What follows belongs to an exercise in optimizing a design on an open flow for small area; a production flow would make more cautious choices.
At most, simulation tests tie the RTL to the original design; equivalence was not proved.
The series may have gaps, and a smaller design here may also do less where the tests do not look.
For run 7, only the layout was checked, not whether the RTL still works.

==> design/flow/design.v <==
module top(
  input  wire       mclk,
  input  wire       rst,
  input  wire [3:0] switch_in,
  output wire [6:0] SEG1,  
  output wire [6:0] SEG2,  
  output wire [6:0] SEG3,  
  output wire [6:0] SEG4,  
  output wire [6:0] SEG5,  
  output wire [6:0] SEG6,  
  output wire [7:0] LED
);
localparam [18:0] POL1 = 19'h2aaaa;
localparam [17:0] POL2 = 18'h2aaaa;
reg [18:0] r1;
reg        h1;
reg [17:0] r2;
reg        h2;
wire [18:0] x1 = r1 ^ POL1;
wire [17:0] x2 = r2 ^ POL2;
wire t1 = (r1 == (19'h32971 ^ POL1));
wire t2 = (r2 == (18'h01d62 ^ POL2));
wire tick1 = t1 & ~h1;
wire tick2 = t2 & ~h2;
wire [18:0] n1 = (rst | t1) ? 19'd0 : {x1[17:0], ~(x1[18] ^ x1[5])};
wire [17:0] n2 = (rst | t2) ? 18'd0 : {x2[16:0], ~(x2[17] ^ x2[6])};
always @(posedge mclk) begin
  r1 <= n1 ^ POL1;
  r2 <= n2 ^ POL2;
  if (rst | t1) h1 <= ~rst & ~h1;
  if (rst | t2) h2 <= ~rst & ~h2;
end
reg [3:0] s1n, s2, s3n, B;
wire [3:0] rise = s2 & s3n;
wire [3:0] fall = ~s3n & ~s2;
wire [3:0] rsel = {rise[3] & ~|rise[2:0], rise[2] & ~|rise[1:0], rise[1] & ~rise[0], rise[0]};
wire [3:0] fsel = {fall[3] & ~|fall[2:0], fall[2] & ~|fall[1:0], fall[1] & ~fall[0], fall[0]} & {4{~|rise}};
wire [3:0] press = rsel & ~B;
always @(posedge mclk) begin
  if (rst) begin
    s1n <= 4'hf; s2 <= 4'd0; s3n <= 4'hf; B <= 4'd0;
  end else begin
    s1n <= ~switch_in; s2 <= ~s1n; s3n <= ~s2;
    B <= (B | rsel) & ~fsel;
  end
end
function [2:0] cinc;
  input [2:0] c;
  cinc = {(c[2] & ~c[1]) | (c[1] & c[0]), (c[0] & ~c[1]) | (c[1] & ~c[0] & ~c[2]), ~c[0] & ~(c[2] & c[1])};
endfunction
reg m1, m2;           
reg [2:0] ct, ca;     
reg E;
always @(posedge mclk) begin
  if (rst | press[0]) begin m1 <= ~rst & ~m1 & ~m2; m2 <= ~rst & m1; end
  if (rst | (press[1] & m1)) ct <= cinc(ct) & {3{~rst}};
  if (rst | (press[1] & m2)) ca <= cinc(ca) & {3{~rst}};
  if (rst | press[3]) E <= ~rst & ~E;
end
function [3:0] inc10;
  input [3:0] d;
  inc10 = {(d[3] & ~d[0]) | (d[2] & d[1] & d[0]), d[2] ^ (d[1] & d[0]), d[1] ^ (d[0] & ~d[3]), ~d[0]};
endfunction
function [2:0] inc6;
  input [2:0] d;
  inc6 = {(d[2] & ~d[0]) | (d[1] & d[0]), d[1] ^ (d[0] & ~d[2]), ~d[0]};
endfunction
function [18:0] step;
  input [18:0] x;
  input [2:0]  c;
  input        en;
  reg [3:0] s, m, h;
  reg [2:0] s10, m10;
  reg h10, cy;
  begin
    {h10, h, m10, m, s10, s} = x;
    cy = en & (c == 3'd0);
    if (cy) begin cy = s[3] & s[0]; s = inc10(s); end
    cy = cy | (en & (c == 3'd1));
    if (cy) begin cy = s10[2] & s10[0]; s10 = inc6(s10); end
    cy = cy | (en & (c == 3'd2));
    if (cy) begin cy = m[3] & m[0]; m = inc10(m); end
    cy = cy | (en & (c == 3'd3));
    if (cy) begin cy = m10[2] & m10[0]; m10 = inc6(m10); end
    cy = cy | (en & (c == 3'd4));
    if (cy) begin
      if (h[3] & h[0]) begin h = 4'd0; h10 = ~h10; end
      else if (h10 & ~h[3] & ~h[2] & ~h[1] & h[0]) begin h = 4'd0; h10 = 1'b0; end
      else h = inc10(h);
    end
    if (en & (c == 3'd5)) h10 = ~h10;
    step = {h10, h, m10, m, s10, s};
  end
endfunction
reg [18:0] P, T, A;
wire [18:0] V = m1 ? T : (m2 ? A : P);
wire [2:0]  scur = m1 ? ct : (m2 ? ca : 3'd0);
wire        sen = (m1 | m2) ? press[2] : tick1;
wire [18:0] W = step(V, scur, sen) & {19{~rst}};    
always @(posedge mclk) begin
  if (rst | (~m1 & ~m2)) P <= W;
  else if (tick1 & m1)   P <= V;
  if (rst | m1) T <= W;
  if (rst | m2) A <= W;
end
wire s_ge = (P[3] & ~A[3]) | (~(P[3] ^ A[3]) & ((P[2] & ~A[2]) | (~(P[2] ^ A[2]) &
            ((P[1] & ~A[1]) | (~(P[1] ^ A[1]) & (P[0] | ~A[0]))))));
wire ring = E & (P[18:7] == A[18:7]) & (s_ge ? (P[6:4] == A[6:4]) : (P[6:4] == {A[6] ^ (A[5] & A[4]), A[5] ^ A[4], ~A[4]}));
reg K;
always @(posedge mclk) begin
  if (rst | tick2) K <= ~rst & ring & ~K;
end
assign LED = {m1, m2, E, {5{K}}};
wire [2:0]  cur = m1 ? ct : ca;
wire        blk = ~h2 & (m1 | m2);
function [6:0] dec4;
  input [3:0] d;
  begin
  dec4[0] = (~d[0]&~d[2]) | (d[0]&~d[1]&d[2]) | (d[1]&~d[3]) | (~d[1]&d[3]);
  dec4[1] = (~d[0]&~d[1]) | (~d[2]) | (d[0]&d[1]&~d[3]);
  dec4[2] = (~d[1]) | (d[0]&~d[2]) | (d[2]&~d[3]);
  dec4[3] = ~((~d[0]&~d[1]&d[2]) | (d[0]&d[1]&d[2]) | (d[0]&~d[1]&~d[2]&~d[3]));
  dec4[4] = ~((d[0]) | (~d[1]&d[2]));
  dec4[5] = ~((d[0]&d[1]) | (d[1]&~d[2]) | (d[0]&~d[2]&~d[3]));
  dec4[6] = ~((d[0]&d[1]&d[2]) | (~d[1]&~d[2]&~d[3]));
  end
endfunction
function [6:0] dec3;
  input [2:0] d;
  begin
  dec3[0] = ~((~d[0]&d[2]) | (d[0]&~d[1]&~d[2]));
  dec3[1] = (~d[0]&~d[1]) | (~d[2]);
  dec3[2] = (d[0]) | (~d[1]);
  dec3[3] = ~((~d[0]&d[2]) | (d[0]&~d[1]&~d[2]));
  dec3[4] = (~d[0]&~d[2]);
  dec3[5] = ~((d[1]) | (d[0]&~d[2]));
  dec3[6] = (d[1]&~d[2]) | (~d[1]&d[2]);
  end
endfunction
wire [5:0] bd = {6{blk}} & {cur == 3'd5, cur == 3'd4, cur == 3'd3, cur == 3'd2, cur == 3'd1, cur == 3'd0};
assign SEG6 = dec4(V[3:0] | {4{bd[0]}});
assign SEG5 = dec3({V[6] | bd[1], V[5] | bd[1], V[4] & ~bd[1]});
assign SEG4 = dec4(V[10:7] | {4{bd[2]}});
assign SEG3 = dec3({V[13] | bd[3], V[12] | bd[3], V[11] & ~bd[3]});
assign SEG2 = dec4(V[17:14] | {4{bd[4]}});
assign SEG1 = {1'b0, {3{~V[18] & ~bd[5]}}, {2{~bd[5]}}, ~V[18] & ~bd[5]};
endmodule
==> design/flow/flow/run.sh <==
#!/bin/bash
export BUFFER_PORTS_ARGS="-buffer_cell sky130_fd_sc_hd__buf_1"
export CTS_ARGS="-sink_clustering_enable -repair_clock_nets -dont_use_dummy_load -buf_list {sky130_fd_sc_hd__clkbuf_8 sky130_fd_sc_hd__clkbuf_4}"
bash standard.sh > standard.log 2>&1
==> design/flow/standard.sh <==
#!/bin/bash
# synth_recipe.tcl (not shown) runs the flow's synth.tcl, then flattens the netlist and writes it again
# the make line also repeats each setting of config.mk as NAME=value (left out here)
make -C /OpenROAD-flow-scripts/flow DESIGN_CONFIG=/design/flow/config.mk WORK_HOME=/design/flow/orfs CLKGATE_MAP_FILE= SYNTH_SCRIPT=/design/flow/synth_recipe.tcl "${@:-finish}"
==> design/flow/config.mk <==
export PLATFORM = sky130hd
export DESIGN_NAME = top
export DESIGN_NICKNAME = top
export VERILOG_FILES = /design/flow/design.v
export SDC_FILE = /design/flow/constraint.sdc
export NUM_CORES = 4
export LEC_CHECK = 0
export ABC_AREA = 1
export CAP_MARGIN = 20
export CORE_MARGIN = 2
export CORE_UTILIZATION = 40
export SLEW_MARGIN = 20
==> design/flow/constraint.sdc <==
create_clock -name core_clock -period 10.0 [get_ports {mclk}]
set_input_delay 2.0000 -clock core_clock [delete_from_list [all_inputs] [get_ports {mclk}]]
set_output_delay 2.0000 -clock core_clock [all_outputs]
set_load 0.01 [all_outputs]
Fig. 1: run 1, register map, names as in the netlist
Other sequential cells in the stronger gray, the rest of the logic in the fainter gray.
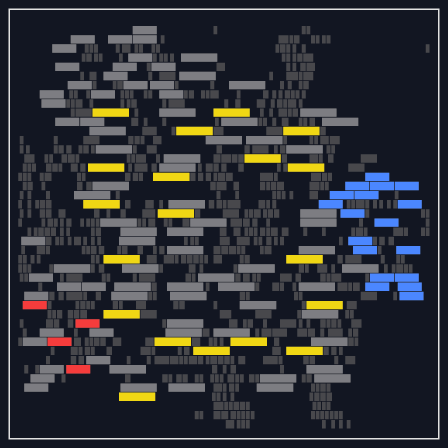
color	netlist name	sequential cells
yellow	`T`	19
blue	`r2`	18
red	`s3n`	4
register share of the cell area: 47.88%
Sequential Area: 3133 um2
Core Util, Final: 44.69%

Fig. 2: run 1, cell area per tile
The die is cut into 13 by 13 equal tiles; dark purple is low, yellow is high, 0 to 100% covered.
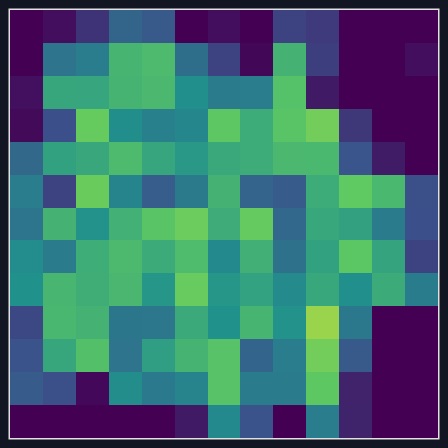
mean over tiles	39%
tiles over 75% full	5.3%
fullest tile	84%
nearly empty tiles	18%
emptiest ninth of the die	top right
initial core utilization: 41.34%
Core Footprint: 14,640 um2

Fig. 3: run 1, the metal 1 layer
Supply wires on this layer in gray.
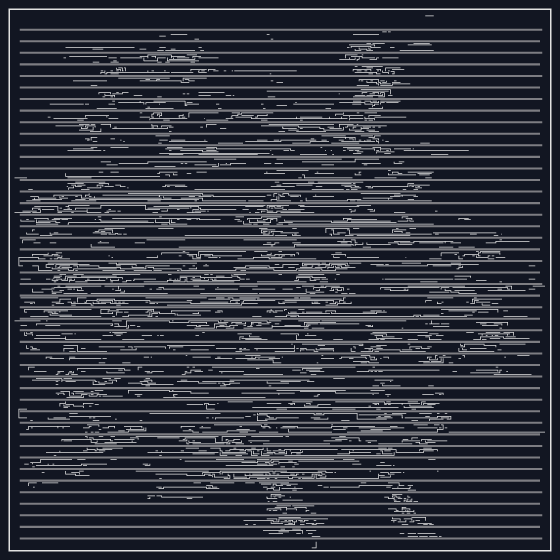
longest straight run	34.3 um
main direction	horizontal
M1 GR Usage: 23.49%
final WL: 14.17 mm
Vias: 4,947

==> reports/metrics.cfg, run 1 <==
[sta]
fmax_mhz=186.3
finClkSkew_ns=0.02329
slew_headroom_pct=33.33
grt_setup_unrepaired=false
hold_viol=0
fin_setup_tns_ns=0
finalSetupViolCount=0
post-route-period-util_pct=53.68
period_minus_slack_ns=5.368
tightest_slew_ns=0.9977
maxSlewViolCount=0

[logic_synthesis]
synthArstFlopShare_pct=0
syn_area_per_cell_um2=8.456
synth_nets=726
synth_edf_count=69
ys_warn_count=1
synthCells=716
synth-seq-area-share_pct=51.75
synthFlopType=edfxtp_1
synth_seq_cells=122
syn_area_um2=6055
synth_cell_types=44

[global_routing]
grtUsageTotal_pct=18.12
grt_max_degree=40
grt.overflow.total=0
grt_antenna_before_repair=0
grt_pass1_wl_mm=22.71
first_global_vias=4530

[finish]
multiInputGateArea_um2=2361
nFillCells=1432
finalNonFillerCells=944
postLayoutCellArea_um2=6544
mostFrequentLayoutCells=144 x nand2_1, 82 x inv_1, 82 x nor2_1
num_antenna_cells=0
final_common_cell=nand2_1
drive_above_1_share_pct=8.026
area_delta_synth_final_pct=8.080
final_nets=772

[worst_setup_path]
path_max_fanout=39
r2r_cells=16
cp_data_required_time_ns=8.00
reg2reg_slack_ns=6.86
worstPathArrival_ns=3.37
critPathKind=reg2out
start_kind=flop
endpoint_kind=primary output

[run]
cap_violations=0

[clocking]
htreeDepth=4
clockRootBuffer=clkbuf_8
clk_latency_ns=0.43
cts_resized=0
holdBufCountCts=0
cts_setup_buffers=0
tritoncts=yes
numCtsBuffers=17
clk_path_buf_depth=2
cts_sinks=122
clk_pin_slew_ns=0.06

[routing]
routedWlPerCell_um=15.01
drc=0
antenna_left=0
met1_length_mm=6.362
highest_layer=met4
dr.pass1.iters=5
dr_wl_met3_um=879
first_iter_violations=310
met2_length_mm=6.643
via_per_inst=5.240

[floorplanning]
rows=44
ios=56
dieWidth_um=127.0
dieArea_um2=16140
die_y_um=127.0

[outcome]
status=finished clean

[place]
dp_cells=927
place_area_um2=6310
gp_congestion=0.8561
port_buffers=54
hpwlAfterDp_mm=9.876

[hold_path]
holdPathStages=1
hold_class=reg2reg

[run 1: cell usage after synthesis (2+ instances only)]
| library cell | number | area share, % |
|---|---|---|
| a21oi_1 | 28 | 2.3 |
| a221oi_1 | 5 | 0.72 |
| a31oi_1 | 4 | 0.41 |
| and3_1 | 2 | 0.21 |
| buf_2 | 5 | 0.41 |
| buf_4 | 15 | 1.9 |
| buf_6 | 5 | 0.93 |
| clkbuf_1 | 6 | 0.37 |
| clkinv_1 | 3 | 0.19 |
| dfxtp_1 | 53 | 18 |
| edfxtp_1 | 69 | 34 |
| ha_1 | 4 | 0.83 |
| inv_1 | 82 | 5.1 |
| inv_2 | 7 | 0.43 |
| nand2_1 | 144 | 8.9 |
| nand2_2 | 11 | 1.1 |
| nand2_4 | 4 | 0.74 |
| nand3_1 | 30 | 2.5 |
| nand3_2 | 3 | 0.50 |
| nand3b_1 | 4 | 0.50 |
| nand4_1 | 8 | 0.83 |
| nor2_1 | 82 | 5.1 |
| nor2_2 | 4 | 0.41 |
| nor3_1 | 12 | 0.99 |
| nor4_1 | 4 | 0.41 |
| o211ai_1 | 8 | 0.99 |
| o21a_1 | 3 | 0.37 |
| o21ai_0 | 49 | 4.1 |
| o21ai_1 | 20 | 1.7 |
| o21ai_2 | 7 | 1.0 |
| o22ai_1 | 10 | 1.0 |
| o31ai_1 | 2 | 0.25 |
| xnor2_1 | 5 | 0.72 |
| xor2_1 | 8 | 1.2 |
[run 1: path summary, 6_finish.rpt]
| kind | start | to |
|---|---|---|
| min | r2[12] | r2[13] |
| min reg2reg | r2[12] | r2[13] |
| max | m1 | SEG2[0] |
| max reg2reg | m1 | P[12] |
[run 1: per-layer routing]
metal | GRT usage (%) | vias up
met4 | 6.852 | 0
met2 | 29.35 | 136
met5 | 0 | -
met1 | 23.49 | 2319
li1 | - | 2469
met3 | 4.648 | 23
[run 1: cell type report]
cell class	instances	share of cell area (%)
flip-flops and latches	122	47.88
inverters	92	5.277
clock buffers	17	3.576
multi-input cells	470	36.08
repair buffers	59	3.671
well taps	184	3.518
[run 1: state kept, by name, indices dropped and copies added (netlist names)]
signal	cells
A	19
B	4
E	1
K	1
P	19
T	19
ca	3
ct	3
h1	1
h2	1
m1	1
m2	1
r1	19
r2	18
s1n	4
s2	4
s3n	4
[run 1: stage by stage]
stage          hold slack, ns  setup WS [ns]
2_1_floorplan          0.3627          6.026
3_3_place_gp           0.3676          5.196
3_5_place_dp           0.3687          5.109
4_1_cts                0.3784          4.648
5_1_grt                0.3980          4.328
6_report               0.3736          4.632
[run 1: critical path: stages (launching register included)]
cell and delay, ns:
edfxtp_1 0.61, inv_2 0.67, nand2_1 0.20, nand2_4 0.14
inv_1 0.07, nor2_1 0.14, nand3_1 0.22, inv_1 0.21
nor2_1 0.09, nand2_1 0.08, nor2_1 0.04, a221oi_1 0.21
o21ai_0 0.12, buf_1 0.14
[run 1: logic make-up after synthesis]
kind of cell               after synthesis  synth area share [%]
xor gates and xnor gates                13                 1.881
DFF                                    122                 51.75
AOI/OAI and AO/OA                      141                 13.52
other                                    1               0.06194
buffers and inverters                  124                 9.341
and+or+nand+nor                        311                 22.63
adders and majority gates                4                0.8267
==> run 2, diff against run 1 <==
==> design/flow/flow/run.sh (replaced) <==
#!/bin/bash
export BUFFER_PORTS_ARGS="-buffer_cell sky130_fd_sc_hd__buf_1"
export CTS_ARGS="-sink_clustering_enable -repair_clock_nets -dont_use_dummy_load -sink_clustering_size 24 -sink_clustering_max_diameter 80 -buf_list {sky130_fd_sc_hd__clkbuf_8}"
bash standard.sh > standard.log 2>&1
--- a/design/flow/config.mk
+++ b/design/flow/config.mk
@@ -9,4 +9,4 @@
 export CAP_MARGIN = 20
 export CORE_MARGIN = 2
-export CORE_UTILIZATION = 40
+export CORE_UTILIZATION = 60
 export SLEW_MARGIN = 20
Fig. 4: run 2, cell area per tile
The die is cut into 10 by 10 equal tiles; dark purple is low, yellow is high, 0 to 100% covered.
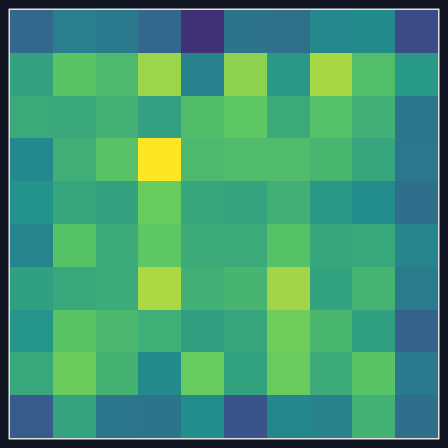
tiles over 75% full	11%
densest ninth of the die	middle
fullest tile	100%
Core Util, Final: 66.30%
initial core utilization: 61.94%
Core Footprint: 9774 um2

Fig. 5: run 2, the worst timing path
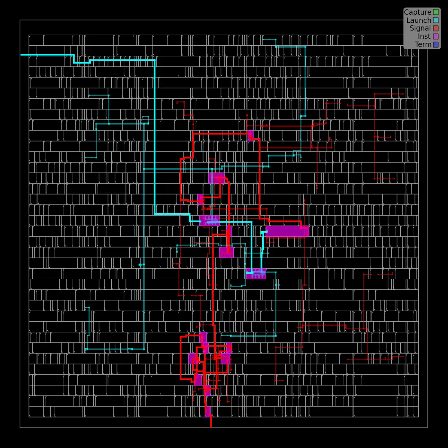
final worst setup slack: 4.543 ns
minimum clock period: 5.457 ns
fin cells: 893
Setup TNS: 0 ns

Fig. 6: run 2, register map, names as in the netlist
Other sequential cells in the stronger gray, the rest of the logic in the fainter gray.
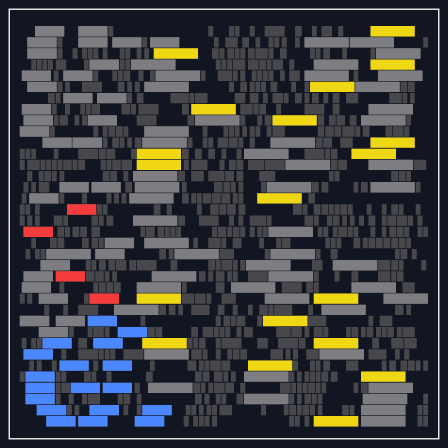
color	netlist name	sequential cells
red	`s3n`	4
yellow	`T`	19
blue	`r2`	18
not colored	81
register share of the cell area: 48.35%

==> reports/metrics.cfg, run 2 <==
[global_routing]
grtUsageTotal_pct=25.56  ; +7.4 points
grt.overflow.total=0  ; unchanged
grt_pass1_wl_mm=21.67  ; -4.6%
grt_antenna_before_repair=0  ; unchanged
grt_max_degree=40  ; unchanged

[hold_path]
min_from=s1n[0]
hold_class=reg2reg
min_to=s2[0]
holdPathStages=1  ; unchanged

[sta]
finClkSkew_ns=0.02808  ; +0.004790 ns
grt_setup_unrepaired=false
fmax_mhz=183.2  ; -1.6%
maxSlewViolCount=0  ; unchanged
hold_viol=0  ; unchanged
tightest_slew_ns=1.056  ; +0.05793 ns
post-route-period-util_pct=54.57  ; +0.89 points

[clocking]
clk_pin_slew_ns=0.07  ; about the same
tritoncts=yes
clk_path_buf_depth=2  ; unchanged
holdBufCountCts=0  ; unchanged
cts_setup_buffers=0  ; unchanged
htreeDepth=4  ; unchanged
cts_sinks=122  ; unchanged
numCtsBuffers=17  ; unchanged
clk_latency_ns=0.43  ; about the same
clockRootBuffer=clkbuf_8

[logic_synthesis]
synthFlopType=edfxtp_1
syn_area_um2=6055  ; unchanged
synth_edf_count=69  ; unchanged
synthArstFlopShare_pct=0  ; unchanged
synth-seq-area-share_pct=51.75  ; unchanged
ys_warn_count=1  ; unchanged
synth_cell_types=44  ; unchanged
synthCells=716  ; unchanged
synth_nets=726  ; unchanged
yosys.area.top_type=edfxtp_1
synth.area.top_cells=edfxtp_1 34%, dfxtp_1 18%, nand2_1 8.9%

[worst_setup_path]
path_buf_inv=3  ; -1
crit_chain=inv_2 > nand2_1 > nand2_4 > nand3_2 > nor2_1 > nor2_2 > inv_1 > nand2_1 > nor2_1 > a31oi_1 > a21oi_1 > a21oi_1 > buf_1
endpoint_kind=primary output
start_kind=flop
r2r_cells=18  ; +2
crit_family=simple AND/OR/NAND/NOR gates
r2r_end=P[18]
worstPathArrival_ns=3.46  ; +0.09 ns
r2r_start=m1
critPathKind=reg2out
slowest_stage=inv_2

[outcome]
status=finished clean

[place]
gp_congestion=0.8672  ; +1.3%
port_buffers=54  ; unchanged
hpwlAfterDp_mm=9.291  ; -5.9%
dp_cells=876  ; -5.5%
place_ws_ns=5.017  ; -0.09237 ns

[floorplanning]
rows=36  ; -18%
dieArea_um2=10910  ; -32%
die_y_um=104.5  ; -18%

[finish]
final_common_cell=nand2_1
drive_above_1_share_pct=8.026  ; unchanged
num_antenna_cells=0  ; unchanged
mostFrequentLayoutCells=144 x nand2_1, 82 x inv_1, 82 x nor2_1
final_nets=772  ; unchanged
area_delta_synth_final_pct=7.026

[routing]
met1_length_mm=6.204  ; -2.5%
met2_length_mm=6.272  ; -5.6%
first_iter_violations=409  ; +32%
dr_wl_met3_um=719  ; -18%
via_per_inst=5.535  ; +5.6%
antenna_left=0  ; unchanged

[run]
cap_violations=0  ; unchanged

==> run 2: area by class of cell <==
class                           instances  area (um2)  area share [%]
Clock buffer                           17       234.0           3.611
Inverter                               92       345.3           5.329
Multi-Input combinational cell        470        2361           36.44
Sequential cell                       122        3133           48.35
Tap cell                              133       166.4           2.568
Timing Repair Buffer                   59       240.2           3.707
==> run 2: per-layer routing <==
| metal | track usage [%] | vias to the layer above |
|---|---|---|
| met5 | 0 | - |
| met4 | 9.459 | 0 |
| met3 | 5.201 | 20 |
| met2 | 40.66 | 160 |
| met1 | 34.69 | 2302 |
| li1 | - | 2461 |
==> run 2: kinds of logic after synthesis <==
group	count (synthesis)	share of synthesized area, %
other	1	0.06194
flip-flops	122	51.75
AND/OR/NAND/NOR	311	22.63
AO/OA/AOI/OAI	141	13.52
adder cells (fa/ha/maj)	4	0.8267
XOR/XNOR	13	1.881
buffers and inverters	124	9.341
==> run 2: how the worst max path moves through the flow <==
stage | to | from
after global placement | SEG2[0] | m1
after CTS | SEG6[3] | m1
final | SEG6[3] | m1
after detailed placement | SEG6[3] | m1
after floorplan | SEG5[3] | m1
after global routing | SEG6[3] | m1
==> run 2: worst register-to-register path: stages, from the launching register on <==
cell	delay, ns
edfxtp_1	0.66
inv_2	0.68
nand2_1	0.22
nand2_4	0.14
nand2_2	0.07
inv_2	0.06
nand3_1	0.12
nand2_2	0.12
nand3_2	0.09
nand2_2	0.11
nand2_2	0.07
nand2_4	0.10
nand2_4	0.06
nand2_4	0.11
nand2_1	0.09
nand2_1	0.07
nand2_1	0.07
nand4_1	0.08
nand2_1	0.07
==> run 2: through the flow <==
step | instance area (um2) | hold WS (ns)
2_1_floorplan | 6055 | 0.3627
3_3_place_gp | 6246 | 0.3645
3_5_place_dp | 6246 | 0.3666
4_1_cts | 6480 | 0.3688
5_1_grt | 6480 | 0.3862
6_report | 6480 | 0.3704
==> run 3, diff against run 2 <==
==> design/flow/flow/run.sh (replaced) <==
#!/bin/bash
export BUFFER_PORTS_ARGS="-buffer_cell sky130_fd_sc_hd__buf_1"
export CTS_ARGS="-sink_clustering_enable -repair_clock_nets -dont_use_dummy_load -buf_list {sky130_fd_sc_hd__clkbuf_16} -root_buf sky130_fd_sc_hd__clkbuf_16 -sink_clustering_size 40 -sink_clustering_max_diameter 150"
bash standard.sh > standard.log 2>&1
--- a/design/flow/config.mk
+++ b/design/flow/config.mk
@@ -9,4 +9,4 @@
 export CAP_MARGIN = 20
 export CORE_MARGIN = 2
-export CORE_UTILIZATION = 60
+export CORE_UTILIZATION = 40
 export SLEW_MARGIN = 20
Fig. 7: run 3, register map, names as in the netlist
Other sequential cells in the stronger gray, the rest of the logic in the fainter gray.
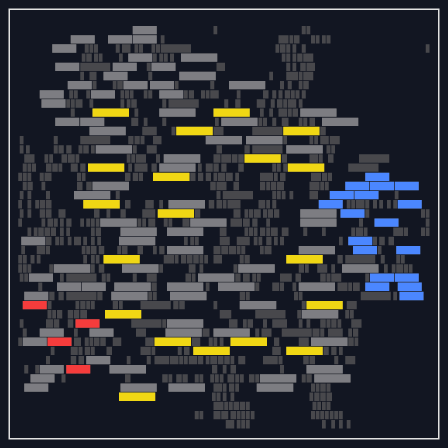
color	netlist name	sequential cells
blue	`r2`	18
red	`s3n`	4
yellow	`T`	19
Core Util, Final: 45.99%
register share of the cell area: 46.52%

Fig. 8: run 3, the worst timing path
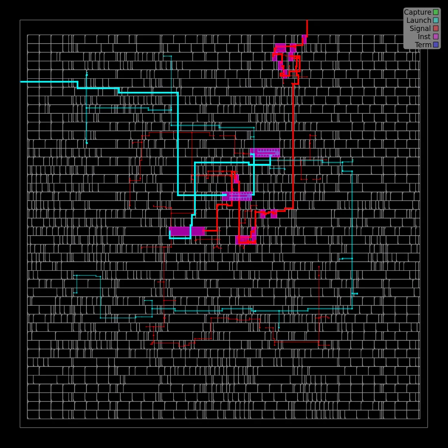
fin cells: 944
minimum clock period: 5.337 ns
final worst setup slack: 4.663 ns

==> reports/metrics.cfg, run 3 <==
[logic_synthesis]
synthArstFlopShare_pct=0  ; unchanged
ys_warn_count=1  ; unchanged
synth_adder_area_share_pct=0.8266  ; unchanged
yosys.area_share.simple_pct=22.63  ; unchanged
synth_cell_types=44  ; unchanged
synth_edf_count=69  ; unchanged
netlist_top_cells_count=144 x nand2_1, 82 x inv_1, 82 x nor2_1, 69 x edfxtp_1, 53 x dfxtp_1
synth_nets=726  ; unchanged
synth_top_family_by_area=simple AND/OR/NAND/NOR gates
synthCells=716  ; unchanged
syn_area_um2=6055  ; unchanged
synth_xor_xnor_area_share_pct=1.881  ; unchanged
synth-seq-area-share_pct=51.75  ; unchanged
yosysMostFrequentCell=nand2_1
synthFlopType=edfxtp_1
synth_mux_area_share_pct=0  ; unchanged
synth_compound_area_share_pct=13.52  ; unchanged
yosys.area.top_type=edfxtp_1
synth.area.top_cells=edfxtp_1 34%, dfxtp_1 18%, nand2_1 8.9%

[finish]
area_delta_synth_final_pct=11.24
final_common_cell=nand2_1
mostFrequentLayoutCells=144 x nand2_1, 82 x inv_1, 82 x nor2_1
drive_above_1_share_pct=8.026  ; unchanged
final_nets=772  ; unchanged
num_antenna_cells=0  ; unchanged

[floorplanning]
dieArea_um2=16140  ; +48%
ios=56
die_y_um=127.0  ; +22%
rows=44  ; +22%

[worst_setup_path]
endpoint_kind=primary output
critPathKind=reg2out
start_kind=flop
worstPathArrival_ns=3.34  ; -0.12 ns
path_max_fanout=39

[place]
place_ws_ns=5.109  ; +0.09237 ns
gp_congestion=0.8561  ; -1.3%
port_buffers=54  ; unchanged
hpwlAfterDp_mm=9.876  ; +6.3%

[routing]
via_per_inst=5.183  ; -6.4%
drc=0
first_iter_violations=319  ; -22%
antenna_left=0  ; unchanged
dr.pass1.iters=5

[clocking]
clk_pin_slew_ns=0.05  ; -0.02 ns
clockRootBuffer=clkbuf_16
cts_sinks=122  ; unchanged
holdBufCountCts=0  ; unchanged
clk_latency_ns=0.41  ; -0.02 ns
tritoncts=yes
numCtsBuffers=17  ; unchanged
cts_setup_buffers=0  ; unchanged
clk_path_buf_depth=2  ; unchanged
htreeDepth=4  ; unchanged

[global_routing]
grtUsageTotal_pct=18.16  ; -7.4 points
grt.overflow.total=0  ; unchanged
grt_pass1_wl_mm=22.76  ; +5.0%
grt_max_degree=40  ; unchanged
grt_antenna_before_repair=0  ; unchanged

[sta]
maxSlewViolCount=0  ; unchanged
fmax_mhz=187.4  ; +2.3%
fin_setup_tns_ns=0  ; unchanged
tightest_slew_ns=1.017  ; -0.03883 ns
grt_setup_unrepaired=false
finClkSkew_ns=0.01886  ; -0.009219 ns
hold_viol=0  ; unchanged
post-route-period-util_pct=53.37  ; -1.2 points

[run]
cap_violations=0  ; unchanged

[outcome]
status=finished clean

[hold_path]
hold_class=reg2reg

Fig. 9: run 3, cell area per tile
The die is cut into 13 by 13 equal tiles; dark purple is low, yellow is high, 0 to 100% covered.
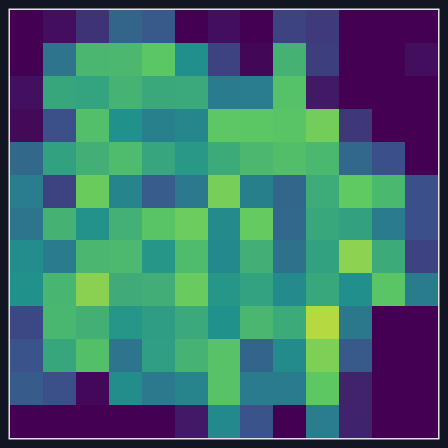
fullest tile	89%
mean over tiles	40%
tiles over 75% full	6.5%
emptiest ninth of the die	top right
Core Footprint: 14,640 um2
initial core utilization: 41.34%

## run 3: cell count changes in the layout (fill, tap and decap cells not counted)
cell | before | now
clkbuf_8 | 17 | 0
clkbuf_16 | 0 | 17
## run 3: cells by family after synthesis
logic type / after synthesis
AND/OR/NAND/NOR: 311
buffers and inverters: 124
adder cells (fa/ha/maj): 4
other: 1
AO/OA/AOI/OAI: 141
flip-flops: 122
XOR/XNOR: 13
## run 3: layout make-up
class                           count  area (um2)
Fill cell                        1429        7909
Sequential cell                   122        3133
Multi-Input combinational cell    470        2361
Clock buffer                       17       425.4
Inverter                           92       345.3
Timing Repair Buffer               59       240.2
Tap cell                          184       230.2
## run 3: metal layers
metal  vias up  wire length (um)  GRT usage, %
li1       2468                 -             -
met1      2252              6242         23.43
met2       153              6659         29.51
met3        20              1032         4.858
met4         0               257         6.658
met5         -                 0             0
## run 3: worst paths after layout
check,endpoint,cells after the start,from,slack [ns]
max reg2reg,P[12],16,m1,6.89
min,s2[1],1,s1n[1],0.38
min reg2reg,s2[1],1,s1n[1],0.38
max,SEG2[0],13,m1,4.66
## run 3: worst max-delay path, stage by stage, from the launching register on
cell,delay [ns]
edfxtp_1,0.60
inv_2,0.66
nand2_1,0.20
nand2_4,0.14
inv_1,0.07
nor2_1,0.14
nand3_1,0.23
inv_1,0.22
nor2_1,0.09
nand2_1,0.08
nor2_1,0.04
a221oi_1,0.21
o21ai_0,0.12
buf_1,0.14
## run 3: per-stage QoR
step / area, um2 / instances / hold slack, ns
after global routing: 6735 / 944 / 0.3946
after detailed placement: 6310 / 927 / 0.3687
final: 6735 / 944 / 0.3764
after CTS: 6735 / 944 / 0.3761
after floorplan: 6055 / 716 / 0.3627
after global placement: 6310 / 927 / 0.3676
==> run 4, diff against run 3 <==
==> design/flow/flow/run.sh (replaced) <==
#!/bin/bash
export BUFFER_PORTS_ARGS="-buffer_cell sky130_fd_sc_hd__buf_1"
export CTS_ARGS="-sink_clustering_enable -repair_clock_nets -dont_use_dummy_load -buf_list {sky130_fd_sc_hd__clkbuf_4} -root_buf sky130_fd_sc_hd__clkbuf_8"
bash standard.sh > standard.log 2>&1
Fig. 10: run 4, metal layers overlaid
Scale bar: 50 um.
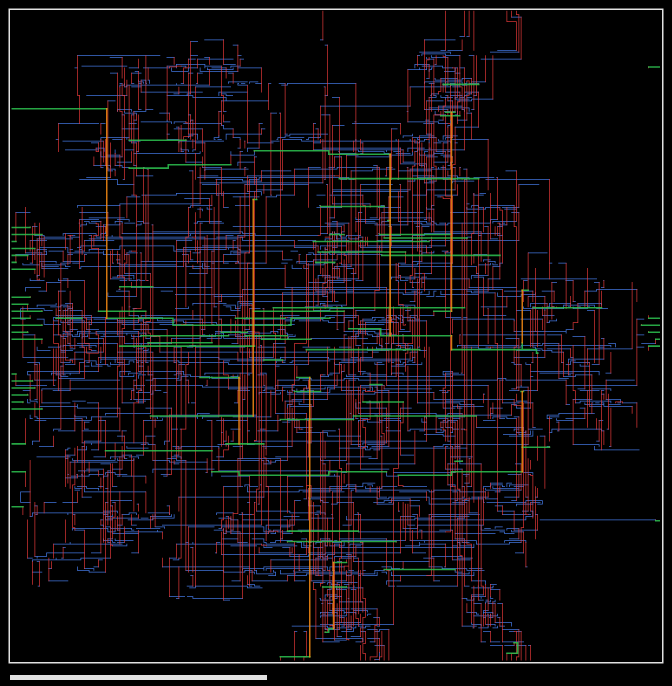
color	layer	wire length
green	M3	863 um
red	M2	6,570 um
orange	M4	266 um
blue	M1	6,420 um
routed wire length per instance: 14.96 um
Tot GR Track Use: 18.09%
final WL: 14.12 mm
Vias: 4,956

Fig. 11: run 4, cell area per tile
The die is cut into 13 by 13 equal tiles; dark purple is low, yellow is high, 0 to 100% covered.
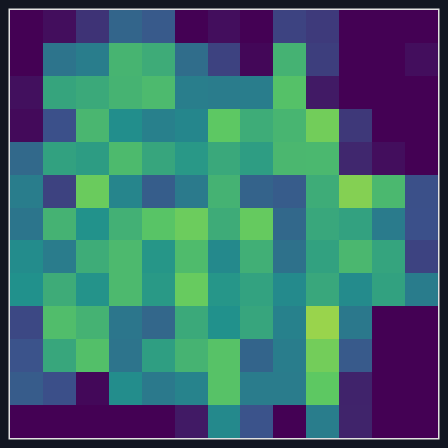
nearly empty tiles	18%
fullest tile	84%
mean over tiles	39%
tiles over 75% full	4.7%
emptiest ninth of the die	top right
Core Util, Final: 44.00%

==> reports/metrics.cfg, run 4 <==
[floorplanning]
initial_core_util_pct=41.34  ; unchanged
dieArea_um2=16140  ; unchanged
core_area_um2=14640  ; unchanged
ios=56  ; unchanged

[worst_setup_path]
start_kind=flop
crit_chain=inv_2 > nand2_1 > nand2_4 > inv_1 > nor2_1 > nand3_1 > inv_1 > nor2_1 > nand2_1 > nor2_1 > a221oi_1 > o21ai_0 > buf_1
slowest_delay_ns=0.67  ; about the same
path_max_fanout=39  ; unchanged
cp.depth=13  ; unchanged
crit_family=buffers and inverters
endpoint_kind=primary output
crit_path_frequent_cell=nor2_1

[sta]
finClkSkew_ns=0.03917  ; +0.02031 ns
post-route-period-util_pct=53.38  ; about the same
tightest_slew_ns=0.9978  ; -0.01902 ns
setup_ws_ns=4.662  ; -0.001310 ns
hold_viol=0  ; unchanged
fmax_mhz=187.3  ; about the same
fin_setup_tns_ns=0  ; unchanged

[logic_synthesis]
synth_adder_area_share_pct=0.8266  ; unchanged
syn_area_um2=6055  ; unchanged
synthFlopType=edfxtp_1
synth_xor_xnor_area_share_pct=1.881  ; unchanged
ys_warn_count=1  ; unchanged
synthArstFlopShare_pct=0  ; unchanged
synth_cell_types=44  ; unchanged
synth_top_family_by_area=simple AND/OR/NAND/NOR gates
synth_mux_area_share_pct=0  ; unchanged
synth_compound_area_share_pct=13.52  ; unchanged

[routing]
dr.pass1.iters=4  ; -1
first_iter_violations=328  ; +2.8%
drc=0  ; unchanged
via_per_inst=5.250  ; +1.3%

[clocking]
clk_pin_slew_ns=0.09  ; +0.04 ns
holdBufCountCts=0  ; unchanged

[place]
gp_congestion=0.8561  ; unchanged
place_ws_ns=5.109  ; unchanged

[global_routing]
grt_pass1_wl_mm=22.73  ; -0.15%

[finish]
area_delta_synth_final_pct=6.427
num_antenna_cells=0  ; unchanged

[outcome]
status=finished clean

[hold_path]
holdPathStages=1  ; unchanged

Fig. 12: run 4, register map, names as in the netlist
Other sequential cells in the stronger gray, the rest of the logic in the fainter gray.
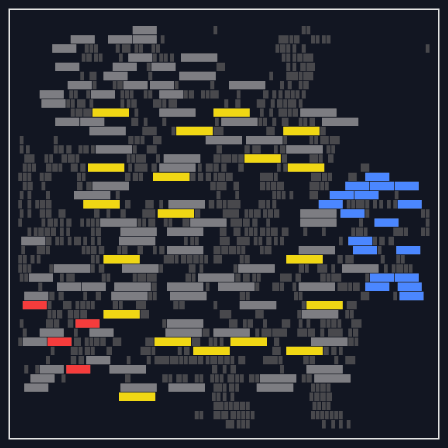
color	netlist name	sequential cells
red	`s3n`	4
yellow	`T`	19
blue	`r2`	18
register share of the cell area: 48.62%

[run 4: stage by stage]
step | cell area (um2) | utilization [%] | hold slack (ns)
floorplan | 6055 | - | 0.3627
global placement | 6310 | 43.09 | 0.3676
detailed placement | 6310 | 43.09 | 0.3687
CTS | 6444 | 44.00 | 0.3802
global route | 6444 | 44.00 | 0.3935
finish | 6444 | 44.00 | 0.3675
[run 4: final cells by class]
class,count,area [um2]
fill,1453,8200
sequential,122,3133
timing repair buffer,59,240.2
multi-input combinational,470,2361
tap,184,230.2
clock buffer,17,133.9
inverter,92,345.3
[run 4: worst paths after layout]
check | slack, ns | to | startpoint
max | 4.66 | SEG2[0] | m1
min | 0.37 | r2[13] | r2[12]
max reg2reg | 6.87 | P[18] | m1
min reg2reg | 0.37 | r2[13] | r2[12]
[run 4: worst register-to-register path, stage by stage (launching register included)]
cell	delay, ns
edfxtp_1	0.62
inv_2	0.67
nand2_1	0.20
nand2_4	0.14
nand3_2	0.09
nand2_2	0.10
nand3_2	0.08
nand2_2	0.08
nand3_2	0.08
nand2_2	0.13
nand2_2	0.08
nand2_4	0.09
nand2_4	0.07
nand2_4	0.12
nand2_1	0.08
nand2_1	0.06
nand2_1	0.06
nand4_1	0.07
nand2_1	0.07
[run 4: routing by layer]
layer  vias to the layer above  GRT usage (%)  part of all wire, %
met5                         -              0                    0
met4                         0          6.076                  1.9
met3                        23          5.025                  6.1
met2                       139          29.38                   47
met1                      2328          23.46                   45
li1                       2466              -                    -
[run 4: cell families after synthesis]
group,after synthesis
compound gates,141
xor+xnor,13
fa+ha+maj,4
buf+inv,124
flops,122
other cells,1
simple gates,311
==> run 5, diff against run 4 <==
--- a/design/flow/design.v
+++ b/design/flow/design.v
@@ -58,44 +58,31 @@
   if (rst | press[3]) E <= ~rst & ~E;
 end
-function [3:0] inc10;
-  input [3:0] d;
-  inc10 = {(d[3] & ~d[0]) | (d[2] & d[1] & d[0]), d[2] ^ (d[1] & d[0]), d[1] ^ (d[0] & ~d[3]), ~d[0]};
-endfunction
-function [2:0] inc6;
-  input [2:0] d;
-  inc6 = {(d[2] & ~d[0]) | (d[1] & d[0]), d[1] ^ (d[0] & ~d[2]), ~d[0]};
-endfunction
-function [18:0] step;
-  input [18:0] x;
-  input [2:0]  c;
-  input        en;
-  reg [3:0] s, m, h;
-  reg [2:0] s10, m10;
-  reg h10, cy;
-  begin
-    {h10, h, m10, m, s10, s} = x;
-    cy = en & (c == 3'd0);
-    if (cy) begin cy = s[3] & s[0]; s = inc10(s); end
-    cy = cy | (en & (c == 3'd1));
-    if (cy) begin cy = s10[2] & s10[0]; s10 = inc6(s10); end
-    cy = cy | (en & (c == 3'd2));
-    if (cy) begin cy = m[3] & m[0]; m = inc10(m); end
-    cy = cy | (en & (c == 3'd3));
-    if (cy) begin cy = m10[2] & m10[0]; m10 = inc6(m10); end
-    cy = cy | (en & (c == 3'd4));
-    if (cy) begin
-      if (h[3] & h[0]) begin h = 4'd0; h10 = ~h10; end
-      else if (h10 & ~h[3] & ~h[2] & ~h[1] & h[0]) begin h = 4'd0; h10 = 1'b0; end
-      else h = inc10(h);
-    end
-    if (en & (c == 3'd5)) h10 = ~h10;
-    step = {h10, h, m10, m, s10, s};
-  end
-endfunction
 reg [18:0] P, T, A;
-wire [18:0] V = m1 ? T : (m2 ? A : P);
-wire [2:0]  scur = m1 ? ct : (m2 ? ca : 3'd0);
-wire        sen = (m1 | m2) ? press[2] : tick1;
-wire [18:0] W = step(V, scur, sen) & {19{~rst}};    
+wire        m0 = ~m1 & ~m2;
+wire [18:0] V = ({19{m1}} & T) | ({19{m2}} & A) | ({19{m0}} & P);
+wire [2:0]  cur = ({3{m1}} & ct) | ({3{m2}} & ca);    
+wire        sen = m0 ? tick1 : press[2];
+wire [5:0]  sel = {6{sen}} & {cur == 3'd5, cur == 3'd4, cur == 3'd3, cur == 3'd2, cur == 3'd1, cur == 3'd0};
+wire [3:0] vs = V[3:0];
+wire [2:0] vs10 = V[6:4];
+wire [3:0] vm = V[10:7];
+wire [2:0] vm10 = V[13:11];
+wire [3:0] vh = V[17:14];
+wire       vh10 = V[18];
+wire e0 = sel[0];
+wire e1 = (e0 & vs[3] & vs[0]) | sel[1];
+wire e2 = (e1 & vs10[2] & vs10[0]) | sel[2];
+wire e3 = (e2 & vm[3] & vm[0]) | sel[3];
+wire e4 = (e3 & vm10[2] & vm10[0]) | sel[4];
+wire h9 = vh[3] & vh[0];
+wire h11 = vh10 & ~vh[3] & ~vh[2] & ~vh[1] & vh[0];
+wire [18:0] tog = {
+  (e4 & (h9 | h11)) | sel[5],
+  e4 & vh[0] & (vh[3] | (vh[2] & vh[1])), e4 & vh[1] & vh[0], e4 & vh[0] & ~vh[3] & ~h11, e4,
+  e3 & vm10[0] & (vm10[1] | vm10[2]), e3 & vm10[0] & ~vm10[2], e3,
+  e2 & vm[0] & (vm[3] | (vm[2] & vm[1])), e2 & vm[1] & vm[0], e2 & vm[0] & ~vm[3], e2,
+  e1 & vs10[0] & (vs10[1] | vs10[2]), e1 & vs10[0] & ~vs10[2], e1,
+  e0 & vs[0] & (vs[3] | (vs[2] & vs[1])), e0 & vs[1] & vs[0], e0 & vs[0] & ~vs[3], e0};
+wire [18:0] W = (V ^ tog) & {19{~rst}};    
 always @(posedge mclk) begin
   if (rst | (~m1 & ~m2)) P <= W;
@@ -112,5 +99,4 @@
 end
 assign LED = {m1, m2, E, {5{K}}};
-wire [2:0]  cur = m1 ? ct : ca;
 wire        blk = ~h2 & (m1 | m2);
 function [6:0] dec4;
==> design/flow/flow/run.sh (replaced) <==
#!/bin/bash
# The standard layout (standard.sh), with two changes made through the
# variables ORFS reads:
#  - each port gets the smallest buffer cell (buf_1) as its port buffer;
#  - clock tree synthesis uses clkbuf_4 (clkbuf_8 at the root) and inserts no
#    dummy loads.
# All of make's output goes to standard.log in this folder.
export BUFFER_PORTS_ARGS="-buffer_cell sky130_fd_sc_hd__buf_1"
export CTS_ARGS="-sink_clustering_enable -repair_clock_nets -dont_use_dummy_load -buf_list {sky130_fd_sc_hd__clkbuf_4} -root_buf sky130_fd_sc_hd__clkbuf_8"
bash standard.sh > standard.log 2>&1
Fig. 13: run 5, the metal 1 layer
Supply wires on this layer in gray.
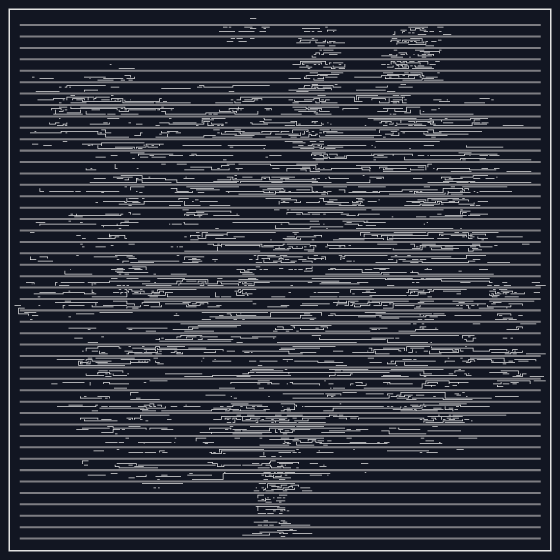
nets with wire on the layer	731
wire length on this layer	6,190 um
main direction	horizontal
share of all routed wire	44%
longest straight run	54.7 um
final WL: 14.03 mm
M1 GR Usage: 22.58%

Fig. 14: run 5, the worst timing path
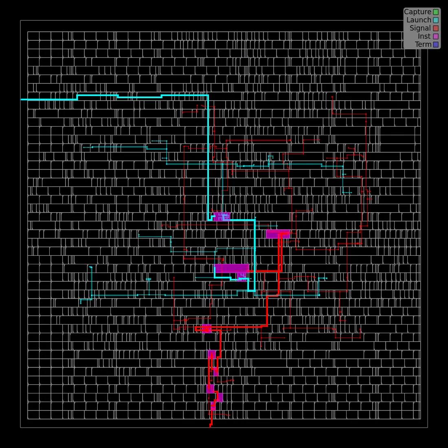
minimum clock period: 5.146 ns
fin cells: 950
Core Util, Final: 43.17%
final worst setup slack: 4.854 ns

==> reports/metrics.cfg, run 5 <==
[sta]
hold_viol=0  ; unchanged
finalSetupViolCount=0
post-route-period-util_pct=51.46  ; -1.9 points
slew_headroom_pct=23.68
grt_setup_unrepaired=false
fmax_mhz=194.3  ; +3.7%
fin_setup_tns_ns=0  ; unchanged
tightest_slew_ns=1.145  ; +0.1470 ns
maxSlewViolCount=0
finClkSkew_ns=0.03605  ; -0.003116 ns
holdWs_ns=0.3665  ; -0.001040 ns

[global_routing]
grt_max_degree=32
grt_antenna_before_repair=0
grt.overflow.total=0
grt_pass1_wl_mm=22.58  ; -0.67%
first_global_vias=4670

[hold_path]
hold_class=reg2reg

[routing]
first_iter_violations=375  ; +14%
via_per_inst=5.257  ; +0.13%
antenna_left=0
dr.pass1.iters=6  ; +2
routedWlPerCell_um=14.77  ; -1.3%
drc=0  ; unchanged

[logic_synthesis]
synth_seq_cells=122
synth.area.top_cells=edfxtp_1 33%, dfxtp_1 17%, nand2_1 11%
netlist_top_cells_count=175 x nand2_1, 92 x inv_1, 70 x nor2_1, 69 x edfxtp_1, 53 x dfxtp_1
yosysMostFrequentCell=nand2_1
syn_area_per_cell_um2=8.642
synth_edf_count=69
synth_cell_types=51  ; +16%
synth_top_area_share_pct=33.30
synth_nets=735
syn_area_um2=6222  ; +2.8%
synthArstFlopShare_pct=0  ; unchanged
synthCells=720
synthFlopType=edfxtp_1
synth-seq-area-share_pct=50.35
yosys.area.top_type=edfxtp_1
ys_warn_count=1  ; unchanged

[clocking]
holdBufCountCts=0  ; unchanged
htreeDepth=4
clk_path_buf_depth=2
cts_sinks=122
tritoncts=yes
clockRootBuffer=clkbuf_8
numCtsBuffers=17
cts_resized=0
cts_setup_buffers=0
clk_pin_slew_ns=0.12  ; +0.03 ns
clk_latency_ns=0.41

[outcome]
status=finished clean

[finish]
mostFrequentLayoutCells=175 x nand2_1, 92 x inv_1, 70 x nor2_1
drive_above_1_share_pct=9.186
final_nets=779
final_common_cell=nand2_1
num_antenna_cells=0  ; unchanged
area_delta_synth_final_pct=5.469

[worst_setup_path]
r2r_cells=17
critPathKind=reg2out
worstPathArrival_ns=3.15
start_kind=flop
crit_path_start=m1
endpoint_kind=primary output
r2r_end=P[12]
cp_data_required_time_ns=8.00
path_max_fanout=29  ; -26%
r2r_start=m1
endpoint=SEG6[3]
reg2reg_slack_ns=6.22  ; -0.65 ns

[floorplanning]
die_y_um=128.7
ios=56  ; unchanged
core_area_um2=15200  ; +3.8%
initial_core_util_pct=40.93  ; -0.41 points
rows=45
dieArea_um2=16570  ; +2.7%
dieWidth_um=128.7

[run]
cap_violations=0

[place]
hpwlAfterDp_mm=9.803
port_buffers=54
gp_congestion=0.8952  ; +4.6%

Fig. 15: run 5, metal layers overlaid
Scale bar: 50 um.
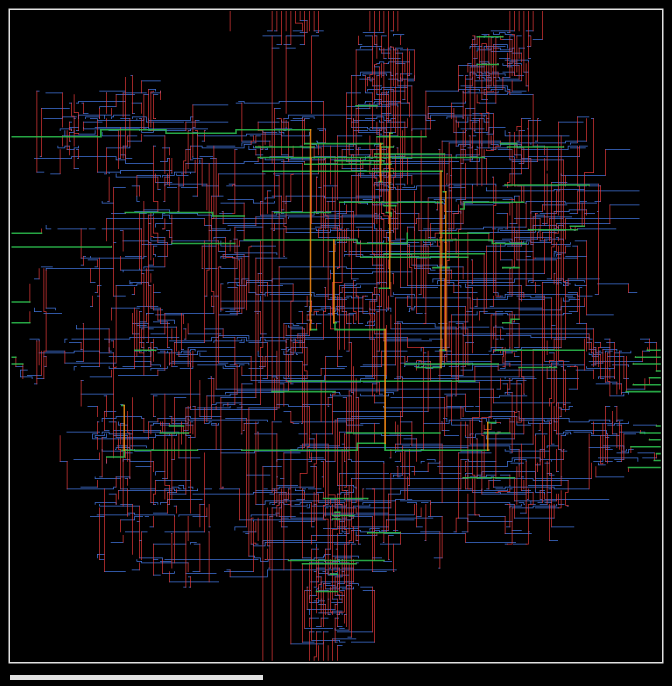
color	layer	wire length
blue	M1	6,190 um
orange	M4	201 um
red	M2	6,790 um
green	M3	855 um
Tot GR Track Use: 17.39%
Vias: 4,994

## run 5: changes by cell type in the layout (fill, tap and decap cells not counted), sizes merged, moves of 5 or more
cell   change
a22o       +6
ha         +5
nand2     +25
nand3     -13
inv       +10
nor2       -6
o21ai     -20
## run 5: final cells by class
type                       instances  area [um2]
clock buffer                      17       133.9
inverter                         101       386.6
fill                            1518        8640
multi-input combinational        465        2449
timing repair buffer              57       225.2
sequential                       122        3133
tap                              188       235.2
## run 5: worst min-delay path by stage
stage          depth (start not counted)  slack [ns]      to   start
4_1_cts                                1        0.36  r2[13]  r2[12]
5_1_grt                                1        0.36  r2[13]  r2[12]
3_3_place_gp                           1        0.36   s2[1]  s1n[1]
6_report                               1        0.37  r2[13]  r2[12]
3_5_place_dp                           1        0.37   s2[1]  s1n[1]
2_1_floorplan                          1        0.36   s2[0]  s1n[0]
## run 5: metrics by stage
step / cells / setup slack, ns / util, % / cell area [um2]
after CTS: 950 / 4.858 / 43.17 / 6563
after global placement: 933 / 5.369 / 42.29 / 6429
final: 950 / 4.854 / 43.17 / 6563
after global routing: 950 / 4.535 / 43.17 / 6563
after detailed placement: 933 / 5.299 / 42.29 / 6429
after floorplan: 720 / 6.201 / - / 6222
## run 5: cell families after synthesis
family / after synthesis / synth area share [%]
other cells: 1 / 0.06027
xor+xnor: 11 / 1.548
fa+ha+maj: 9 / 1.810
flops: 122 / 50.35
simple gates: 319 / 23.06
buf+inv: 133 / 10.38
compound gates: 125 / 12.79
## run 5: worst max-delay path, cell delays in order, from the launching register on
cell      delay (ns)
edfxtp_1        0.86
nor2_8          0.78
nand2_1         0.10
nand2_1         0.22
inv_1           0.10
or2_2           0.33
a31oi_1         0.17
a21oi_1         0.06
buf_1           0.13
## run 5: routing by layer
metal	up-vias	wire (um)	track usage, %
met5	-	0	0
met4	0	200	4.604
met3	19	854	4.491
met2	150	6787	28.98
met1	2379	6186	22.58
li1	2446	-	-
==> run 6, diff against run 5 <==
--- a/design/flow/config.mk
+++ b/design/flow/config.mk
@@ -6,5 +6,5 @@
 export NUM_CORES = 4
 export LEC_CHECK = 0
-export ABC_AREA = 1
+export ABC_AREA = 0
 export CAP_MARGIN = 20
 export CORE_MARGIN = 2
Fig. 16: run 6, the metal 1 layer
Supply wires on this layer in gray.
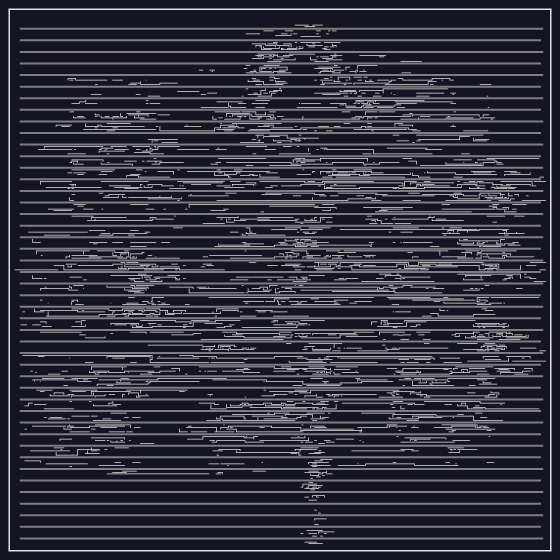
wire length on this layer	6,260 um
main direction	horizontal
M1 GR Usage: 22.73%
Vias: 4,487
final WL: 13.20 mm

Fig. 17: run 6, the worst timing path
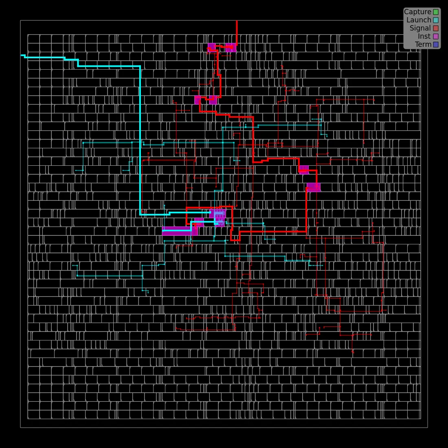
final worst setup slack: 4.928 ns
fin cells: 827
Core Util, Final: 43.71%

Fig. 18: run 6, register map, names as in the netlist
Other sequential cells in the stronger gray, the rest of the logic in the fainter gray.
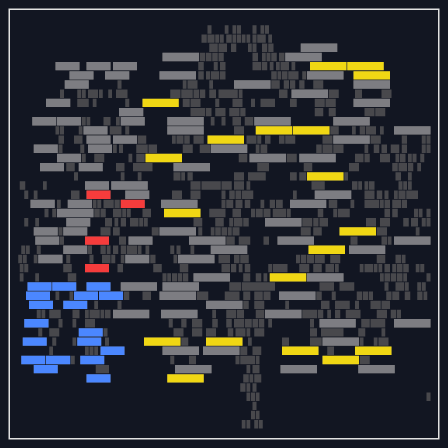
color	netlist name	sequential cells
yellow	`T`	19
red	`s3n`	4
blue	`r2`	18
not colored	81
register share of the cell area: 48.94%

==> reports/metrics.cfg, run 6 <==
[outcome]
status=finished clean

[place]
port_buffers=54  ; unchanged
gp_congestion=0.8055  ; -10%
hpwlAfterDp_mm=8.992  ; -8.3%

[floorplanning]
die_y_um=126.8  ; -1.5%
dieArea_um2=16080  ; -3.0%
ios=56  ; unchanged
dieWidth_um=126.8  ; -1.5%
core_area_um2=14640  ; -3.7%
rows=44  ; -2.2%

[hold_path]
hold_class=reg2reg

[logic_synthesis]
synthCells=606  ; -16%
yosysMostFrequentCell=nor2_1
syn_area_um2=6032  ; -3.1%
syn_area_per_cell_um2=9.954  ; +15%
synthFlopType=edfxtp_1
synth_seq_cells=122  ; unchanged
synthArstFlopShare_pct=0  ; unchanged
synth_cell_types=67  ; +31%
synth_edf_count=69  ; unchanged
synth.area.top_cells=edfxtp_1 34%, dfxtp_1 18%, nor2_1 5.5%
synth_nets=621  ; -16%
synth_top_area_share_pct=34.35  ; +1.0 points
ys_warn_count=1  ; unchanged
netlist_top_cells_count=89 x nor2_1, 69 x edfxtp_1, 60 x a21oi_1, 57 x nand2_1, 53 x dfxtp_1

[clocking]
cts_setup_buffers=0  ; unchanged
cts_resized=0  ; unchanged
clockRootBuffer=clkbuf_8
holdBufCountCts=0  ; unchanged
clk_latency_ns=0.40  ; about the same
clk_path_buf_depth=2  ; unchanged
cts_sinks=122  ; unchanged
clk_pin_slew_ns=0.10  ; -0.02 ns
numCtsBuffers=17  ; unchanged
tritoncts=yes
htreeDepth=4  ; unchanged

[global_routing]
grt_pass1_wl_mm=21.71  ; -3.8%
grt.overflow.total=0  ; unchanged
grt_antenna_before_repair=0  ; unchanged
first_global_vias=4374  ; -6.3%
grtUsageTotal_pct=17.02  ; -0.36 points
grt_max_degree=35  ; +9.4%

[worst_setup_path]
crit_family=simple AND/OR/NAND/NOR gates
slowest_stage=nor2_4
cp_data_required_time_ns=8.00  ; about the same
path_buf_inv=3  ; +1
critPathKind=reg2out
slowest_delay_ns=0.45  ; -0.41 ns
endpoint_kind=primary output
worstPathArrival_ns=3.07  ; -0.08 ns
crit_chain=buf_4 > nor2_4 > buf_4 > a21oi_1 > and3_1 > or3_1 > a21oi_1 > buf_1
path_max_fanout=32  ; +10%

[sta]
tightest_slew_ns=0.7944  ; -0.3504 ns
post-route-period-util_pct=50.72  ; -0.74 points
period_minus_slack_ns=5.072  ; -0.07407 ns
hold_viol=0  ; unchanged
finalSetupViolCount=0  ; unchanged
fin_setup_tns_ns=0  ; unchanged
maxSlewViolCount=0  ; unchanged
slew_headroom_pct=47.04  ; +23 points
fmax_mhz=197.2  ; +1.5%

[finish]
num_antenna_cells=0  ; unchanged
final_common_cell=nor2_1
nFillCells=1414  ; -6.9%
area_delta_synth_final_pct=6.119
mostFrequentLayoutCells=88 x nor2_1, 69 x edfxtp_1, 60 x a21oi_1

[run]
cap_violations=0  ; unchanged

[routing]
first_iter_violations=344  ; -8.3%
dr.pass1.iters=4  ; -2
routedWlPerCell_um=15.96  ; +8.1%
drc=0  ; unchanged

## run 6: cell count changes in the layout (fill, tap and decap cells not counted), moves of 9 or more
cell and change:
a22o_1 +14, and2_1 +9, nor2_1 +18, o22ai_1 -9, o21ai_1 -9, a211oi_1 +13, xor2_1 +10, o21ai_0 -24
a21oi_1 +41, nand2_1 -118, a21o_1 +9, inv_1 -74
## run 6: worst paths after layout
check	start	end	slack [ns]	depth (start not counted)
min reg2reg	r1[8]	r1[9]	0.35	1
max reg2reg	m2	P[15]	6.24	13
min	r1[8]	r1[9]	0.35	1
max	m2	SEG4[3]	4.93	8
## run 6: kinds of logic after synthesis
kind of cell / synth area share, %
other: 0.06217
AND/OR/NAND/NOR: 17.80
AO/OA/AOI/OAI: 17.90
XOR/XNOR: 4.065
adder cells (fa/ha/maj): 1.867
multiplexers: 1.016
flip-flops: 51.94
buffers and inverters: 5.351
## run 6: cell type report
| type | count | area [um2] | share of cell area, % |
|---|---|---|---|
| clock buffer | 17 | 133.9 | 2.091 |
| inverter | 19 | 71.32 | 1.114 |
| multi-input combinational | 425 | 2584 | 40.36 |
| sequential | 122 | 3133 | 48.94 |
| tap | 184 | 230.2 | 3.597 |
| timing repair buffer | 60 | 249.0 | 3.890 |
## run 6: metrics by stage
step | cells | setup WS (ns) | util [%] | instance area [um2]
after detailed placement | 810 | 5.331 | 42.80 | 6267
after global routing | 827 | 4.633 | 43.71 | 6401
final | 827 | 4.928 | 43.71 | 6401
after floorplan | 606 | 5.893 | - | 6032
after CTS | 827 | 4.899 | 43.71 | 6401
after global placement | 810 | 5.365 | 42.80 | 6267
## run 6: metal layers
layer | wire [um] | GRT usage [%]
met5 | 0 | 0
met4 | 193 | 4.331
met3 | 618 | 4.175
met2 | 6127 | 27.89
met1 | 6257 | 22.73
==> run 7, diff against run 6 <==
--- a/design/flow/design.v
+++ b/design/flow/design.v
@@ -86,6 +86,5 @@
 wire [18:0] W = (V ^ tog) & {19{~rst}};    
 always @(posedge mclk) begin
-  if (rst | (~m1 & ~m2)) P <= W;
-  else if (tick1 & m1)   P <= V;
+  P <= ({19{rst | m0}} & W) | ({19{~rst & m1 & tick1}} & V) | ({19{~rst & ~m0 & ~(m1 & tick1)}} & P);
   if (rst | m1) T <= W;
   if (rst | m2) A <= W;
Fig. 19: run 7, the metal 1 layer
Supply wires on this layer in gray.
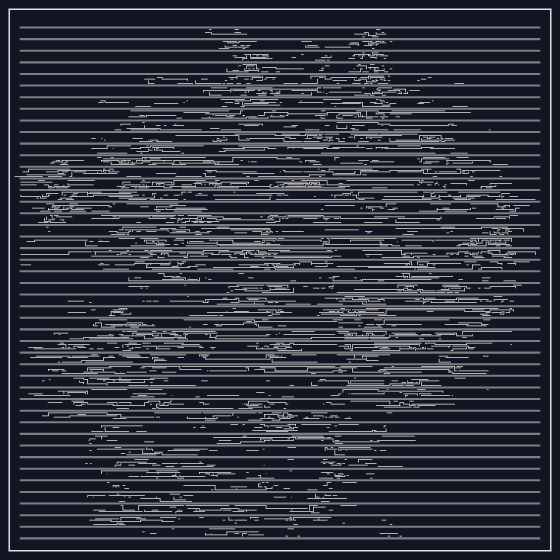
wire length on this layer	6,440 um
share of all routed wire	46%
main direction	horizontal
nets with wire on the layer	630
longest straight run	35.9 um
final WL: 14.04 mm
Vias: 4,835
M1 GR Usage: 23.61%

Fig. 20: run 7, register map, names as in the netlist
Other sequential cells in the stronger gray, the rest of the logic in the fainter gray.
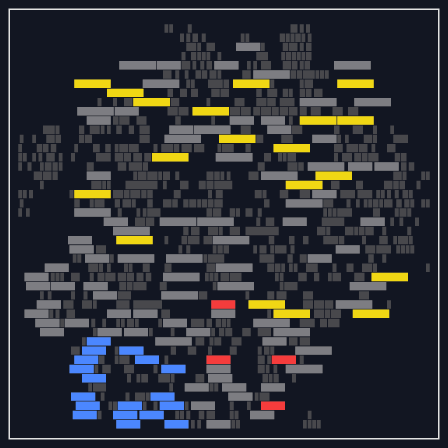
color	netlist name	sequential cells
red	`s3n`	4
yellow	`T`	19
blue	`r2`	18
not colored	81
register share of the cell area: 46.30%
Sequential Area: 2943 um2
Core Util, Final: 43.57%

==> reports/metrics.cfg, run 7 <==
[sta]
post-route-period-util_pct=53.65  ; +2.9 points
finClkSkew_ns=0.04755
fmax_mhz=186.4  ; -5.5%
hold_viol=0  ; unchanged
slew_headroom_pct=35.94  ; -11 points
finalSetupViolCount=0  ; unchanged
maxSlewViolCount=0  ; unchanged
fin_setup_tns_ns=0  ; unchanged
tightest_slew_ns=0.9609  ; +0.1666 ns
grt_setup_unrepaired=false

[global_routing]
grt_pass1_wl_mm=23.03  ; +6.1%
grt_antenna_before_repair=0  ; unchanged
grt.overflow.total=0  ; unchanged
grtUsageTotal_pct=18.19  ; +1.2 points
first_global_vias=4583  ; +4.8%
grt_max_degree=49  ; +40%

[logic_synthesis]
synth_top_area_share_pct=25.01  ; -9.3 points
synth_seq_cells=122  ; unchanged
synth-seq-area-share_pct=49.02
synth_cell_types=68  ; +1.5%
syn_area_per_cell_um2=9.409  ; -5.5%
yosys.area.top_type=edfxtp_1
netlist_top_cells_count=95 x nor2_1, 80 x nand2_1, 72 x dfxtp_1, 51 x a21oi_1, 50 x edfxtp_1
ys_warn_count=1  ; unchanged
yosysMostFrequentCell=nor2_1
synth_nets=653  ; +5.2%
synth_edf_count=50  ; -28%
synthCells=638  ; +5.3%
synth.area.top_cells=edfxtp_1 25%, dfxtp_1 24%, nor2_1 5.9%
synthArstFlopShare_pct=0  ; unchanged
syn_area_um2=6003  ; -0.48%
synthFlopType=dfxtp_1

[finish]
final_nets=687
postLayoutCellArea_um2=6356  ; -0.70%
area_delta_synth_final_pct=5.878
drive_above_1_share_pct=7.015
final_common_cell=nor2_1
mostFrequentLayoutCells=95 x nor2_1, 80 x nand2_1, 72 x dfxtp_1
num_antenna_cells=0  ; unchanged

[hold_path]
hold_class=reg2reg

[worst_setup_path]
slowest_delay_ns=0.79  ; +0.34 ns
critPathKind=reg2out
start_kind=flop
slowest_stage=a21oi_1
path_max_fanout=35  ; +9.4%
cp_data_required_time_ns=8.00  ; about the same
endpoint_kind=primary output
worstPathArrival_ns=3.37  ; +0.30 ns
crit_chain=buf_4 > nor2_4 > buf_4 > a21oi_1 > nor2_1 > or3_1 > a21oi_1 > buf_1
crit_family=compound AO/OA/AOI/OAI gates
path_buf_inv=3  ; unchanged

[clocking]
clk_latency_ns=0.43  ; +0.03 ns
clk_path_buf_depth=2  ; unchanged
htreeDepth=4  ; unchanged
cts_resized=0  ; unchanged
tritoncts=yes
holdBufCountCts=0  ; unchanged
cts_setup_buffers=0  ; unchanged
clk_pin_slew_ns=0.12  ; +0.02 ns
numCtsBuffers=17  ; unchanged
cts_sinks=122  ; unchanged
clockRootBuffer=clkbuf_8

[place]
hpwlAfterDp_mm=9.746  ; +8.4%
gp_congestion=0.8133  ; +0.97%
dp_cells=837  ; +3.3%
place_area_um2=6222  ; -0.72%
port_buffers=54  ; unchanged

[floorplanning]
die_y_um=126.5  ; -0.23%
initial_core_util_pct=41.15
rows=44  ; unchanged
ios=56  ; unchanged
dieArea_um2=16000  ; -0.46%
dieWidth_um=126.5  ; -0.23%
core_area_um2=14590  ; -0.38%

[routing]
first_iter_violations=317  ; -7.8%
routedWlPerCell_um=16.44  ; +3.1%
dr.pass1.iters=5  ; +1
via_per_inst=5.662
drc=0  ; unchanged
antenna_left=0

[run]
cap_violations=0  ; unchanged

[outcome]
status=finished clean

Fig. 21: run 7, the worst timing path
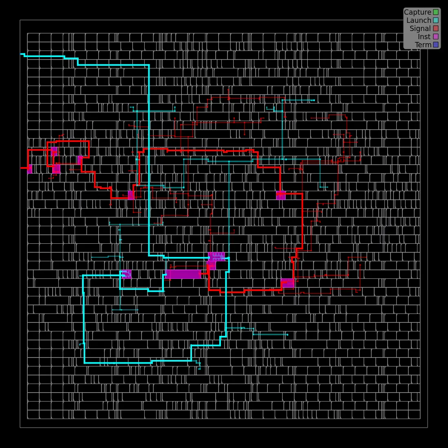
fin cells: 854
final worst setup slack: 4.635 ns
minimum clock period: 5.365 ns

## run 7: cell types whose count changed after synthesis, moves of 5 or more
cell and change:
o211ai_1 +5, edfxtp_1 -19, a22oi_1 +5, and2_1 -6, a21oi_1 -9, a221o_1 +5
dfxtp_1 +19, nor2_1 +6, nand2_1 +23
## run 7: cells by family (layout without fill, tap and decap cells)
group | after synthesis | count (layout) | synth area share, %
and+or+nand+nor | 260 | 260 | 20.97
AOI/OAI and AO/OA | 155 | 155 | 18.34
DFF | 122 | 122 | 49.02
buffers and inverters | 62 | 94 | 5.398
xor gates and xnor gates | 24 | 24 | 3.501
adders and majority gates | 9 | 9 | 1.876
muxes | 5 | 5 | 0.8337
other | 1 | 1 | 0.06247
## run 7: through the flow
step | hold WS, ns | setup slack (ns)
5_1_grt | 0.3948 | 4.415
3_5_place_dp | 0.3679 | 5.142
3_3_place_gp | 0.3643 | 5.288
6_report | 0.3759 | 4.635
4_1_cts | 0.3822 | 4.650
2_1_floorplan | 0.3527 | 5.799
## run 7: worst paths after layout
check,from,endpoint,slack [ns],cells past startpoint
hold reg to reg,r1[11],r1[12],0.38,1
setup reg to reg,m1,T[18],6.64,9
setup / recovery,m1,SEG2[3],4.63,8
hold / removal,r1[11],r1[12],0.38,1
## run 7: cell type report
type                    count  area, um2
repair buffers             60      249.0
fillers                  1445       8233
clock buffers              17      133.9
inverters                  17      63.81
well taps                 184      230.2
multi-input cells         454       2736
flip-flops and latches    122       2943
## run 7: per-layer routing
metal,track usage (%),wire length [um]
met1,23.61,6439
met5,0,0
met2,29.16,6556
met4,6.723,255
met3,4.935,792
## run 7: worst reg2reg max path, stage by stage, from the launching register on
cell	delay, ns
edfxtp_1	0.34
buf_4	0.40
nor2_4	0.19
buf_4	0.26
a21oi_1	0.80
a21boi_0	0.25
or3_1	0.38
o2111ai_1	0.20
a21boi_2	0.22
nor2_1	0.07
==> run 8, diff against run 7 <==
--- a/design/flow/design.v
+++ b/design/flow/design.v
@@ -63,5 +63,6 @@
 wire [2:0]  cur = ({3{m1}} & ct) | ({3{m2}} & ca);    
 wire        sen = m0 ? tick1 : press[2];
-wire [5:0]  sel = {6{sen}} & {cur == 3'd5, cur == 3'd4, cur == 3'd3, cur == 3'd2, cur == 3'd1, cur == 3'd0};
+wire [5:0]  cdec = {cur[2] & cur[0], cur[2] & ~cur[1] & ~cur[0], cur[1] & cur[0], ~cur[2] & cur[1] & ~cur[0], ~cur[2] & ~cur[1] & cur[0], ~cur[2] & ~cur[1] & ~cur[0]};
+wire [5:0]  sel = {6{sen}} & cdec;
 wire [3:0] vs = V[3:0];
 wire [2:0] vs10 = V[6:4];
@@ -86,5 +87,5 @@
 wire [18:0] W = (V ^ tog) & {19{~rst}};    
 always @(posedge mclk) begin
-  P <= ({19{rst | m0}} & W) | ({19{~rst & m1 & tick1}} & V) | ({19{~rst & ~m0 & ~(m1 & tick1)}} & P);
+  P <= ({19{rst | m0}} & W) | ({19{~rst & m1 & tick1}} & T) | ({19{~rst & ~m0 & ~(m1 & tick1)}} & P);
   if (rst | m1) T <= W;
   if (rst | m2) A <= W;
@@ -123,5 +124,5 @@
   end
 endfunction
-wire [5:0] bd = {6{blk}} & {cur == 3'd5, cur == 3'd4, cur == 3'd3, cur == 3'd2, cur == 3'd1, cur == 3'd0};
+wire [5:0] bd = {6{blk}} & cdec;
 assign SEG6 = dec4(V[3:0] | {4{bd[0]}});
 assign SEG5 = dec3({V[6] | bd[1], V[5] | bd[1], V[4] & ~bd[1]});
--- a/design/flow/flow/run.sh
+++ b/design/flow/flow/run.sh
@@ -8,3 +8,4 @@
 export BUFFER_PORTS_ARGS="-buffer_cell sky130_fd_sc_hd__buf_1"
 export CTS_ARGS="-sink_clustering_enable -repair_clock_nets -dont_use_dummy_load -buf_list {sky130_fd_sc_hd__clkbuf_4} -root_buf sky130_fd_sc_hd__clkbuf_8"
+export RECOVER_POWER=100
 bash standard.sh > standard.log 2>&1
==> reports/metrics.cfg, run 8 <==
[floorplanning]
dieArea_um2=15380  ; -3.9%
ios=56  ; unchanged
initial_core_util_pct=41.20  ; +0.049 points
dieWidth_um=124.0  ; -2.0%
rows=43  ; -2.3%
core_area_um2=13990  ; -4.1%

[worst_setup_path]
cp_data_required_time_ns=8.00  ; about the same
start_kind=flop
endpoint_kind=primary output
path_max_fanout=38  ; +8.6%
worstPathArrival_ns=4.56  ; +1.19 ns

[sta]
grt_setup_unrepaired=false
post-route-period-util_pct=65.62  ; +12 points
tightest_slew_ns=2.716  ; +1.756 ns
hold_viol=0  ; unchanged
maxSlewViolCount=153  ; +153
fin_setup_tns_ns=0  ; unchanged
period_minus_slack_ns=6.562  ; +1.197 ns

[routing]
met2_length_mm=6.382  ; -2.7%
first_iter_violations=320  ; +0.95%
drc=0  ; unchanged
dr_wl_met3_um=782  ; -1.3%

[place]
port_buffers=54  ; unchanged

[hold_path]
hold_class=reg2reg

[logic_synthesis]
synth_seq_cells=122  ; unchanged
synth.area.top_cells=edfxtp_1 26%, dfxtp_1 25%, nor2_1 5.6%
netlist_top_cells_count=86 x nor2_1, 72 x dfxtp_1, 70 x nand2_1, 50 x edfxtp_1, 46 x a21oi_1
synthArstFlopShare_pct=0  ; unchanged
yosys.area.top_type=edfxtp_1
ys_warn_count=1  ; unchanged
yosysMostFrequentCell=nor2_1
syn_area_per_cell_um2=9.589  ; +1.9%
syn_area_um2=5763  ; -4.0%
synthFlopType=dfxtp_1

[outcome]
status=failed layout checks
so_faults=max-capacitance violations, max-slew violations

[clocking]
clk_latency_ns=0.42  ; about the same
cts_resized=0  ; unchanged
cts_sinks=122  ; unchanged

[finish]
final_nets=655  ; -4.7%
postLayoutCellArea_um2=6113  ; -3.8%

[global_routing]
grt.overflow.total=0  ; unchanged
first_global_vias=4501  ; -1.8%

[run]
cap_violations=5  ; +5

==> run 8: cell types whose count changed in the layout (fill, tap and decap cells not counted), sizes merged, moves of 4 or more <==
cell    change
a21oi       -5
nand3       +4
a211oi      +4
nor2       -11
a22oi       +7
buf         -6
nand2      -10
nand4b      -4
o211ai      -4
and3        -4
clkbuf      +4
a21boi      -5
==> run 8: cells by family after synthesis <==
| family | share of synthesized area [%] |
|---|---|
| flip-flops | 51.06 |
| buffers and inverters | 4.928 |
| multiplexers | 0.5211 |
| AND/OR/NAND/NOR | 18.45 |
| AO/OA/AOI/OAI | 19.06 |
| adder cells (fa/ha/maj) | 1.954 |
| other | 0.06507 |
| XOR/XNOR | 3.951 |
==> run 8: routing by layer <==
| layer | vias to the layer above | GRT usage [%] |
|---|---|---|
| li1 | 2235 | - |
| met1 | 2200 | 24.13 |
| met2 | 152 | 29.91 |
| met3 | 19 | 4.716 |
| met4 | 0 | 8.146 |
| met5 | - | 0 |
==> run 8: worst paths after layout <==
path / startpoint / endpoint / depth (start not counted)
setup / recovery: m1 / SEG2[3] / 10
hold / removal: r2[12] / r2[13] / 1
setup reg to reg: m1 / P[15] / 13
hold reg to reg: r2[12] / r2[13] / 1
==> run 8: area by class of cell <==
cell class / instances / area share (%)
Clock buffer: 17 / 2.190
Inverter: 15 / 0.9210
Multi-Input combinational cell: 426 / 41.49
Sequential cell: 122 / 48.14
Tap cell: 180 / 3.684
Timing Repair Buffer: 58 / 3.582
==> run 8: critical path, stage by stage, from the launching register on <==
cell      delay (ns)
edfxtp_1        0.59
clkbuf_1        0.51
nor2_2          0.22
clkbuf_1        1.27
a21oi_1         0.66
nand2_1         0.23
nor2_1          0.08
nor2_1          0.09
nor2_1          0.05
a211oi_1        0.25
buf_1           0.18
==> run 8: per-stage QoR <==
stage	setup slack [ns]	cells	hold slack, ns
global route	3.124	818	0.3760
finish	3.438	818	0.3562
CTS	4.688	818	0.3557
global placement	5.225	801	0.3600
detailed placement	5.112	801	0.3639
floorplan	5.906	601	0.3527
Fig. 22: run 8, register map, names as in the netlist
Other sequential cells in the stronger gray, the rest of the logic in the fainter gray.
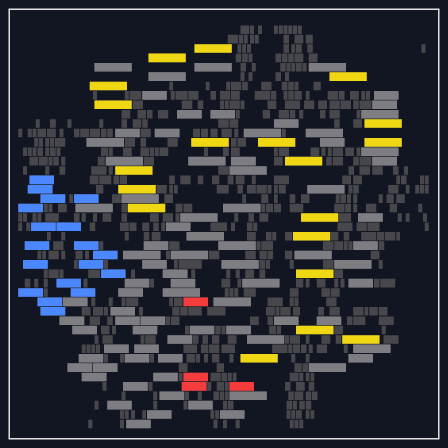
color	netlist name	sequential cells
yellow	`T`	19
red	`s3n`	4
blue	`r2`	18
register share of the cell area: 48.14%
Core Util, Final: 43.70%

Fig. 23: run 8, the metal 1 layer
Supply wires on this layer in gray.
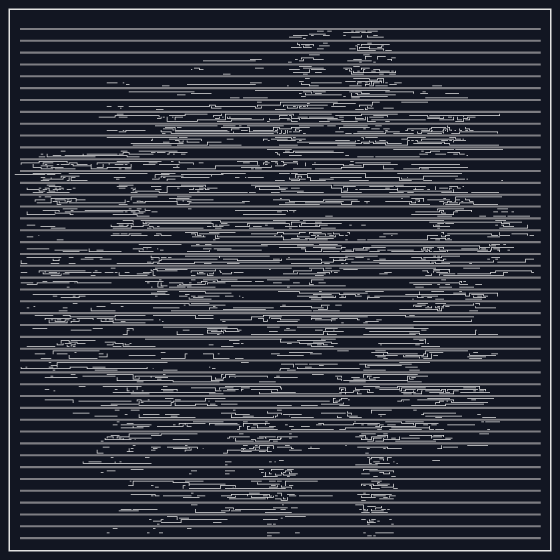
main direction	horizontal
wire length on this layer	6,230 um
longest straight run	32.7 um
M1 GR Usage: 24.13%
final WL: 13.60 mm
Vias: 4,606

Fig. 24: run 8, metal layers overlaid
Scale bar: 20 um.
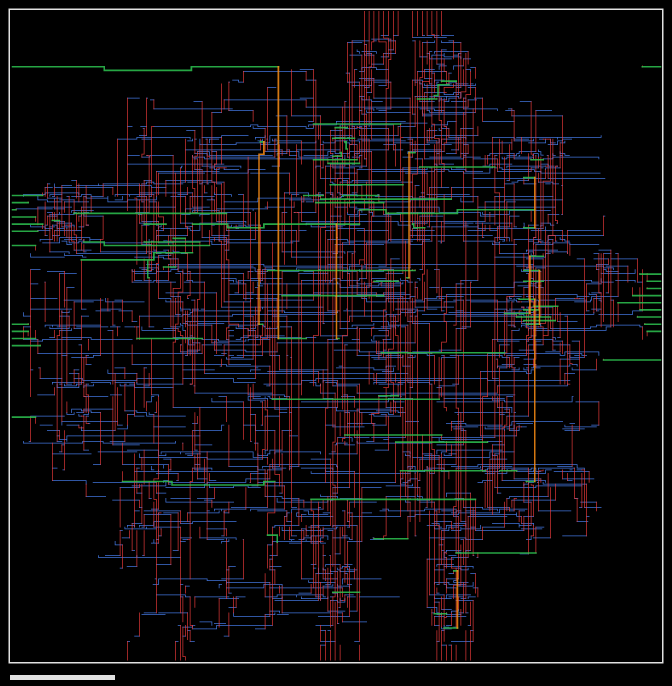
color	layer	wire length
blue	M1	6,230 um
red	M2	6,380 um
green	M3	783 um
orange	M4	209 um
Tot GR Track Use: 18.74%
routed wire length per instance: 16.63 um

Fig. 25: run 8, cell area per tile
The die is cut into 12 by 12 equal tiles; dark purple is low, yellow is high, 0 to 100% covered.
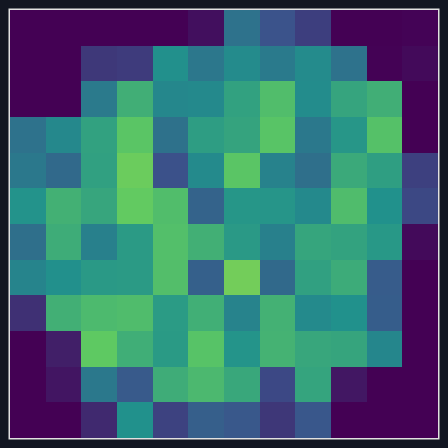

==> run 9, diff against run 8 <==
--- a/design/flow/flow/run.sh
+++ b/design/flow/flow/run.sh
@@ -8,4 +8,3 @@
 export BUFFER_PORTS_ARGS="-buffer_cell sky130_fd_sc_hd__buf_1"
 export CTS_ARGS="-sink_clustering_enable -repair_clock_nets -dont_use_dummy_load -buf_list {sky130_fd_sc_hd__clkbuf_4} -root_buf sky130_fd_sc_hd__clkbuf_8"
-export RECOVER_POWER=100
 bash standard.sh > standard.log 2>&1
Fig. 26: run 9, cell area per tile
The die is cut into 12 by 12 equal tiles; dark purple is low, yellow is high, 0 to 100% covered.
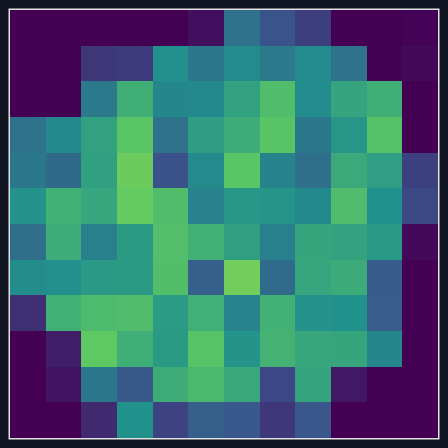
fullest tile	78%
nearly empty tiles	19%
mean over tiles	39%
initial core utilization: 41.20%
Core Footprint: 13,990 um2
Core Util, Final: 43.93%

Fig. 27: run 9, the metal 1 layer
Supply wires on this layer in gray.
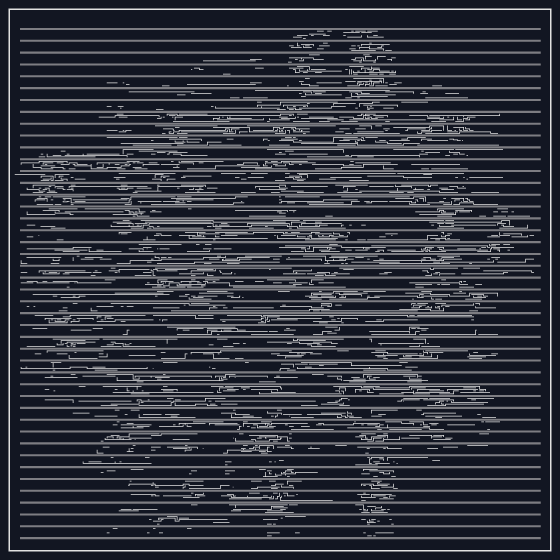
longest straight run	33.1 um
wire length on this layer	6,300 um
share of all routed wire	46%
final WL: 13.58 mm
Vias: 4,592

Fig. 28: run 9, metal layers overlaid
Scale bar: 20 um.
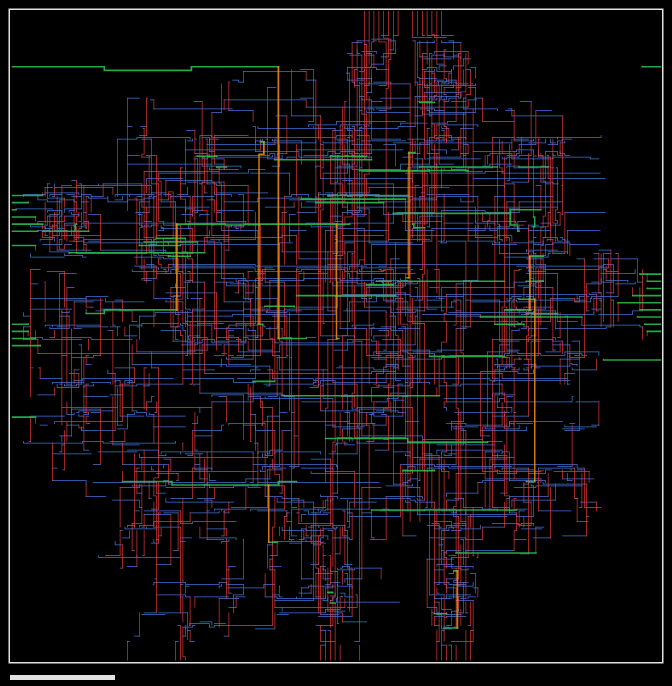
color	layer	wire length
red	M2	6,360 um
blue	M1	6,300 um
orange	M4	216 um
green	M3	706 um
routed wire length per instance: 16.61 um

==> reports/metrics.cfg, run 9 <==
[worst_setup_path]
endpoint_kind=primary output
cp_data_required_time_ns=8.00  ; about the same
start_kind=flop
r2r_cells=13  ; unchanged
r2r_end=P[15]
worstPathArrival_ns=3.37  ; -1.19 ns
path_max_fanout=38  ; unchanged
r2r_start=m1

[run]
cap_violations=0  ; -5

[sta]
fin_setup_tns_ns=0  ; unchanged
grt_setup_unrepaired=false
hold_viol=0  ; unchanged
holdWs_ns=0.3550  ; -0.001113 ns
post-route-period-util_pct=53.69  ; -12 points
tightest_slew_ns=0.9981  ; -1.718 ns
maxSlewViolCount=0  ; -100%
period_minus_slack_ns=5.369  ; -1.193 ns

[place]
place_ws_ns=5.112  ; unchanged
port_buffers=54  ; unchanged

[global_routing]
first_global_vias=4501  ; unchanged
grt.overflow.total=0  ; unchanged
grtUsageTotal_pct=18.74  ; unchanged

[hold_path]
holdPathStages=1  ; unchanged
hold_class=reg2reg
min_from=r2[12]
min_to=r2[13]

[finish]
final_nets=655  ; unchanged

[clocking]
htreeDepth=4
cts_resized=0  ; unchanged
cts_sinks=122  ; unchanged

[routing]
drc=0  ; unchanged
first_iter_violations=361  ; +13%

[outcome]
status=finished clean

[logic_synthesis]
synth_seq_cells=122  ; unchanged
ys_warn_count=1  ; unchanged
synthArstFlopShare_pct=0  ; unchanged
synth.area.top_cells=edfxtp_1 26%, dfxtp_1 25%, nor2_1 5.6%
syn_area_per_cell_um2=9.589  ; unchanged
yosys.area.top_type=edfxtp_1
yosysMostFrequentCell=nor2_1
netlist_top_cells_count=86 x nor2_1, 72 x dfxtp_1, 70 x nand2_1, 50 x edfxtp_1, 46 x a21oi_1
syn_area_um2=5763  ; unchanged

[floorplanning]
die_y_um=124.0
ios=56  ; unchanged
dieArea_um2=15380  ; unchanged
dieWidth_um=124.0  ; unchanged
rows=43  ; unchanged

==> run 9: cell count changes in the layout (fill, tap and decap cells not counted) <==
cell / delta
clkbuf_1: -4
inv_1: -1
a21oi_1: -1
or2_0: -2
inv_2: +1
and2_1: +2
o21ai_1: +2
a21oi_2: +1
o21ai_0: -2
or2_2: +2
buf_4: +4
and2_0: -2
a211oi_4: +1
a211oi_1: -1
==> run 9: area by class of cell <==
type | instances | area [um2]
Inverter | 15 | 56.30
Multi-Input combinational cell | 426 | 2552
Timing Repair Buffer | 58 | 234.0
Tap cell | 180 | 225.2
Fill cell | 1381 | 7844
Clock buffer | 17 | 133.9
Sequential cell | 122 | 2943
==> run 9: per-stage QoR <==
stage | instances | area (um2)
2_1_floorplan | 601 | 5763
3_3_place_gp | 801 | 6011
3_5_place_dp | 801 | 6011
4_1_cts | 818 | 6145
5_1_grt | 818 | 6145
6_report | 818 | 6145
==> run 9: critical path: stages (launching register included) <==
cell and delay, ns:
edfxtp_1 0.67, buf_4 0.36, nor2_2 0.06, buf_4 0.28
a21oi_1 0.75, nor2_1 0.20, nor2_1 0.15, nor2_1 0.05
a211oi_1 0.25, buf_1 0.18
==> run 9: logic make-up (layout without fill, tap and decap cells) <==
logic type | Yosys count | count (layout) | synth area share (%)
muxes | 3 | 3 | 0.5211
other | 1 | 1 | 0.06507
xor gates and xnor gates | 26 | 26 | 3.951
DFF | 122 | 122 | 51.06
and+or+nand+nor | 229 | 229 | 18.45
buffers and inverters | 53 | 90 | 4.928
adders and majority gates | 9 | 9 | 1.954
AOI/OAI and AO/OA | 158 | 158 | 19.06
==> run 9: metal layers <==
| layer | vias to the layer above | routed length [um] | track usage, % | part of all wire (%) |
|---|---|---|---|---|
| li1 | 2232 | - | - | - |
| met1 | 2209 | 6302 | 24.13 | 46 |
| met2 | 133 | 6359 | 29.91 | 47 |
| met3 | 18 | 706 | 4.716 | 5.2 |
| met4 | 0 | 215 | 8.146 | 1.6 |
| met5 | - | 0 | 0 | 0 |
==> run 9: how the worst max path moves through the flow <==
stage	startpoint	endpoint	depth (start not counted)
finish	m1	SEG2[3]	9
global route	m1	SEG2[3]	9
CTS	m1	SEG2[3]	9
detailed placement	m1	SEG2[3]	9
global placement	m1	SEG2[3]	9
floorplan	m1	SEG4[3]	8
==> run 10, diff against run 9 <==
--- a/design/flow/flow/run.sh
+++ b/design/flow/flow/run.sh
@@ -7,4 +7,4 @@
 # All of make's output goes to standard.log in this folder.
 export BUFFER_PORTS_ARGS="-buffer_cell sky130_fd_sc_hd__buf_1"
-export CTS_ARGS="-sink_clustering_enable -repair_clock_nets -dont_use_dummy_load -buf_list {sky130_fd_sc_hd__clkbuf_4} -root_buf sky130_fd_sc_hd__clkbuf_8"
+export CTS_ARGS="-sink_clustering_enable -repair_clock_nets -dont_use_dummy_load -buf_list {sky130_fd_sc_hd__clkbuf_2 sky130_fd_sc_hd__clkbuf_4} -root_buf sky130_fd_sc_hd__clkbuf_8"
 bash standard.sh > standard.log 2>&1
==> reports/metrics.cfg, run 10 <==
[clocking]
cts_sinks=122  ; unchanged
holdBufCountCts=0
htreeDepth=4  ; unchanged
clockRootBuffer=clkbuf_8
cts_resized=0  ; unchanged

[sta]
fin_setup_tns_ns=0  ; unchanged
tightest_slew_ns=0.9981  ; unchanged
hold_viol=0  ; unchanged
grt_setup_unrepaired=false
finClkSkew_ns=0.04201
post-route-period-util_pct=53.69  ; unchanged
maxSlewViolCount=0  ; unchanged
fmax_mhz=186.2

[logic_synthesis]
synth.area.top_cells=edfxtp_1 26%, dfxtp_1 25%, nor2_1 5.6%
synth_top_area_share_pct=26.05
yosys.area.top_type=edfxtp_1
synthArstFlopShare_pct=0  ; unchanged
synth_seq_cells=122  ; unchanged
syn_area_per_cell_um2=9.589  ; unchanged
ys_warn_count=1  ; unchanged
syn_area_um2=5763  ; unchanged
netlist_top_cells_count=86 x nor2_1, 72 x dfxtp_1, 70 x nand2_1, 50 x edfxtp_1, 46 x a21oi_1
yosysMostFrequentCell=nor2_1

[routing]
first_iter_violations=361  ; unchanged
routedWlPerCell_um=16.61  ; unchanged
dr.pass1.iters=6
detail_route.wirelength_mm=13.58  ; unchanged
drc=0  ; unchanged
vias=4592  ; unchanged

[global_routing]
grtUsageTotal_pct=18.74  ; unchanged
grt_max_degree=54
grt_antenna_before_repair=0
grt_pass1_wl_mm=21.95
first_global_vias=4501  ; unchanged
grt.overflow.total=0  ; unchanged

[worst_setup_path]
endpoint_kind=primary output
critPathKind=reg2out
cp_data_required_time_ns=8.00  ; about the same
path_max_fanout=38  ; unchanged
worstPathArrival_ns=3.37  ; about the same
path_buf_inv=3  ; unchanged
crit_family=compound AO/OA/AOI/OAI gates
slowest_stage=a21oi_1
crit_chain=buf_4 > nor2_2 > buf_4 > a21oi_1 > nor2_1 > nor2_1 > nor2_1 > a211oi_1 > buf_1
start_kind=flop
crit_path_frequent_cell=nor2_1
slowest_delay_ns=0.75  ; about the same

[finish]
final_common_cell=nor2_1
final_nets=655  ; unchanged
postLayoutCoreUtil_pct=43.93  ; unchanged
nFillCells=1381  ; unchanged
mostFrequentLayoutCells=85 x nor2_1, 72 x dfxtp_1, 70 x nand2_1
multiInputGateArea_um2=2552  ; unchanged
regArea_um2=2943  ; unchanged

[outcome]
status=finished clean

[hold_path]
hold_class=reg2reg

[floorplanning]
core_area_um2=13990  ; unchanged
die_y_um=124.0  ; unchanged
initial_core_util_pct=41.20  ; unchanged
ios=56  ; unchanged
dieArea_um2=15380  ; unchanged
dieWidth_um=124.0  ; unchanged
rows=43  ; unchanged

[place]
gp_congestion=0.7905
port_buffers=54  ; unchanged

[run]
cap_violations=0  ; unchanged

run 10: cell counts in the layout (fill, tap and decap cells not counted):
No cell type changed its count.
run 10: metrics by stage:
| stage | cells | hold WS [ns] | cell area [um2] | setup slack (ns) |
|---|---|---|---|---|
| 2_1_floorplan | 601 | 0.3527 | 5763 | 5.906 |
| 3_3_place_gp | 801 | 0.3600 | 6011 | 5.225 |
| 3_5_place_dp | 801 | 0.3639 | 6011 | 5.112 |
| 4_1_cts | 818 | 0.3557 | 6145 | 4.688 |
| 5_1_grt | 818 | 0.3760 | 6145 | 4.378 |
| 6_report | 818 | 0.3550 | 6145 | 4.631 |
run 10: cell families after synthesis:
| kind of cell | count (synthesis) | synth area share [%] |
|---|---|---|
| AO/OA/AOI/OAI | 158 | 19.06 |
| XOR/XNOR | 26 | 3.951 |
| adder cells (fa/ha/maj) | 9 | 1.954 |
| buffers and inverters | 53 | 4.928 |
| flip-flops | 122 | 51.06 |
| multiplexers | 3 | 0.5211 |
| other | 1 | 0.06507 |
| AND/OR/NAND/NOR | 229 | 18.45 |
run 10: layout make-up:
cell class	instances	share of cell area [%]
multi-input cells	426	41.54
inverters	15	0.9163
repair buffers	58	3.808
flip-flops and latches	122	47.89
clock buffers	17	2.179
well taps	180	3.665
run 10: path summary, 6_finish.rpt:
check	start	to	slack, ns	cells after the start
max	m1	SEG2[3]	4.63	9
min	r2[12]	r2[13]	0.36	1
max reg2reg	m1	P[15]	6.08	13
min reg2reg	r2[12]	r2[13]	0.36	1
run 10: routing by layer:
layer	vias to the layer above	GRT usage [%]	share of wire (%)
met3	18	4.716	5.2
met1	2209	24.13	46
li1	2232	-	-
met5	-	0	0
met2	133	29.91	47
met4	0	8.146	1.6
Fig. 29: run 10, the worst timing path
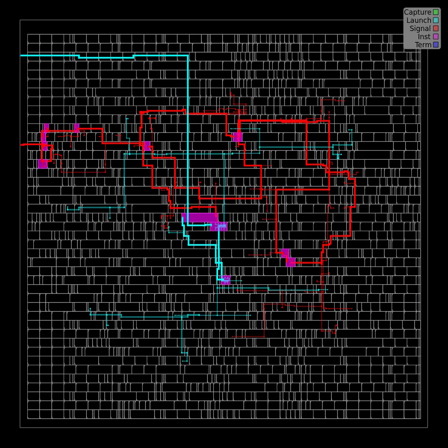
minimum clock period: 5.369 ns
fin cells: 818
final worst setup slack: 4.631 ns

Fig. 30: run 10, register map, names as in the netlist
Other sequential cells in the stronger gray, the rest of the logic in the fainter gray.
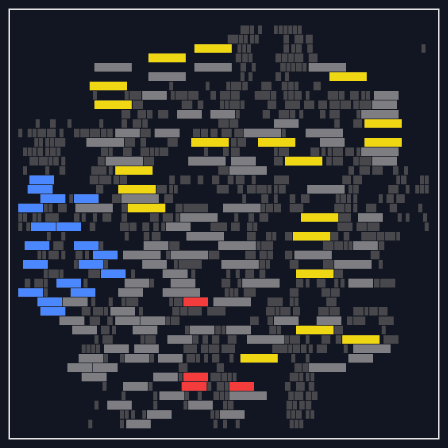
color	netlist name	sequential cells
yellow	`T`	19
red	`s3n`	4
blue	`r2`	18
not colored	81
register share of the cell area: 47.89%

==> run 11, diff against run 10 <==
--- a/design/flow/flow/run.sh
+++ b/design/flow/flow/run.sh
@@ -7,4 +7,4 @@
 # All of make's output goes to standard.log in this folder.
 export BUFFER_PORTS_ARGS="-buffer_cell sky130_fd_sc_hd__buf_1"
-export CTS_ARGS="-sink_clustering_enable -repair_clock_nets -dont_use_dummy_load -buf_list {sky130_fd_sc_hd__clkbuf_2 sky130_fd_sc_hd__clkbuf_4} -root_buf sky130_fd_sc_hd__clkbuf_8"
+export CTS_ARGS="-sink_clustering_enable -repair_clock_nets -dont_use_dummy_load -buf_list {sky130_fd_sc_hd__clkbuf_4} -root_buf sky130_fd_sc_hd__clkbuf_4"
 bash standard.sh > standard.log 2>&1
Fig. 31: run 11, the worst timing path
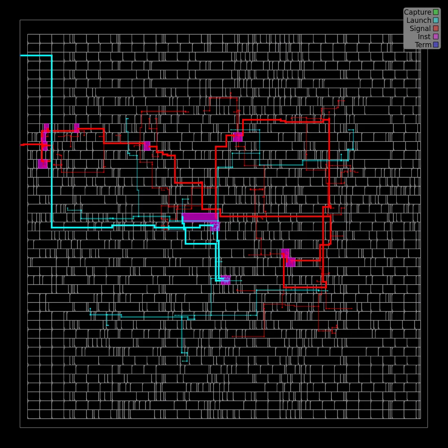
Core Util, Final: 43.90%
final worst setup slack: 4.521 ns

Fig. 32: run 11, register map, names as in the netlist
Other sequential cells in the stronger gray, the rest of the logic in the fainter gray.
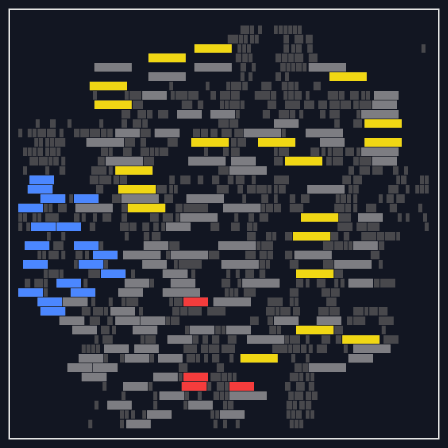
color	netlist name	sequential cells
red	`s3n`	4
blue	`r2`	18
yellow	`T`	19
not colored	81
register share of the cell area: 47.92%

==> reports/metrics.cfg, run 11 <==
[floorplanning]
rows=43  ; unchanged
die_y_um=124.0  ; unchanged
core_area_um2=13990  ; unchanged
initial_core_util_pct=41.20  ; unchanged
dieArea_um2=15380  ; unchanged
dieWidth_um=124.0  ; unchanged

[logic_synthesis]
yosys.area.top_type=edfxtp_1
syn_area_um2=5763  ; unchanged
synth_seq_cells=122  ; unchanged
synth_top_area_share_pct=26.05  ; unchanged
synth.area.top_cells=edfxtp_1 26%, dfxtp_1 25%, nor2_1 5.6%
syn_area_per_cell_um2=9.589  ; unchanged
netlist_top_cells_count=86 x nor2_1, 72 x dfxtp_1, 70 x nand2_1, 50 x edfxtp_1, 46 x a21oi_1
yosysMostFrequentCell=nor2_1

[sta]
fmax_mhz=182.5  ; -2.0%
fin_setup_tns_ns=0  ; unchanged
post-route-period-util_pct=54.79  ; +1.1 points
finClkSkew_ns=0.04311  ; +0.001098 ns
period_minus_slack_ns=5.479  ; +0.1099 ns
hold_viol=0  ; unchanged
maxSlewViolCount=0  ; unchanged
grt_setup_unrepaired=false
tightest_slew_ns=0.9943  ; -0.003818 ns

[finish]
final_nets=655  ; unchanged
mostFrequentLayoutCells=85 x nor2_1, 72 x dfxtp_1, 70 x nand2_1
final_common_cell=nor2_1

[worst_setup_path]
crit_path_frequent_cell=nor2_1
cp_data_required_time_ns=8.00  ; about the same
crit_chain=buf_4 > nor2_2 > buf_4 > a21oi_1 > nor2_1 > nor2_1 > nor2_1 > a211oi_1 > buf_1
path_buf_inv=3  ; unchanged
slowest_delay_ns=0.76  ; about the same
crit_family=compound AO/OA/AOI/OAI gates
endpoint_kind=primary output
path_max_fanout=38  ; unchanged
worstPathArrival_ns=3.48  ; +0.11 ns

[clocking]
holdBufCountCts=0  ; unchanged
htreeDepth=4  ; unchanged
cts_resized=0  ; unchanged
clockRootBuffer=clkbuf_4
cts_sinks=122  ; unchanged

[global_routing]
grt_pass1_wl_mm=21.95  ; unchanged
grt.overflow.total=0  ; unchanged
grt_antenna_before_repair=1  ; +1
first_global_vias=4501  ; unchanged
grt_max_degree=54  ; unchanged

[hold_path]
hold_class=reg2reg

[place]
port_buffers=54  ; unchanged

[routing]
drc=0  ; unchanged
first_iter_violations=377  ; +4.4%
dr.pass1.iters=5  ; -1

[run]
cap_violations=0  ; unchanged

[outcome]
status=finished clean

Fig. 33: run 11, metal layers overlaid
Scale bar: 20 um.
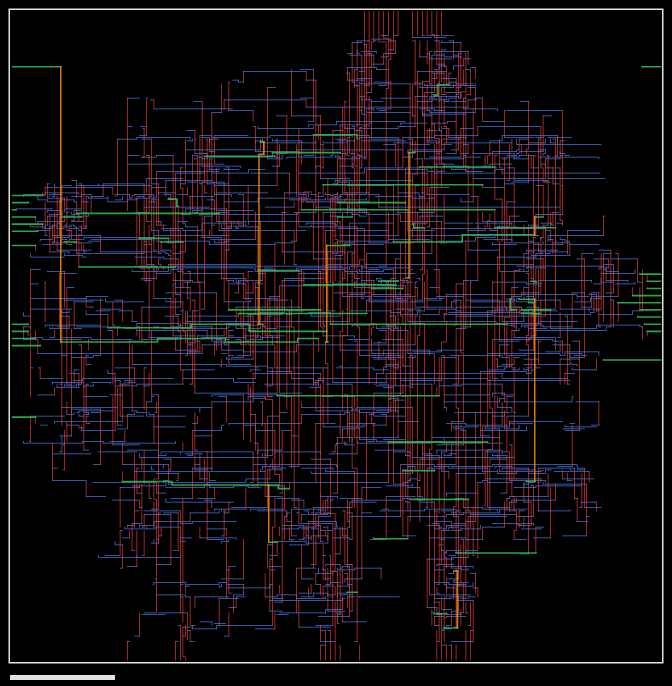
color	layer	wire length
orange	M4	190 um
red	M2	6,480 um
blue	M1	6,210 um
green	M3	714 um
final WL: 13.59 mm
Vias: 4,597
routed wire length per instance: 16.60 um

==> run 11: worst paths after layout <==
| kind | end | cells after the start | from | slack (ns) |
|---|---|---|---|---|
| min reg2reg | r2[13] | 1 | r2[12] | 0.35 |
| max | SEG2[3] | 9 | m1 | 4.52 |
| min | r2[13] | 1 | r2[12] | 0.35 |
| max reg2reg | P[15] | 13 | m1 | 6.10 |
==> run 11: logic make-up after synthesis <==
kind of cell | after synthesis | synth area share [%]
AOI/OAI and AO/OA | 158 | 19.06
xor gates and xnor gates | 26 | 3.951
adders and majority gates | 9 | 1.954
buffers and inverters | 53 | 4.928
DFF | 122 | 51.06
muxes | 3 | 0.5211
other | 1 | 0.06507
and+or+nand+nor | 229 | 18.45
==> run 11: cell type report <==
cell class | instances | area, um2
fill | 1382 | 7848
sequential | 122 | 2943
multi-input combinational | 426 | 2552
timing repair buffer | 58 | 234.0
tap | 180 | 225.2
clock buffer | 17 | 127.6
inverter | 15 | 56.30
antenna | 1 | 2.502
==> run 11: per-stage QoR <==
stage / hold WS (ns) / util [%] / cell area (um2) / setup slack [ns] / cells
after floorplan: 0.3527 / - / 5763 / 5.906 / 601
after global placement: 0.3600 / 42.97 / 6011 / 5.225 / 801
after detailed placement: 0.3639 / 42.97 / 6011 / 5.112 / 801
after CTS: 0.3560 / 43.88 / 6138 / 4.562 / 818
after global routing: 0.3763 / 43.90 / 6141 / 4.244 / 819
final: 0.3547 / 43.90 / 6141 / 4.521 / 819
==> run 11: metal layers <==
layer / wire length [um] / share of wire, % / vias up / GRT usage, %
met2: 6478 / 48 / 132 / 29.91
met4: 189 / 1.4 / 0 / 8.146
met3: 713 / 5.2 / 17 / 4.716
met5: 0 / 0 / - / 0
met1: 6209 / 46 / 2214 / 24.13
li1: - / - / 2234 / -
==> run 12, diff against run 11 <==
--- a/design/flow/flow/run.sh
+++ b/design/flow/flow/run.sh
@@ -7,4 +7,4 @@
 # All of make's output goes to standard.log in this folder.
 export BUFFER_PORTS_ARGS="-buffer_cell sky130_fd_sc_hd__buf_1"
-export CTS_ARGS="-sink_clustering_enable -repair_clock_nets -dont_use_dummy_load -buf_list {sky130_fd_sc_hd__clkbuf_4} -root_buf sky130_fd_sc_hd__clkbuf_4"
+export CTS_ARGS="-sink_clustering_enable -repair_clock_nets -dont_use_dummy_load -buf_list {sky130_fd_sc_hd__clkbuf_4} -root_buf sky130_fd_sc_hd__clkbuf_4 -sink_clustering_levels 1 -sink_clustering_size 30 -sink_clustering_max_diameter 100"
 bash standard.sh > standard.log 2>&1
Fig. 34: run 12, the metal 1 layer
Supply wires on this layer in gray.
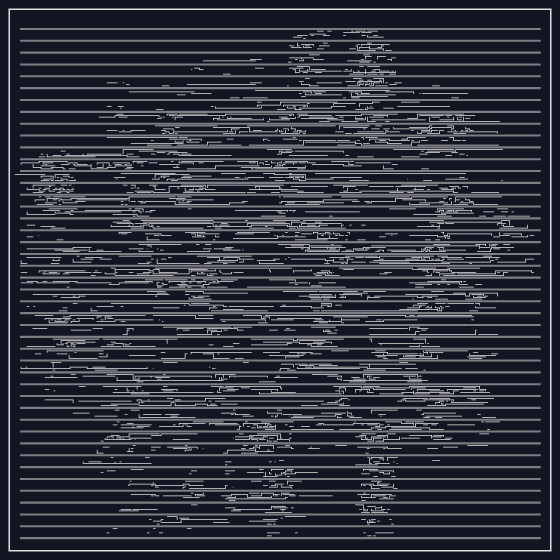
nets with wire on the layer	609
main direction	horizontal
longest straight run	34.5 um

==> reports/metrics.cfg, run 12 <==
[floorplanning]
dieWidth_um=124.0  ; unchanged
initial_core_util_pct=41.20  ; unchanged
die_y_um=124.0  ; unchanged
core_area_um2=13990  ; unchanged
dieArea_um2=15380  ; unchanged
rows=43  ; unchanged

[clocking]
clockRootBuffer=clkbuf_4
htreeDepth=4  ; unchanged
holdBufCountCts=0  ; unchanged

[sta]
post-route-period-util_pct=54.79  ; unchanged
finClkSkew_ns=0.04311  ; unchanged
holdWs_ns=0.3547  ; unchanged
tightest_slew_ns=0.9943  ; unchanged
maxSlewViolCount=0  ; unchanged

[logic_synthesis]
yosysMostFrequentCell=nor2_1
synth.area.top_cells=edfxtp_1 26%, dfxtp_1 25%, nor2_1 5.6%
synth_top_area_share_pct=26.05  ; unchanged
yosys.area.top_type=edfxtp_1
syn_area_per_cell_um2=9.589  ; unchanged
netlist_top_cells_count=86 x nor2_1, 72 x dfxtp_1, 70 x nand2_1, 50 x edfxtp_1, 46 x a21oi_1
synth_seq_cells=122  ; unchanged

[finish]
postLayoutCellArea_um2=6141  ; unchanged
finalNonFillerCells=819  ; unchanged
nFillCells=1382  ; unchanged
final_common_cell=nor2_1
regArea_um2=2943  ; unchanged

[global_routing]
grt_pass1_wl_mm=21.95  ; unchanged
grt_max_degree=54  ; unchanged
first_global_vias=4501  ; unchanged

[worst_setup_path]
endpoint_kind=primary output
worstPathArrival_ns=3.48  ; about the same
cp_data_required_time_ns=8.00  ; about the same

[routing]
vias=4597  ; unchanged
drc=0  ; unchanged

[hold_path]
holdPathStages=1  ; unchanged
hold_class=reg2reg

[place]
port_buffers=54  ; unchanged
dp_cells=801  ; unchanged
place_area_um2=6011  ; unchanged

[run]
cap_violations=0  ; unchanged

[outcome]
status=finished clean

Fig. 35: run 12, cell area per tile
The die is cut into 12 by 12 equal tiles; dark purple is low, yellow is high, 0 to 100% covered.
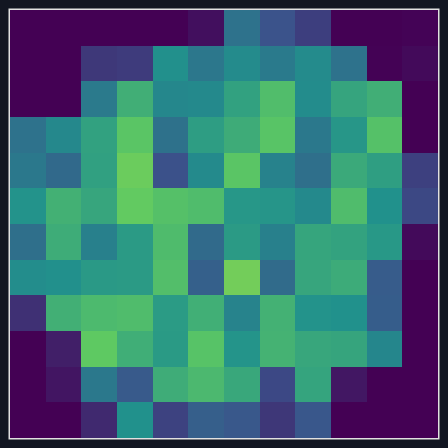
mean over tiles	38%
nearly empty tiles	19%
tiles over 75% full	2.8%
fullest tile	78%

[run 12: final cells by class]
| class | count | area share (%) |
|---|---|---|
| Clock buffer | 17 | 2.078 |
| Inverter | 15 | 0.9169 |
| Antenna cell | 1 | 0.04075 |
| Timing Repair Buffer | 58 | 3.810 |
| Multi-Input combinational cell | 426 | 41.56 |
| Sequential cell | 122 | 47.92 |
| Tap cell | 180 | 3.667 |
[run 12: worst max-delay path: stages, from the launching register on]
cell	delay, ns
edfxtp_1	0.67
buf_4	0.35
nor2_2	0.06
buf_4	0.28
a21oi_1	0.76
nor2_1	0.20
nor2_1	0.15
nor2_1	0.05
a211oi_1	0.25
buf_1	0.18
[run 12: final timing paths]
path / slack (ns) / from / endpoint
setup reg to reg: 6.10 / m1 / P[15]
setup / recovery: 4.52 / m1 / SEG2[3]
hold / removal: 0.35 / r2[12] / r2[13]
hold reg to reg: 0.35 / r2[12] / r2[13]
[run 12: logic make-up after synthesis]
group | Yosys count | share of synthesized area [%]
xor+xnor | 26 | 3.951
flops | 122 | 51.06
fa+ha+maj | 9 | 1.954
simple gates | 229 | 18.45
mux | 3 | 0.5211
buf+inv | 53 | 4.928
other cells | 1 | 0.06507
compound gates | 158 | 19.06
[run 12: per-stage QoR]
| stage | util [%] | setup WS, ns |
|---|---|---|
| floorplan | - | 5.906 |
| global placement | 42.97 | 5.225 |
| detailed placement | 42.97 | 5.112 |
| CTS | 43.88 | 4.562 |
| global route | 43.90 | 4.244 |
| finish | 43.90 | 4.521 |
[run 12: layer usage]
layer | wire length (um) | GRT usage, %
met2 | 6478 | 29.91
met3 | 713 | 4.716
met1 | 6209 | 24.13
met5 | 0 | 0
met4 | 189 | 8.146
--- run 13: outline of the changes from run 12 ---
design/flow/design.v: 133 -> 128 lines; modules unchanged: 0
  top: edited, 133 -> 128 lines
==> design/flow/run.sh (new file) <==
#!/bin/bash
# synth_recipe.tcl (not shown) runs the flow's synth.tcl, then flattens the netlist and writes it again
# the make line also repeats each setting of config.mk as NAME=value (left out here)
make -C /OpenROAD-flow-scripts/flow DESIGN_CONFIG=/design/flow/config.mk WORK_HOME=/design/flow/orfs CLKGATE_MAP_FILE= SYNTH_SCRIPT=/design/flow/synth_recipe.tcl finish
--- a/design/flow/config.mk
+++ b/design/flow/config.mk
@@ -6,5 +6,4 @@
 export NUM_CORES = 4
 export LEC_CHECK = 0
-export ABC_AREA = 0
 export CAP_MARGIN = 20
 export CORE_MARGIN = 2
removed: design/flow/flow/run.sh
removed: design/flow/standard.sh
Fig. 36: run 13, cell area per tile
The die is cut into 14 by 14 equal tiles; dark purple is low, yellow is high, 0 to 100% covered.
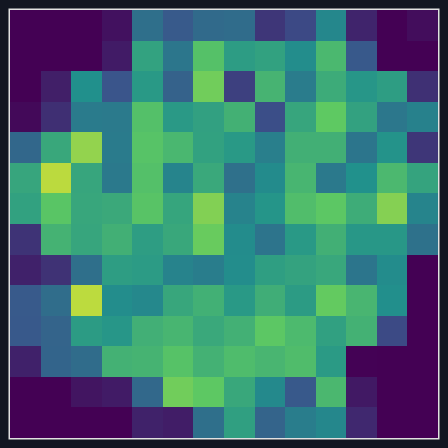
emptiest ninth of the die	top left
fullest tile	90%
nearly empty tiles	13%
mean over tiles	42%
tiles over 75% full	4.6%
initial core utilization: 40.91%
Core Footprint: 18,020 um2
Core Util, Final: 47.47%

Fig. 37: run 13, metal layers overlaid
Scale bar: 50 um.
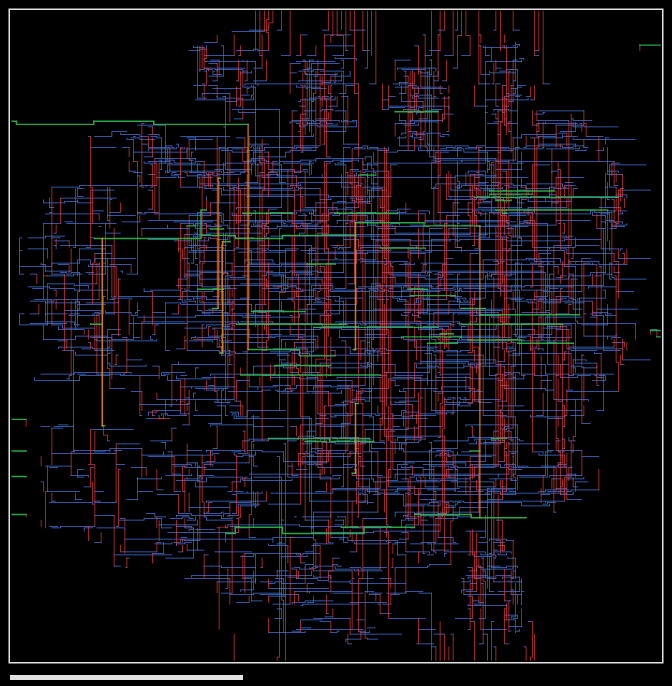
color	layer	wire length
red	M2	8,110 um
orange	M4	245 um
green	M3	660 um
blue	M1	8,660 um
Vias: 6,233
routed wire length per instance: 15.08 um
Tot GR Track Use: 18.25%
final WL: 17.67 mm

==> reports/metrics.cfg, run 13 <==
[finish]
regArea_um2=2445  ; -17%
num_antenna_cells=0  ; -1
final_nets=975
postLayoutCellArea_um2=8557  ; +39%
drive_above_1_share_pct=7.423
nFillCells=1777  ; +29%
final_common_cell=dfxtp_1
mostFrequentLayoutCells=120 x dfxtp_1, 96 x nor2_1, 92 x a21oi_1
finalNonFillerCells=1172  ; +43%

[logic_synthesis]
synth_seq_cells=122  ; unchanged
synth_cell_types=77
synth_edf_count=0
syn_area_per_cell_um2=8.086  ; -16%
synthCells=912
synth-seq-area-share_pct=33.12
synth.area.top_cells=dfxtp_1 33%, ha_1 6.6%, a21oi_1 6.2%
yosysMostFrequentCell=dfxtp_1
synthFlopType=dfxtp_1
yosys.area.top_type=dfxtp_1
synth_top_area_share_pct=33.12  ; +7.1 points
netlist_top_cells_count=122 x dfxtp_1, 96 x nor2_1, 92 x a21oi_1, 79 x nand2_1, 46 x nor2b_1

[worst_setup_path]
path_max_fanout=41
cp_data_required_time_ns=8.00  ; about the same
r2r_start=m1
r2r_cells=6
r2r_end=P[13]
reg2reg_slack_ns=6.65  ; +0.55 ns
worstPathArrival_ns=3.57  ; +0.09 ns
endpoint_kind=primary output

[clocking]
htreeDepth=4  ; unchanged
cts_setup_buffers=0
cts_sinks=122
holdBufCountCts=0  ; unchanged
clk_path_buf_depth=2
clockRootBuffer=clkbuf_16
clk_latency_ns=0.43
clk_pin_slew_ns=0.06

[sta]
post-route-period-util_pct=55.66  ; +0.87 points
hold_viol=0
tightest_slew_ns=0.9991  ; +0.004789 ns
fmax_mhz=179.7
maxSlewViolCount=0  ; unchanged
finalSetupViolCount=0
slew_headroom_pct=32.90
finClkSkew_ns=0.007396  ; -0.03571 ns

[global_routing]
first_global_vias=5573  ; +24%
grt_pass1_wl_mm=28.74  ; +31%
grt_max_degree=87  ; +61%

[hold_path]
min_to=s2[3]
holdPathStages=1  ; unchanged
min_from=s1[3]
hold_class=reg2reg

[floorplanning]
dieArea_um2=19540  ; +27%
dieWidth_um=139.8  ; +13%
die_y_um=139.8  ; +13%
rows=49  ; +14%
ios=56

[place]
place_area_um2=7945  ; +32%
dp_cells=1140  ; +42%
port_buffers=54  ; unchanged
hpwlAfterDp_mm=12.78

[outcome]
status=finished clean

[routing]
antenna_left=0
via_per_inst=5.318
drc=0  ; unchanged

[run]
cap_violations=0  ; unchanged

Fig. 38: run 13, the metal 1 layer
Supply wires on this layer in gray.
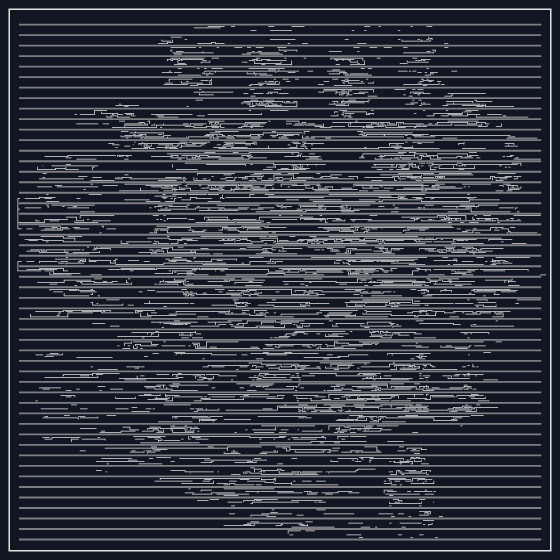
share of all routed wire	49%
wire length on this layer	8,660 um
nets with wire on the layer	899
longest straight run	38.2 um
main direction	horizontal
M1 GR Usage: 24.78%

run 13: cell types whose count changed in the layout (fill, tap and decap cells not counted), sizes merged, moves of 30 or more:
cell	change
ha	+30
mux2i	+32
dfxtp	+50
nor2b	+40
clkdlybuf4s50	+53
a21oi	+44
edfxtp	-50
buf	-53
inv	+38
run 13: how the worst max path moves through the flow:
stage	cells past startpoint	start	endpoint
finish	8	m1	SEG2[2]
global route	8	m1	SEG2[1]
CTS	8	m1	SEG2[2]
detailed placement	8	m1	SEG2[2]
global placement	8	m1	SEG2[2]
floorplan	9	m1	SEG5[0]
run 13: area by class of cell:
| type | instances | area share (%) |
|---|---|---|
| Clock inverter | 14 | 2.018 |
| Clock buffer | 18 | 5.132 |
| Tap cell | 229 | 3.348 |
| Inverter | 43 | 1.886 |
| Multi-Input combinational cell | 689 | 52.49 |
| Timing Repair Buffer | 57 | 6.551 |
| Sequential cell | 122 | 28.57 |
run 13: through the flow:
stage	setup slack [ns]	utilization, %	hold WS, ns
6_report	4.434	47.47	0.4379
5_1_grt	4.263	47.47	0.4558
4_1_cts	4.470	47.47	0.4437
3_5_place_dp	4.949	44.08	0.4231
3_3_place_gp	5.002	44.08	0.4187
2_1_floorplan	5.713	-	0.4138
run 13: kinds of logic (layout without fill, tap and decap cells):
logic type | count (synthesis) | after routing | share of synthesized area [%]
compound gates | 211 | 211 | 17.88
xor+xnor | 36 | 36 | 4.276
fa+ha+maj | 39 | 39 | 6.617
buf+inv | 101 | 132 | 5.972
flops | 122 | 122 | 33.12
mux | 42 | 42 | 5.820
other cells | 1 | 1 | 0.05085
simple gates | 360 | 360 | 26.26
run 13: layer usage:
metal  vias up  GRT usage (%)  part of all wire [%]
met2       108          29.35                    46
met4         0          4.789                   1.4
li1       3198              -                     -
met1      2909          24.78                    49
met5         -              0                     0
met3        18          4.129                   3.7
run 13: critical path: stages (launching register included):
cell and delay [ns]:
dfxtp_2 0.79, buf_4 0.40, clkinv_1 0.38, nand3_1 0.17, a21oi_1 0.12, nor2b_1 0.18
or2_2 0.35, a31oi_1 0.15, clkdlybuf4s50_1 0.56

==> notes/layouts.md <==
Pictures saved along the way, in no particular order.

The metal 1 layer.
Supply wires on this layer in gray.
image #1
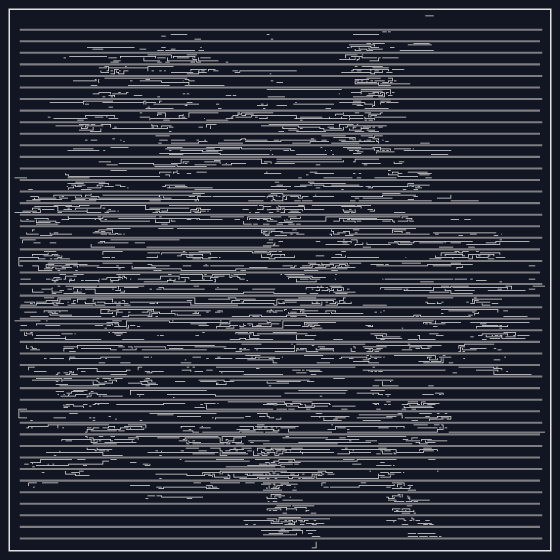
image #2
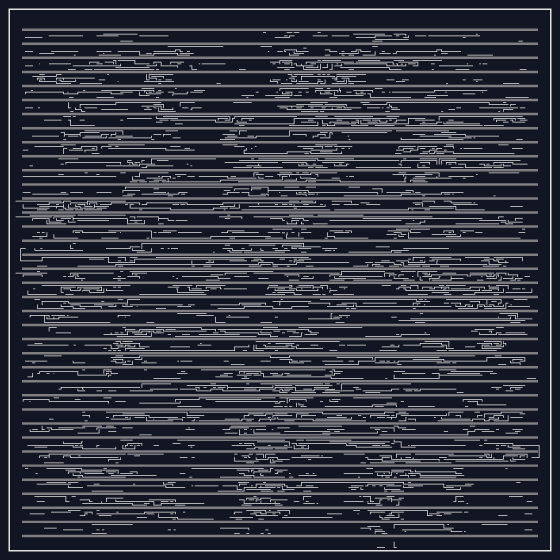
Image #2 comes from run 2.
Image #1 comes from run 3.

[separate check: timing with driven ports]
The results above use ideal ports. As a check the final layouts listed here were re-extracted and re-timed, cells and wires unchanged. Step 1: set_driving_cell puts a clkbuf_16 on mclk and a buf_2 on each other input, an assumption about the parent block. Step 2 adds t to the input delays and takes it off the output delays; t is the mean of the earliest and latest rising clock arrival at the registers after step 1. Input paths then give back, and output paths get back, about the clock's delay inside the block. Three values: ideal, step 1, step 2; two values: the first two.
run	shift t [ns]	slack for setup (ns)	clock arrival spread, ns
run 1	0.454	4.632 / 4.597 / 5.051	0.026 / 0.026
run 2	0.452	4.543 / 4.509 / 4.960	0.028 / 0.029
run 3	0.440	4.663 / 4.625 / 5.065	0.020 / 0.020
run 4	0.430	4.662 / 4.624 / 5.055	0.043 / 0.043
run 5	0.431	4.854 / 4.817 / 5.249	0.047 / 0.047
run 6	0.417	4.928 / 4.894 / 5.311	0.044 / 0.045
run 7	0.444	4.635 / 4.597 / 5.041	0.048 / 0.048
run 8	0.433	3.438 / 3.404 / 3.837	0.043 / 0.043
run 9	0.434	4.631 / 4.597 / 5.031	0.042 / 0.042
run 10	0.434	4.631 / 4.597 / 5.031	0.042 / 0.042
run 11	0.542	4.521 / 4.484 / 5.027	0.043 / 0.043
run 12	0.542	4.521 / 4.484 / 5.027	0.043 / 0.043
run 13	0.467	4.434 / 4.391 / 4.858	0.008 / 0.008
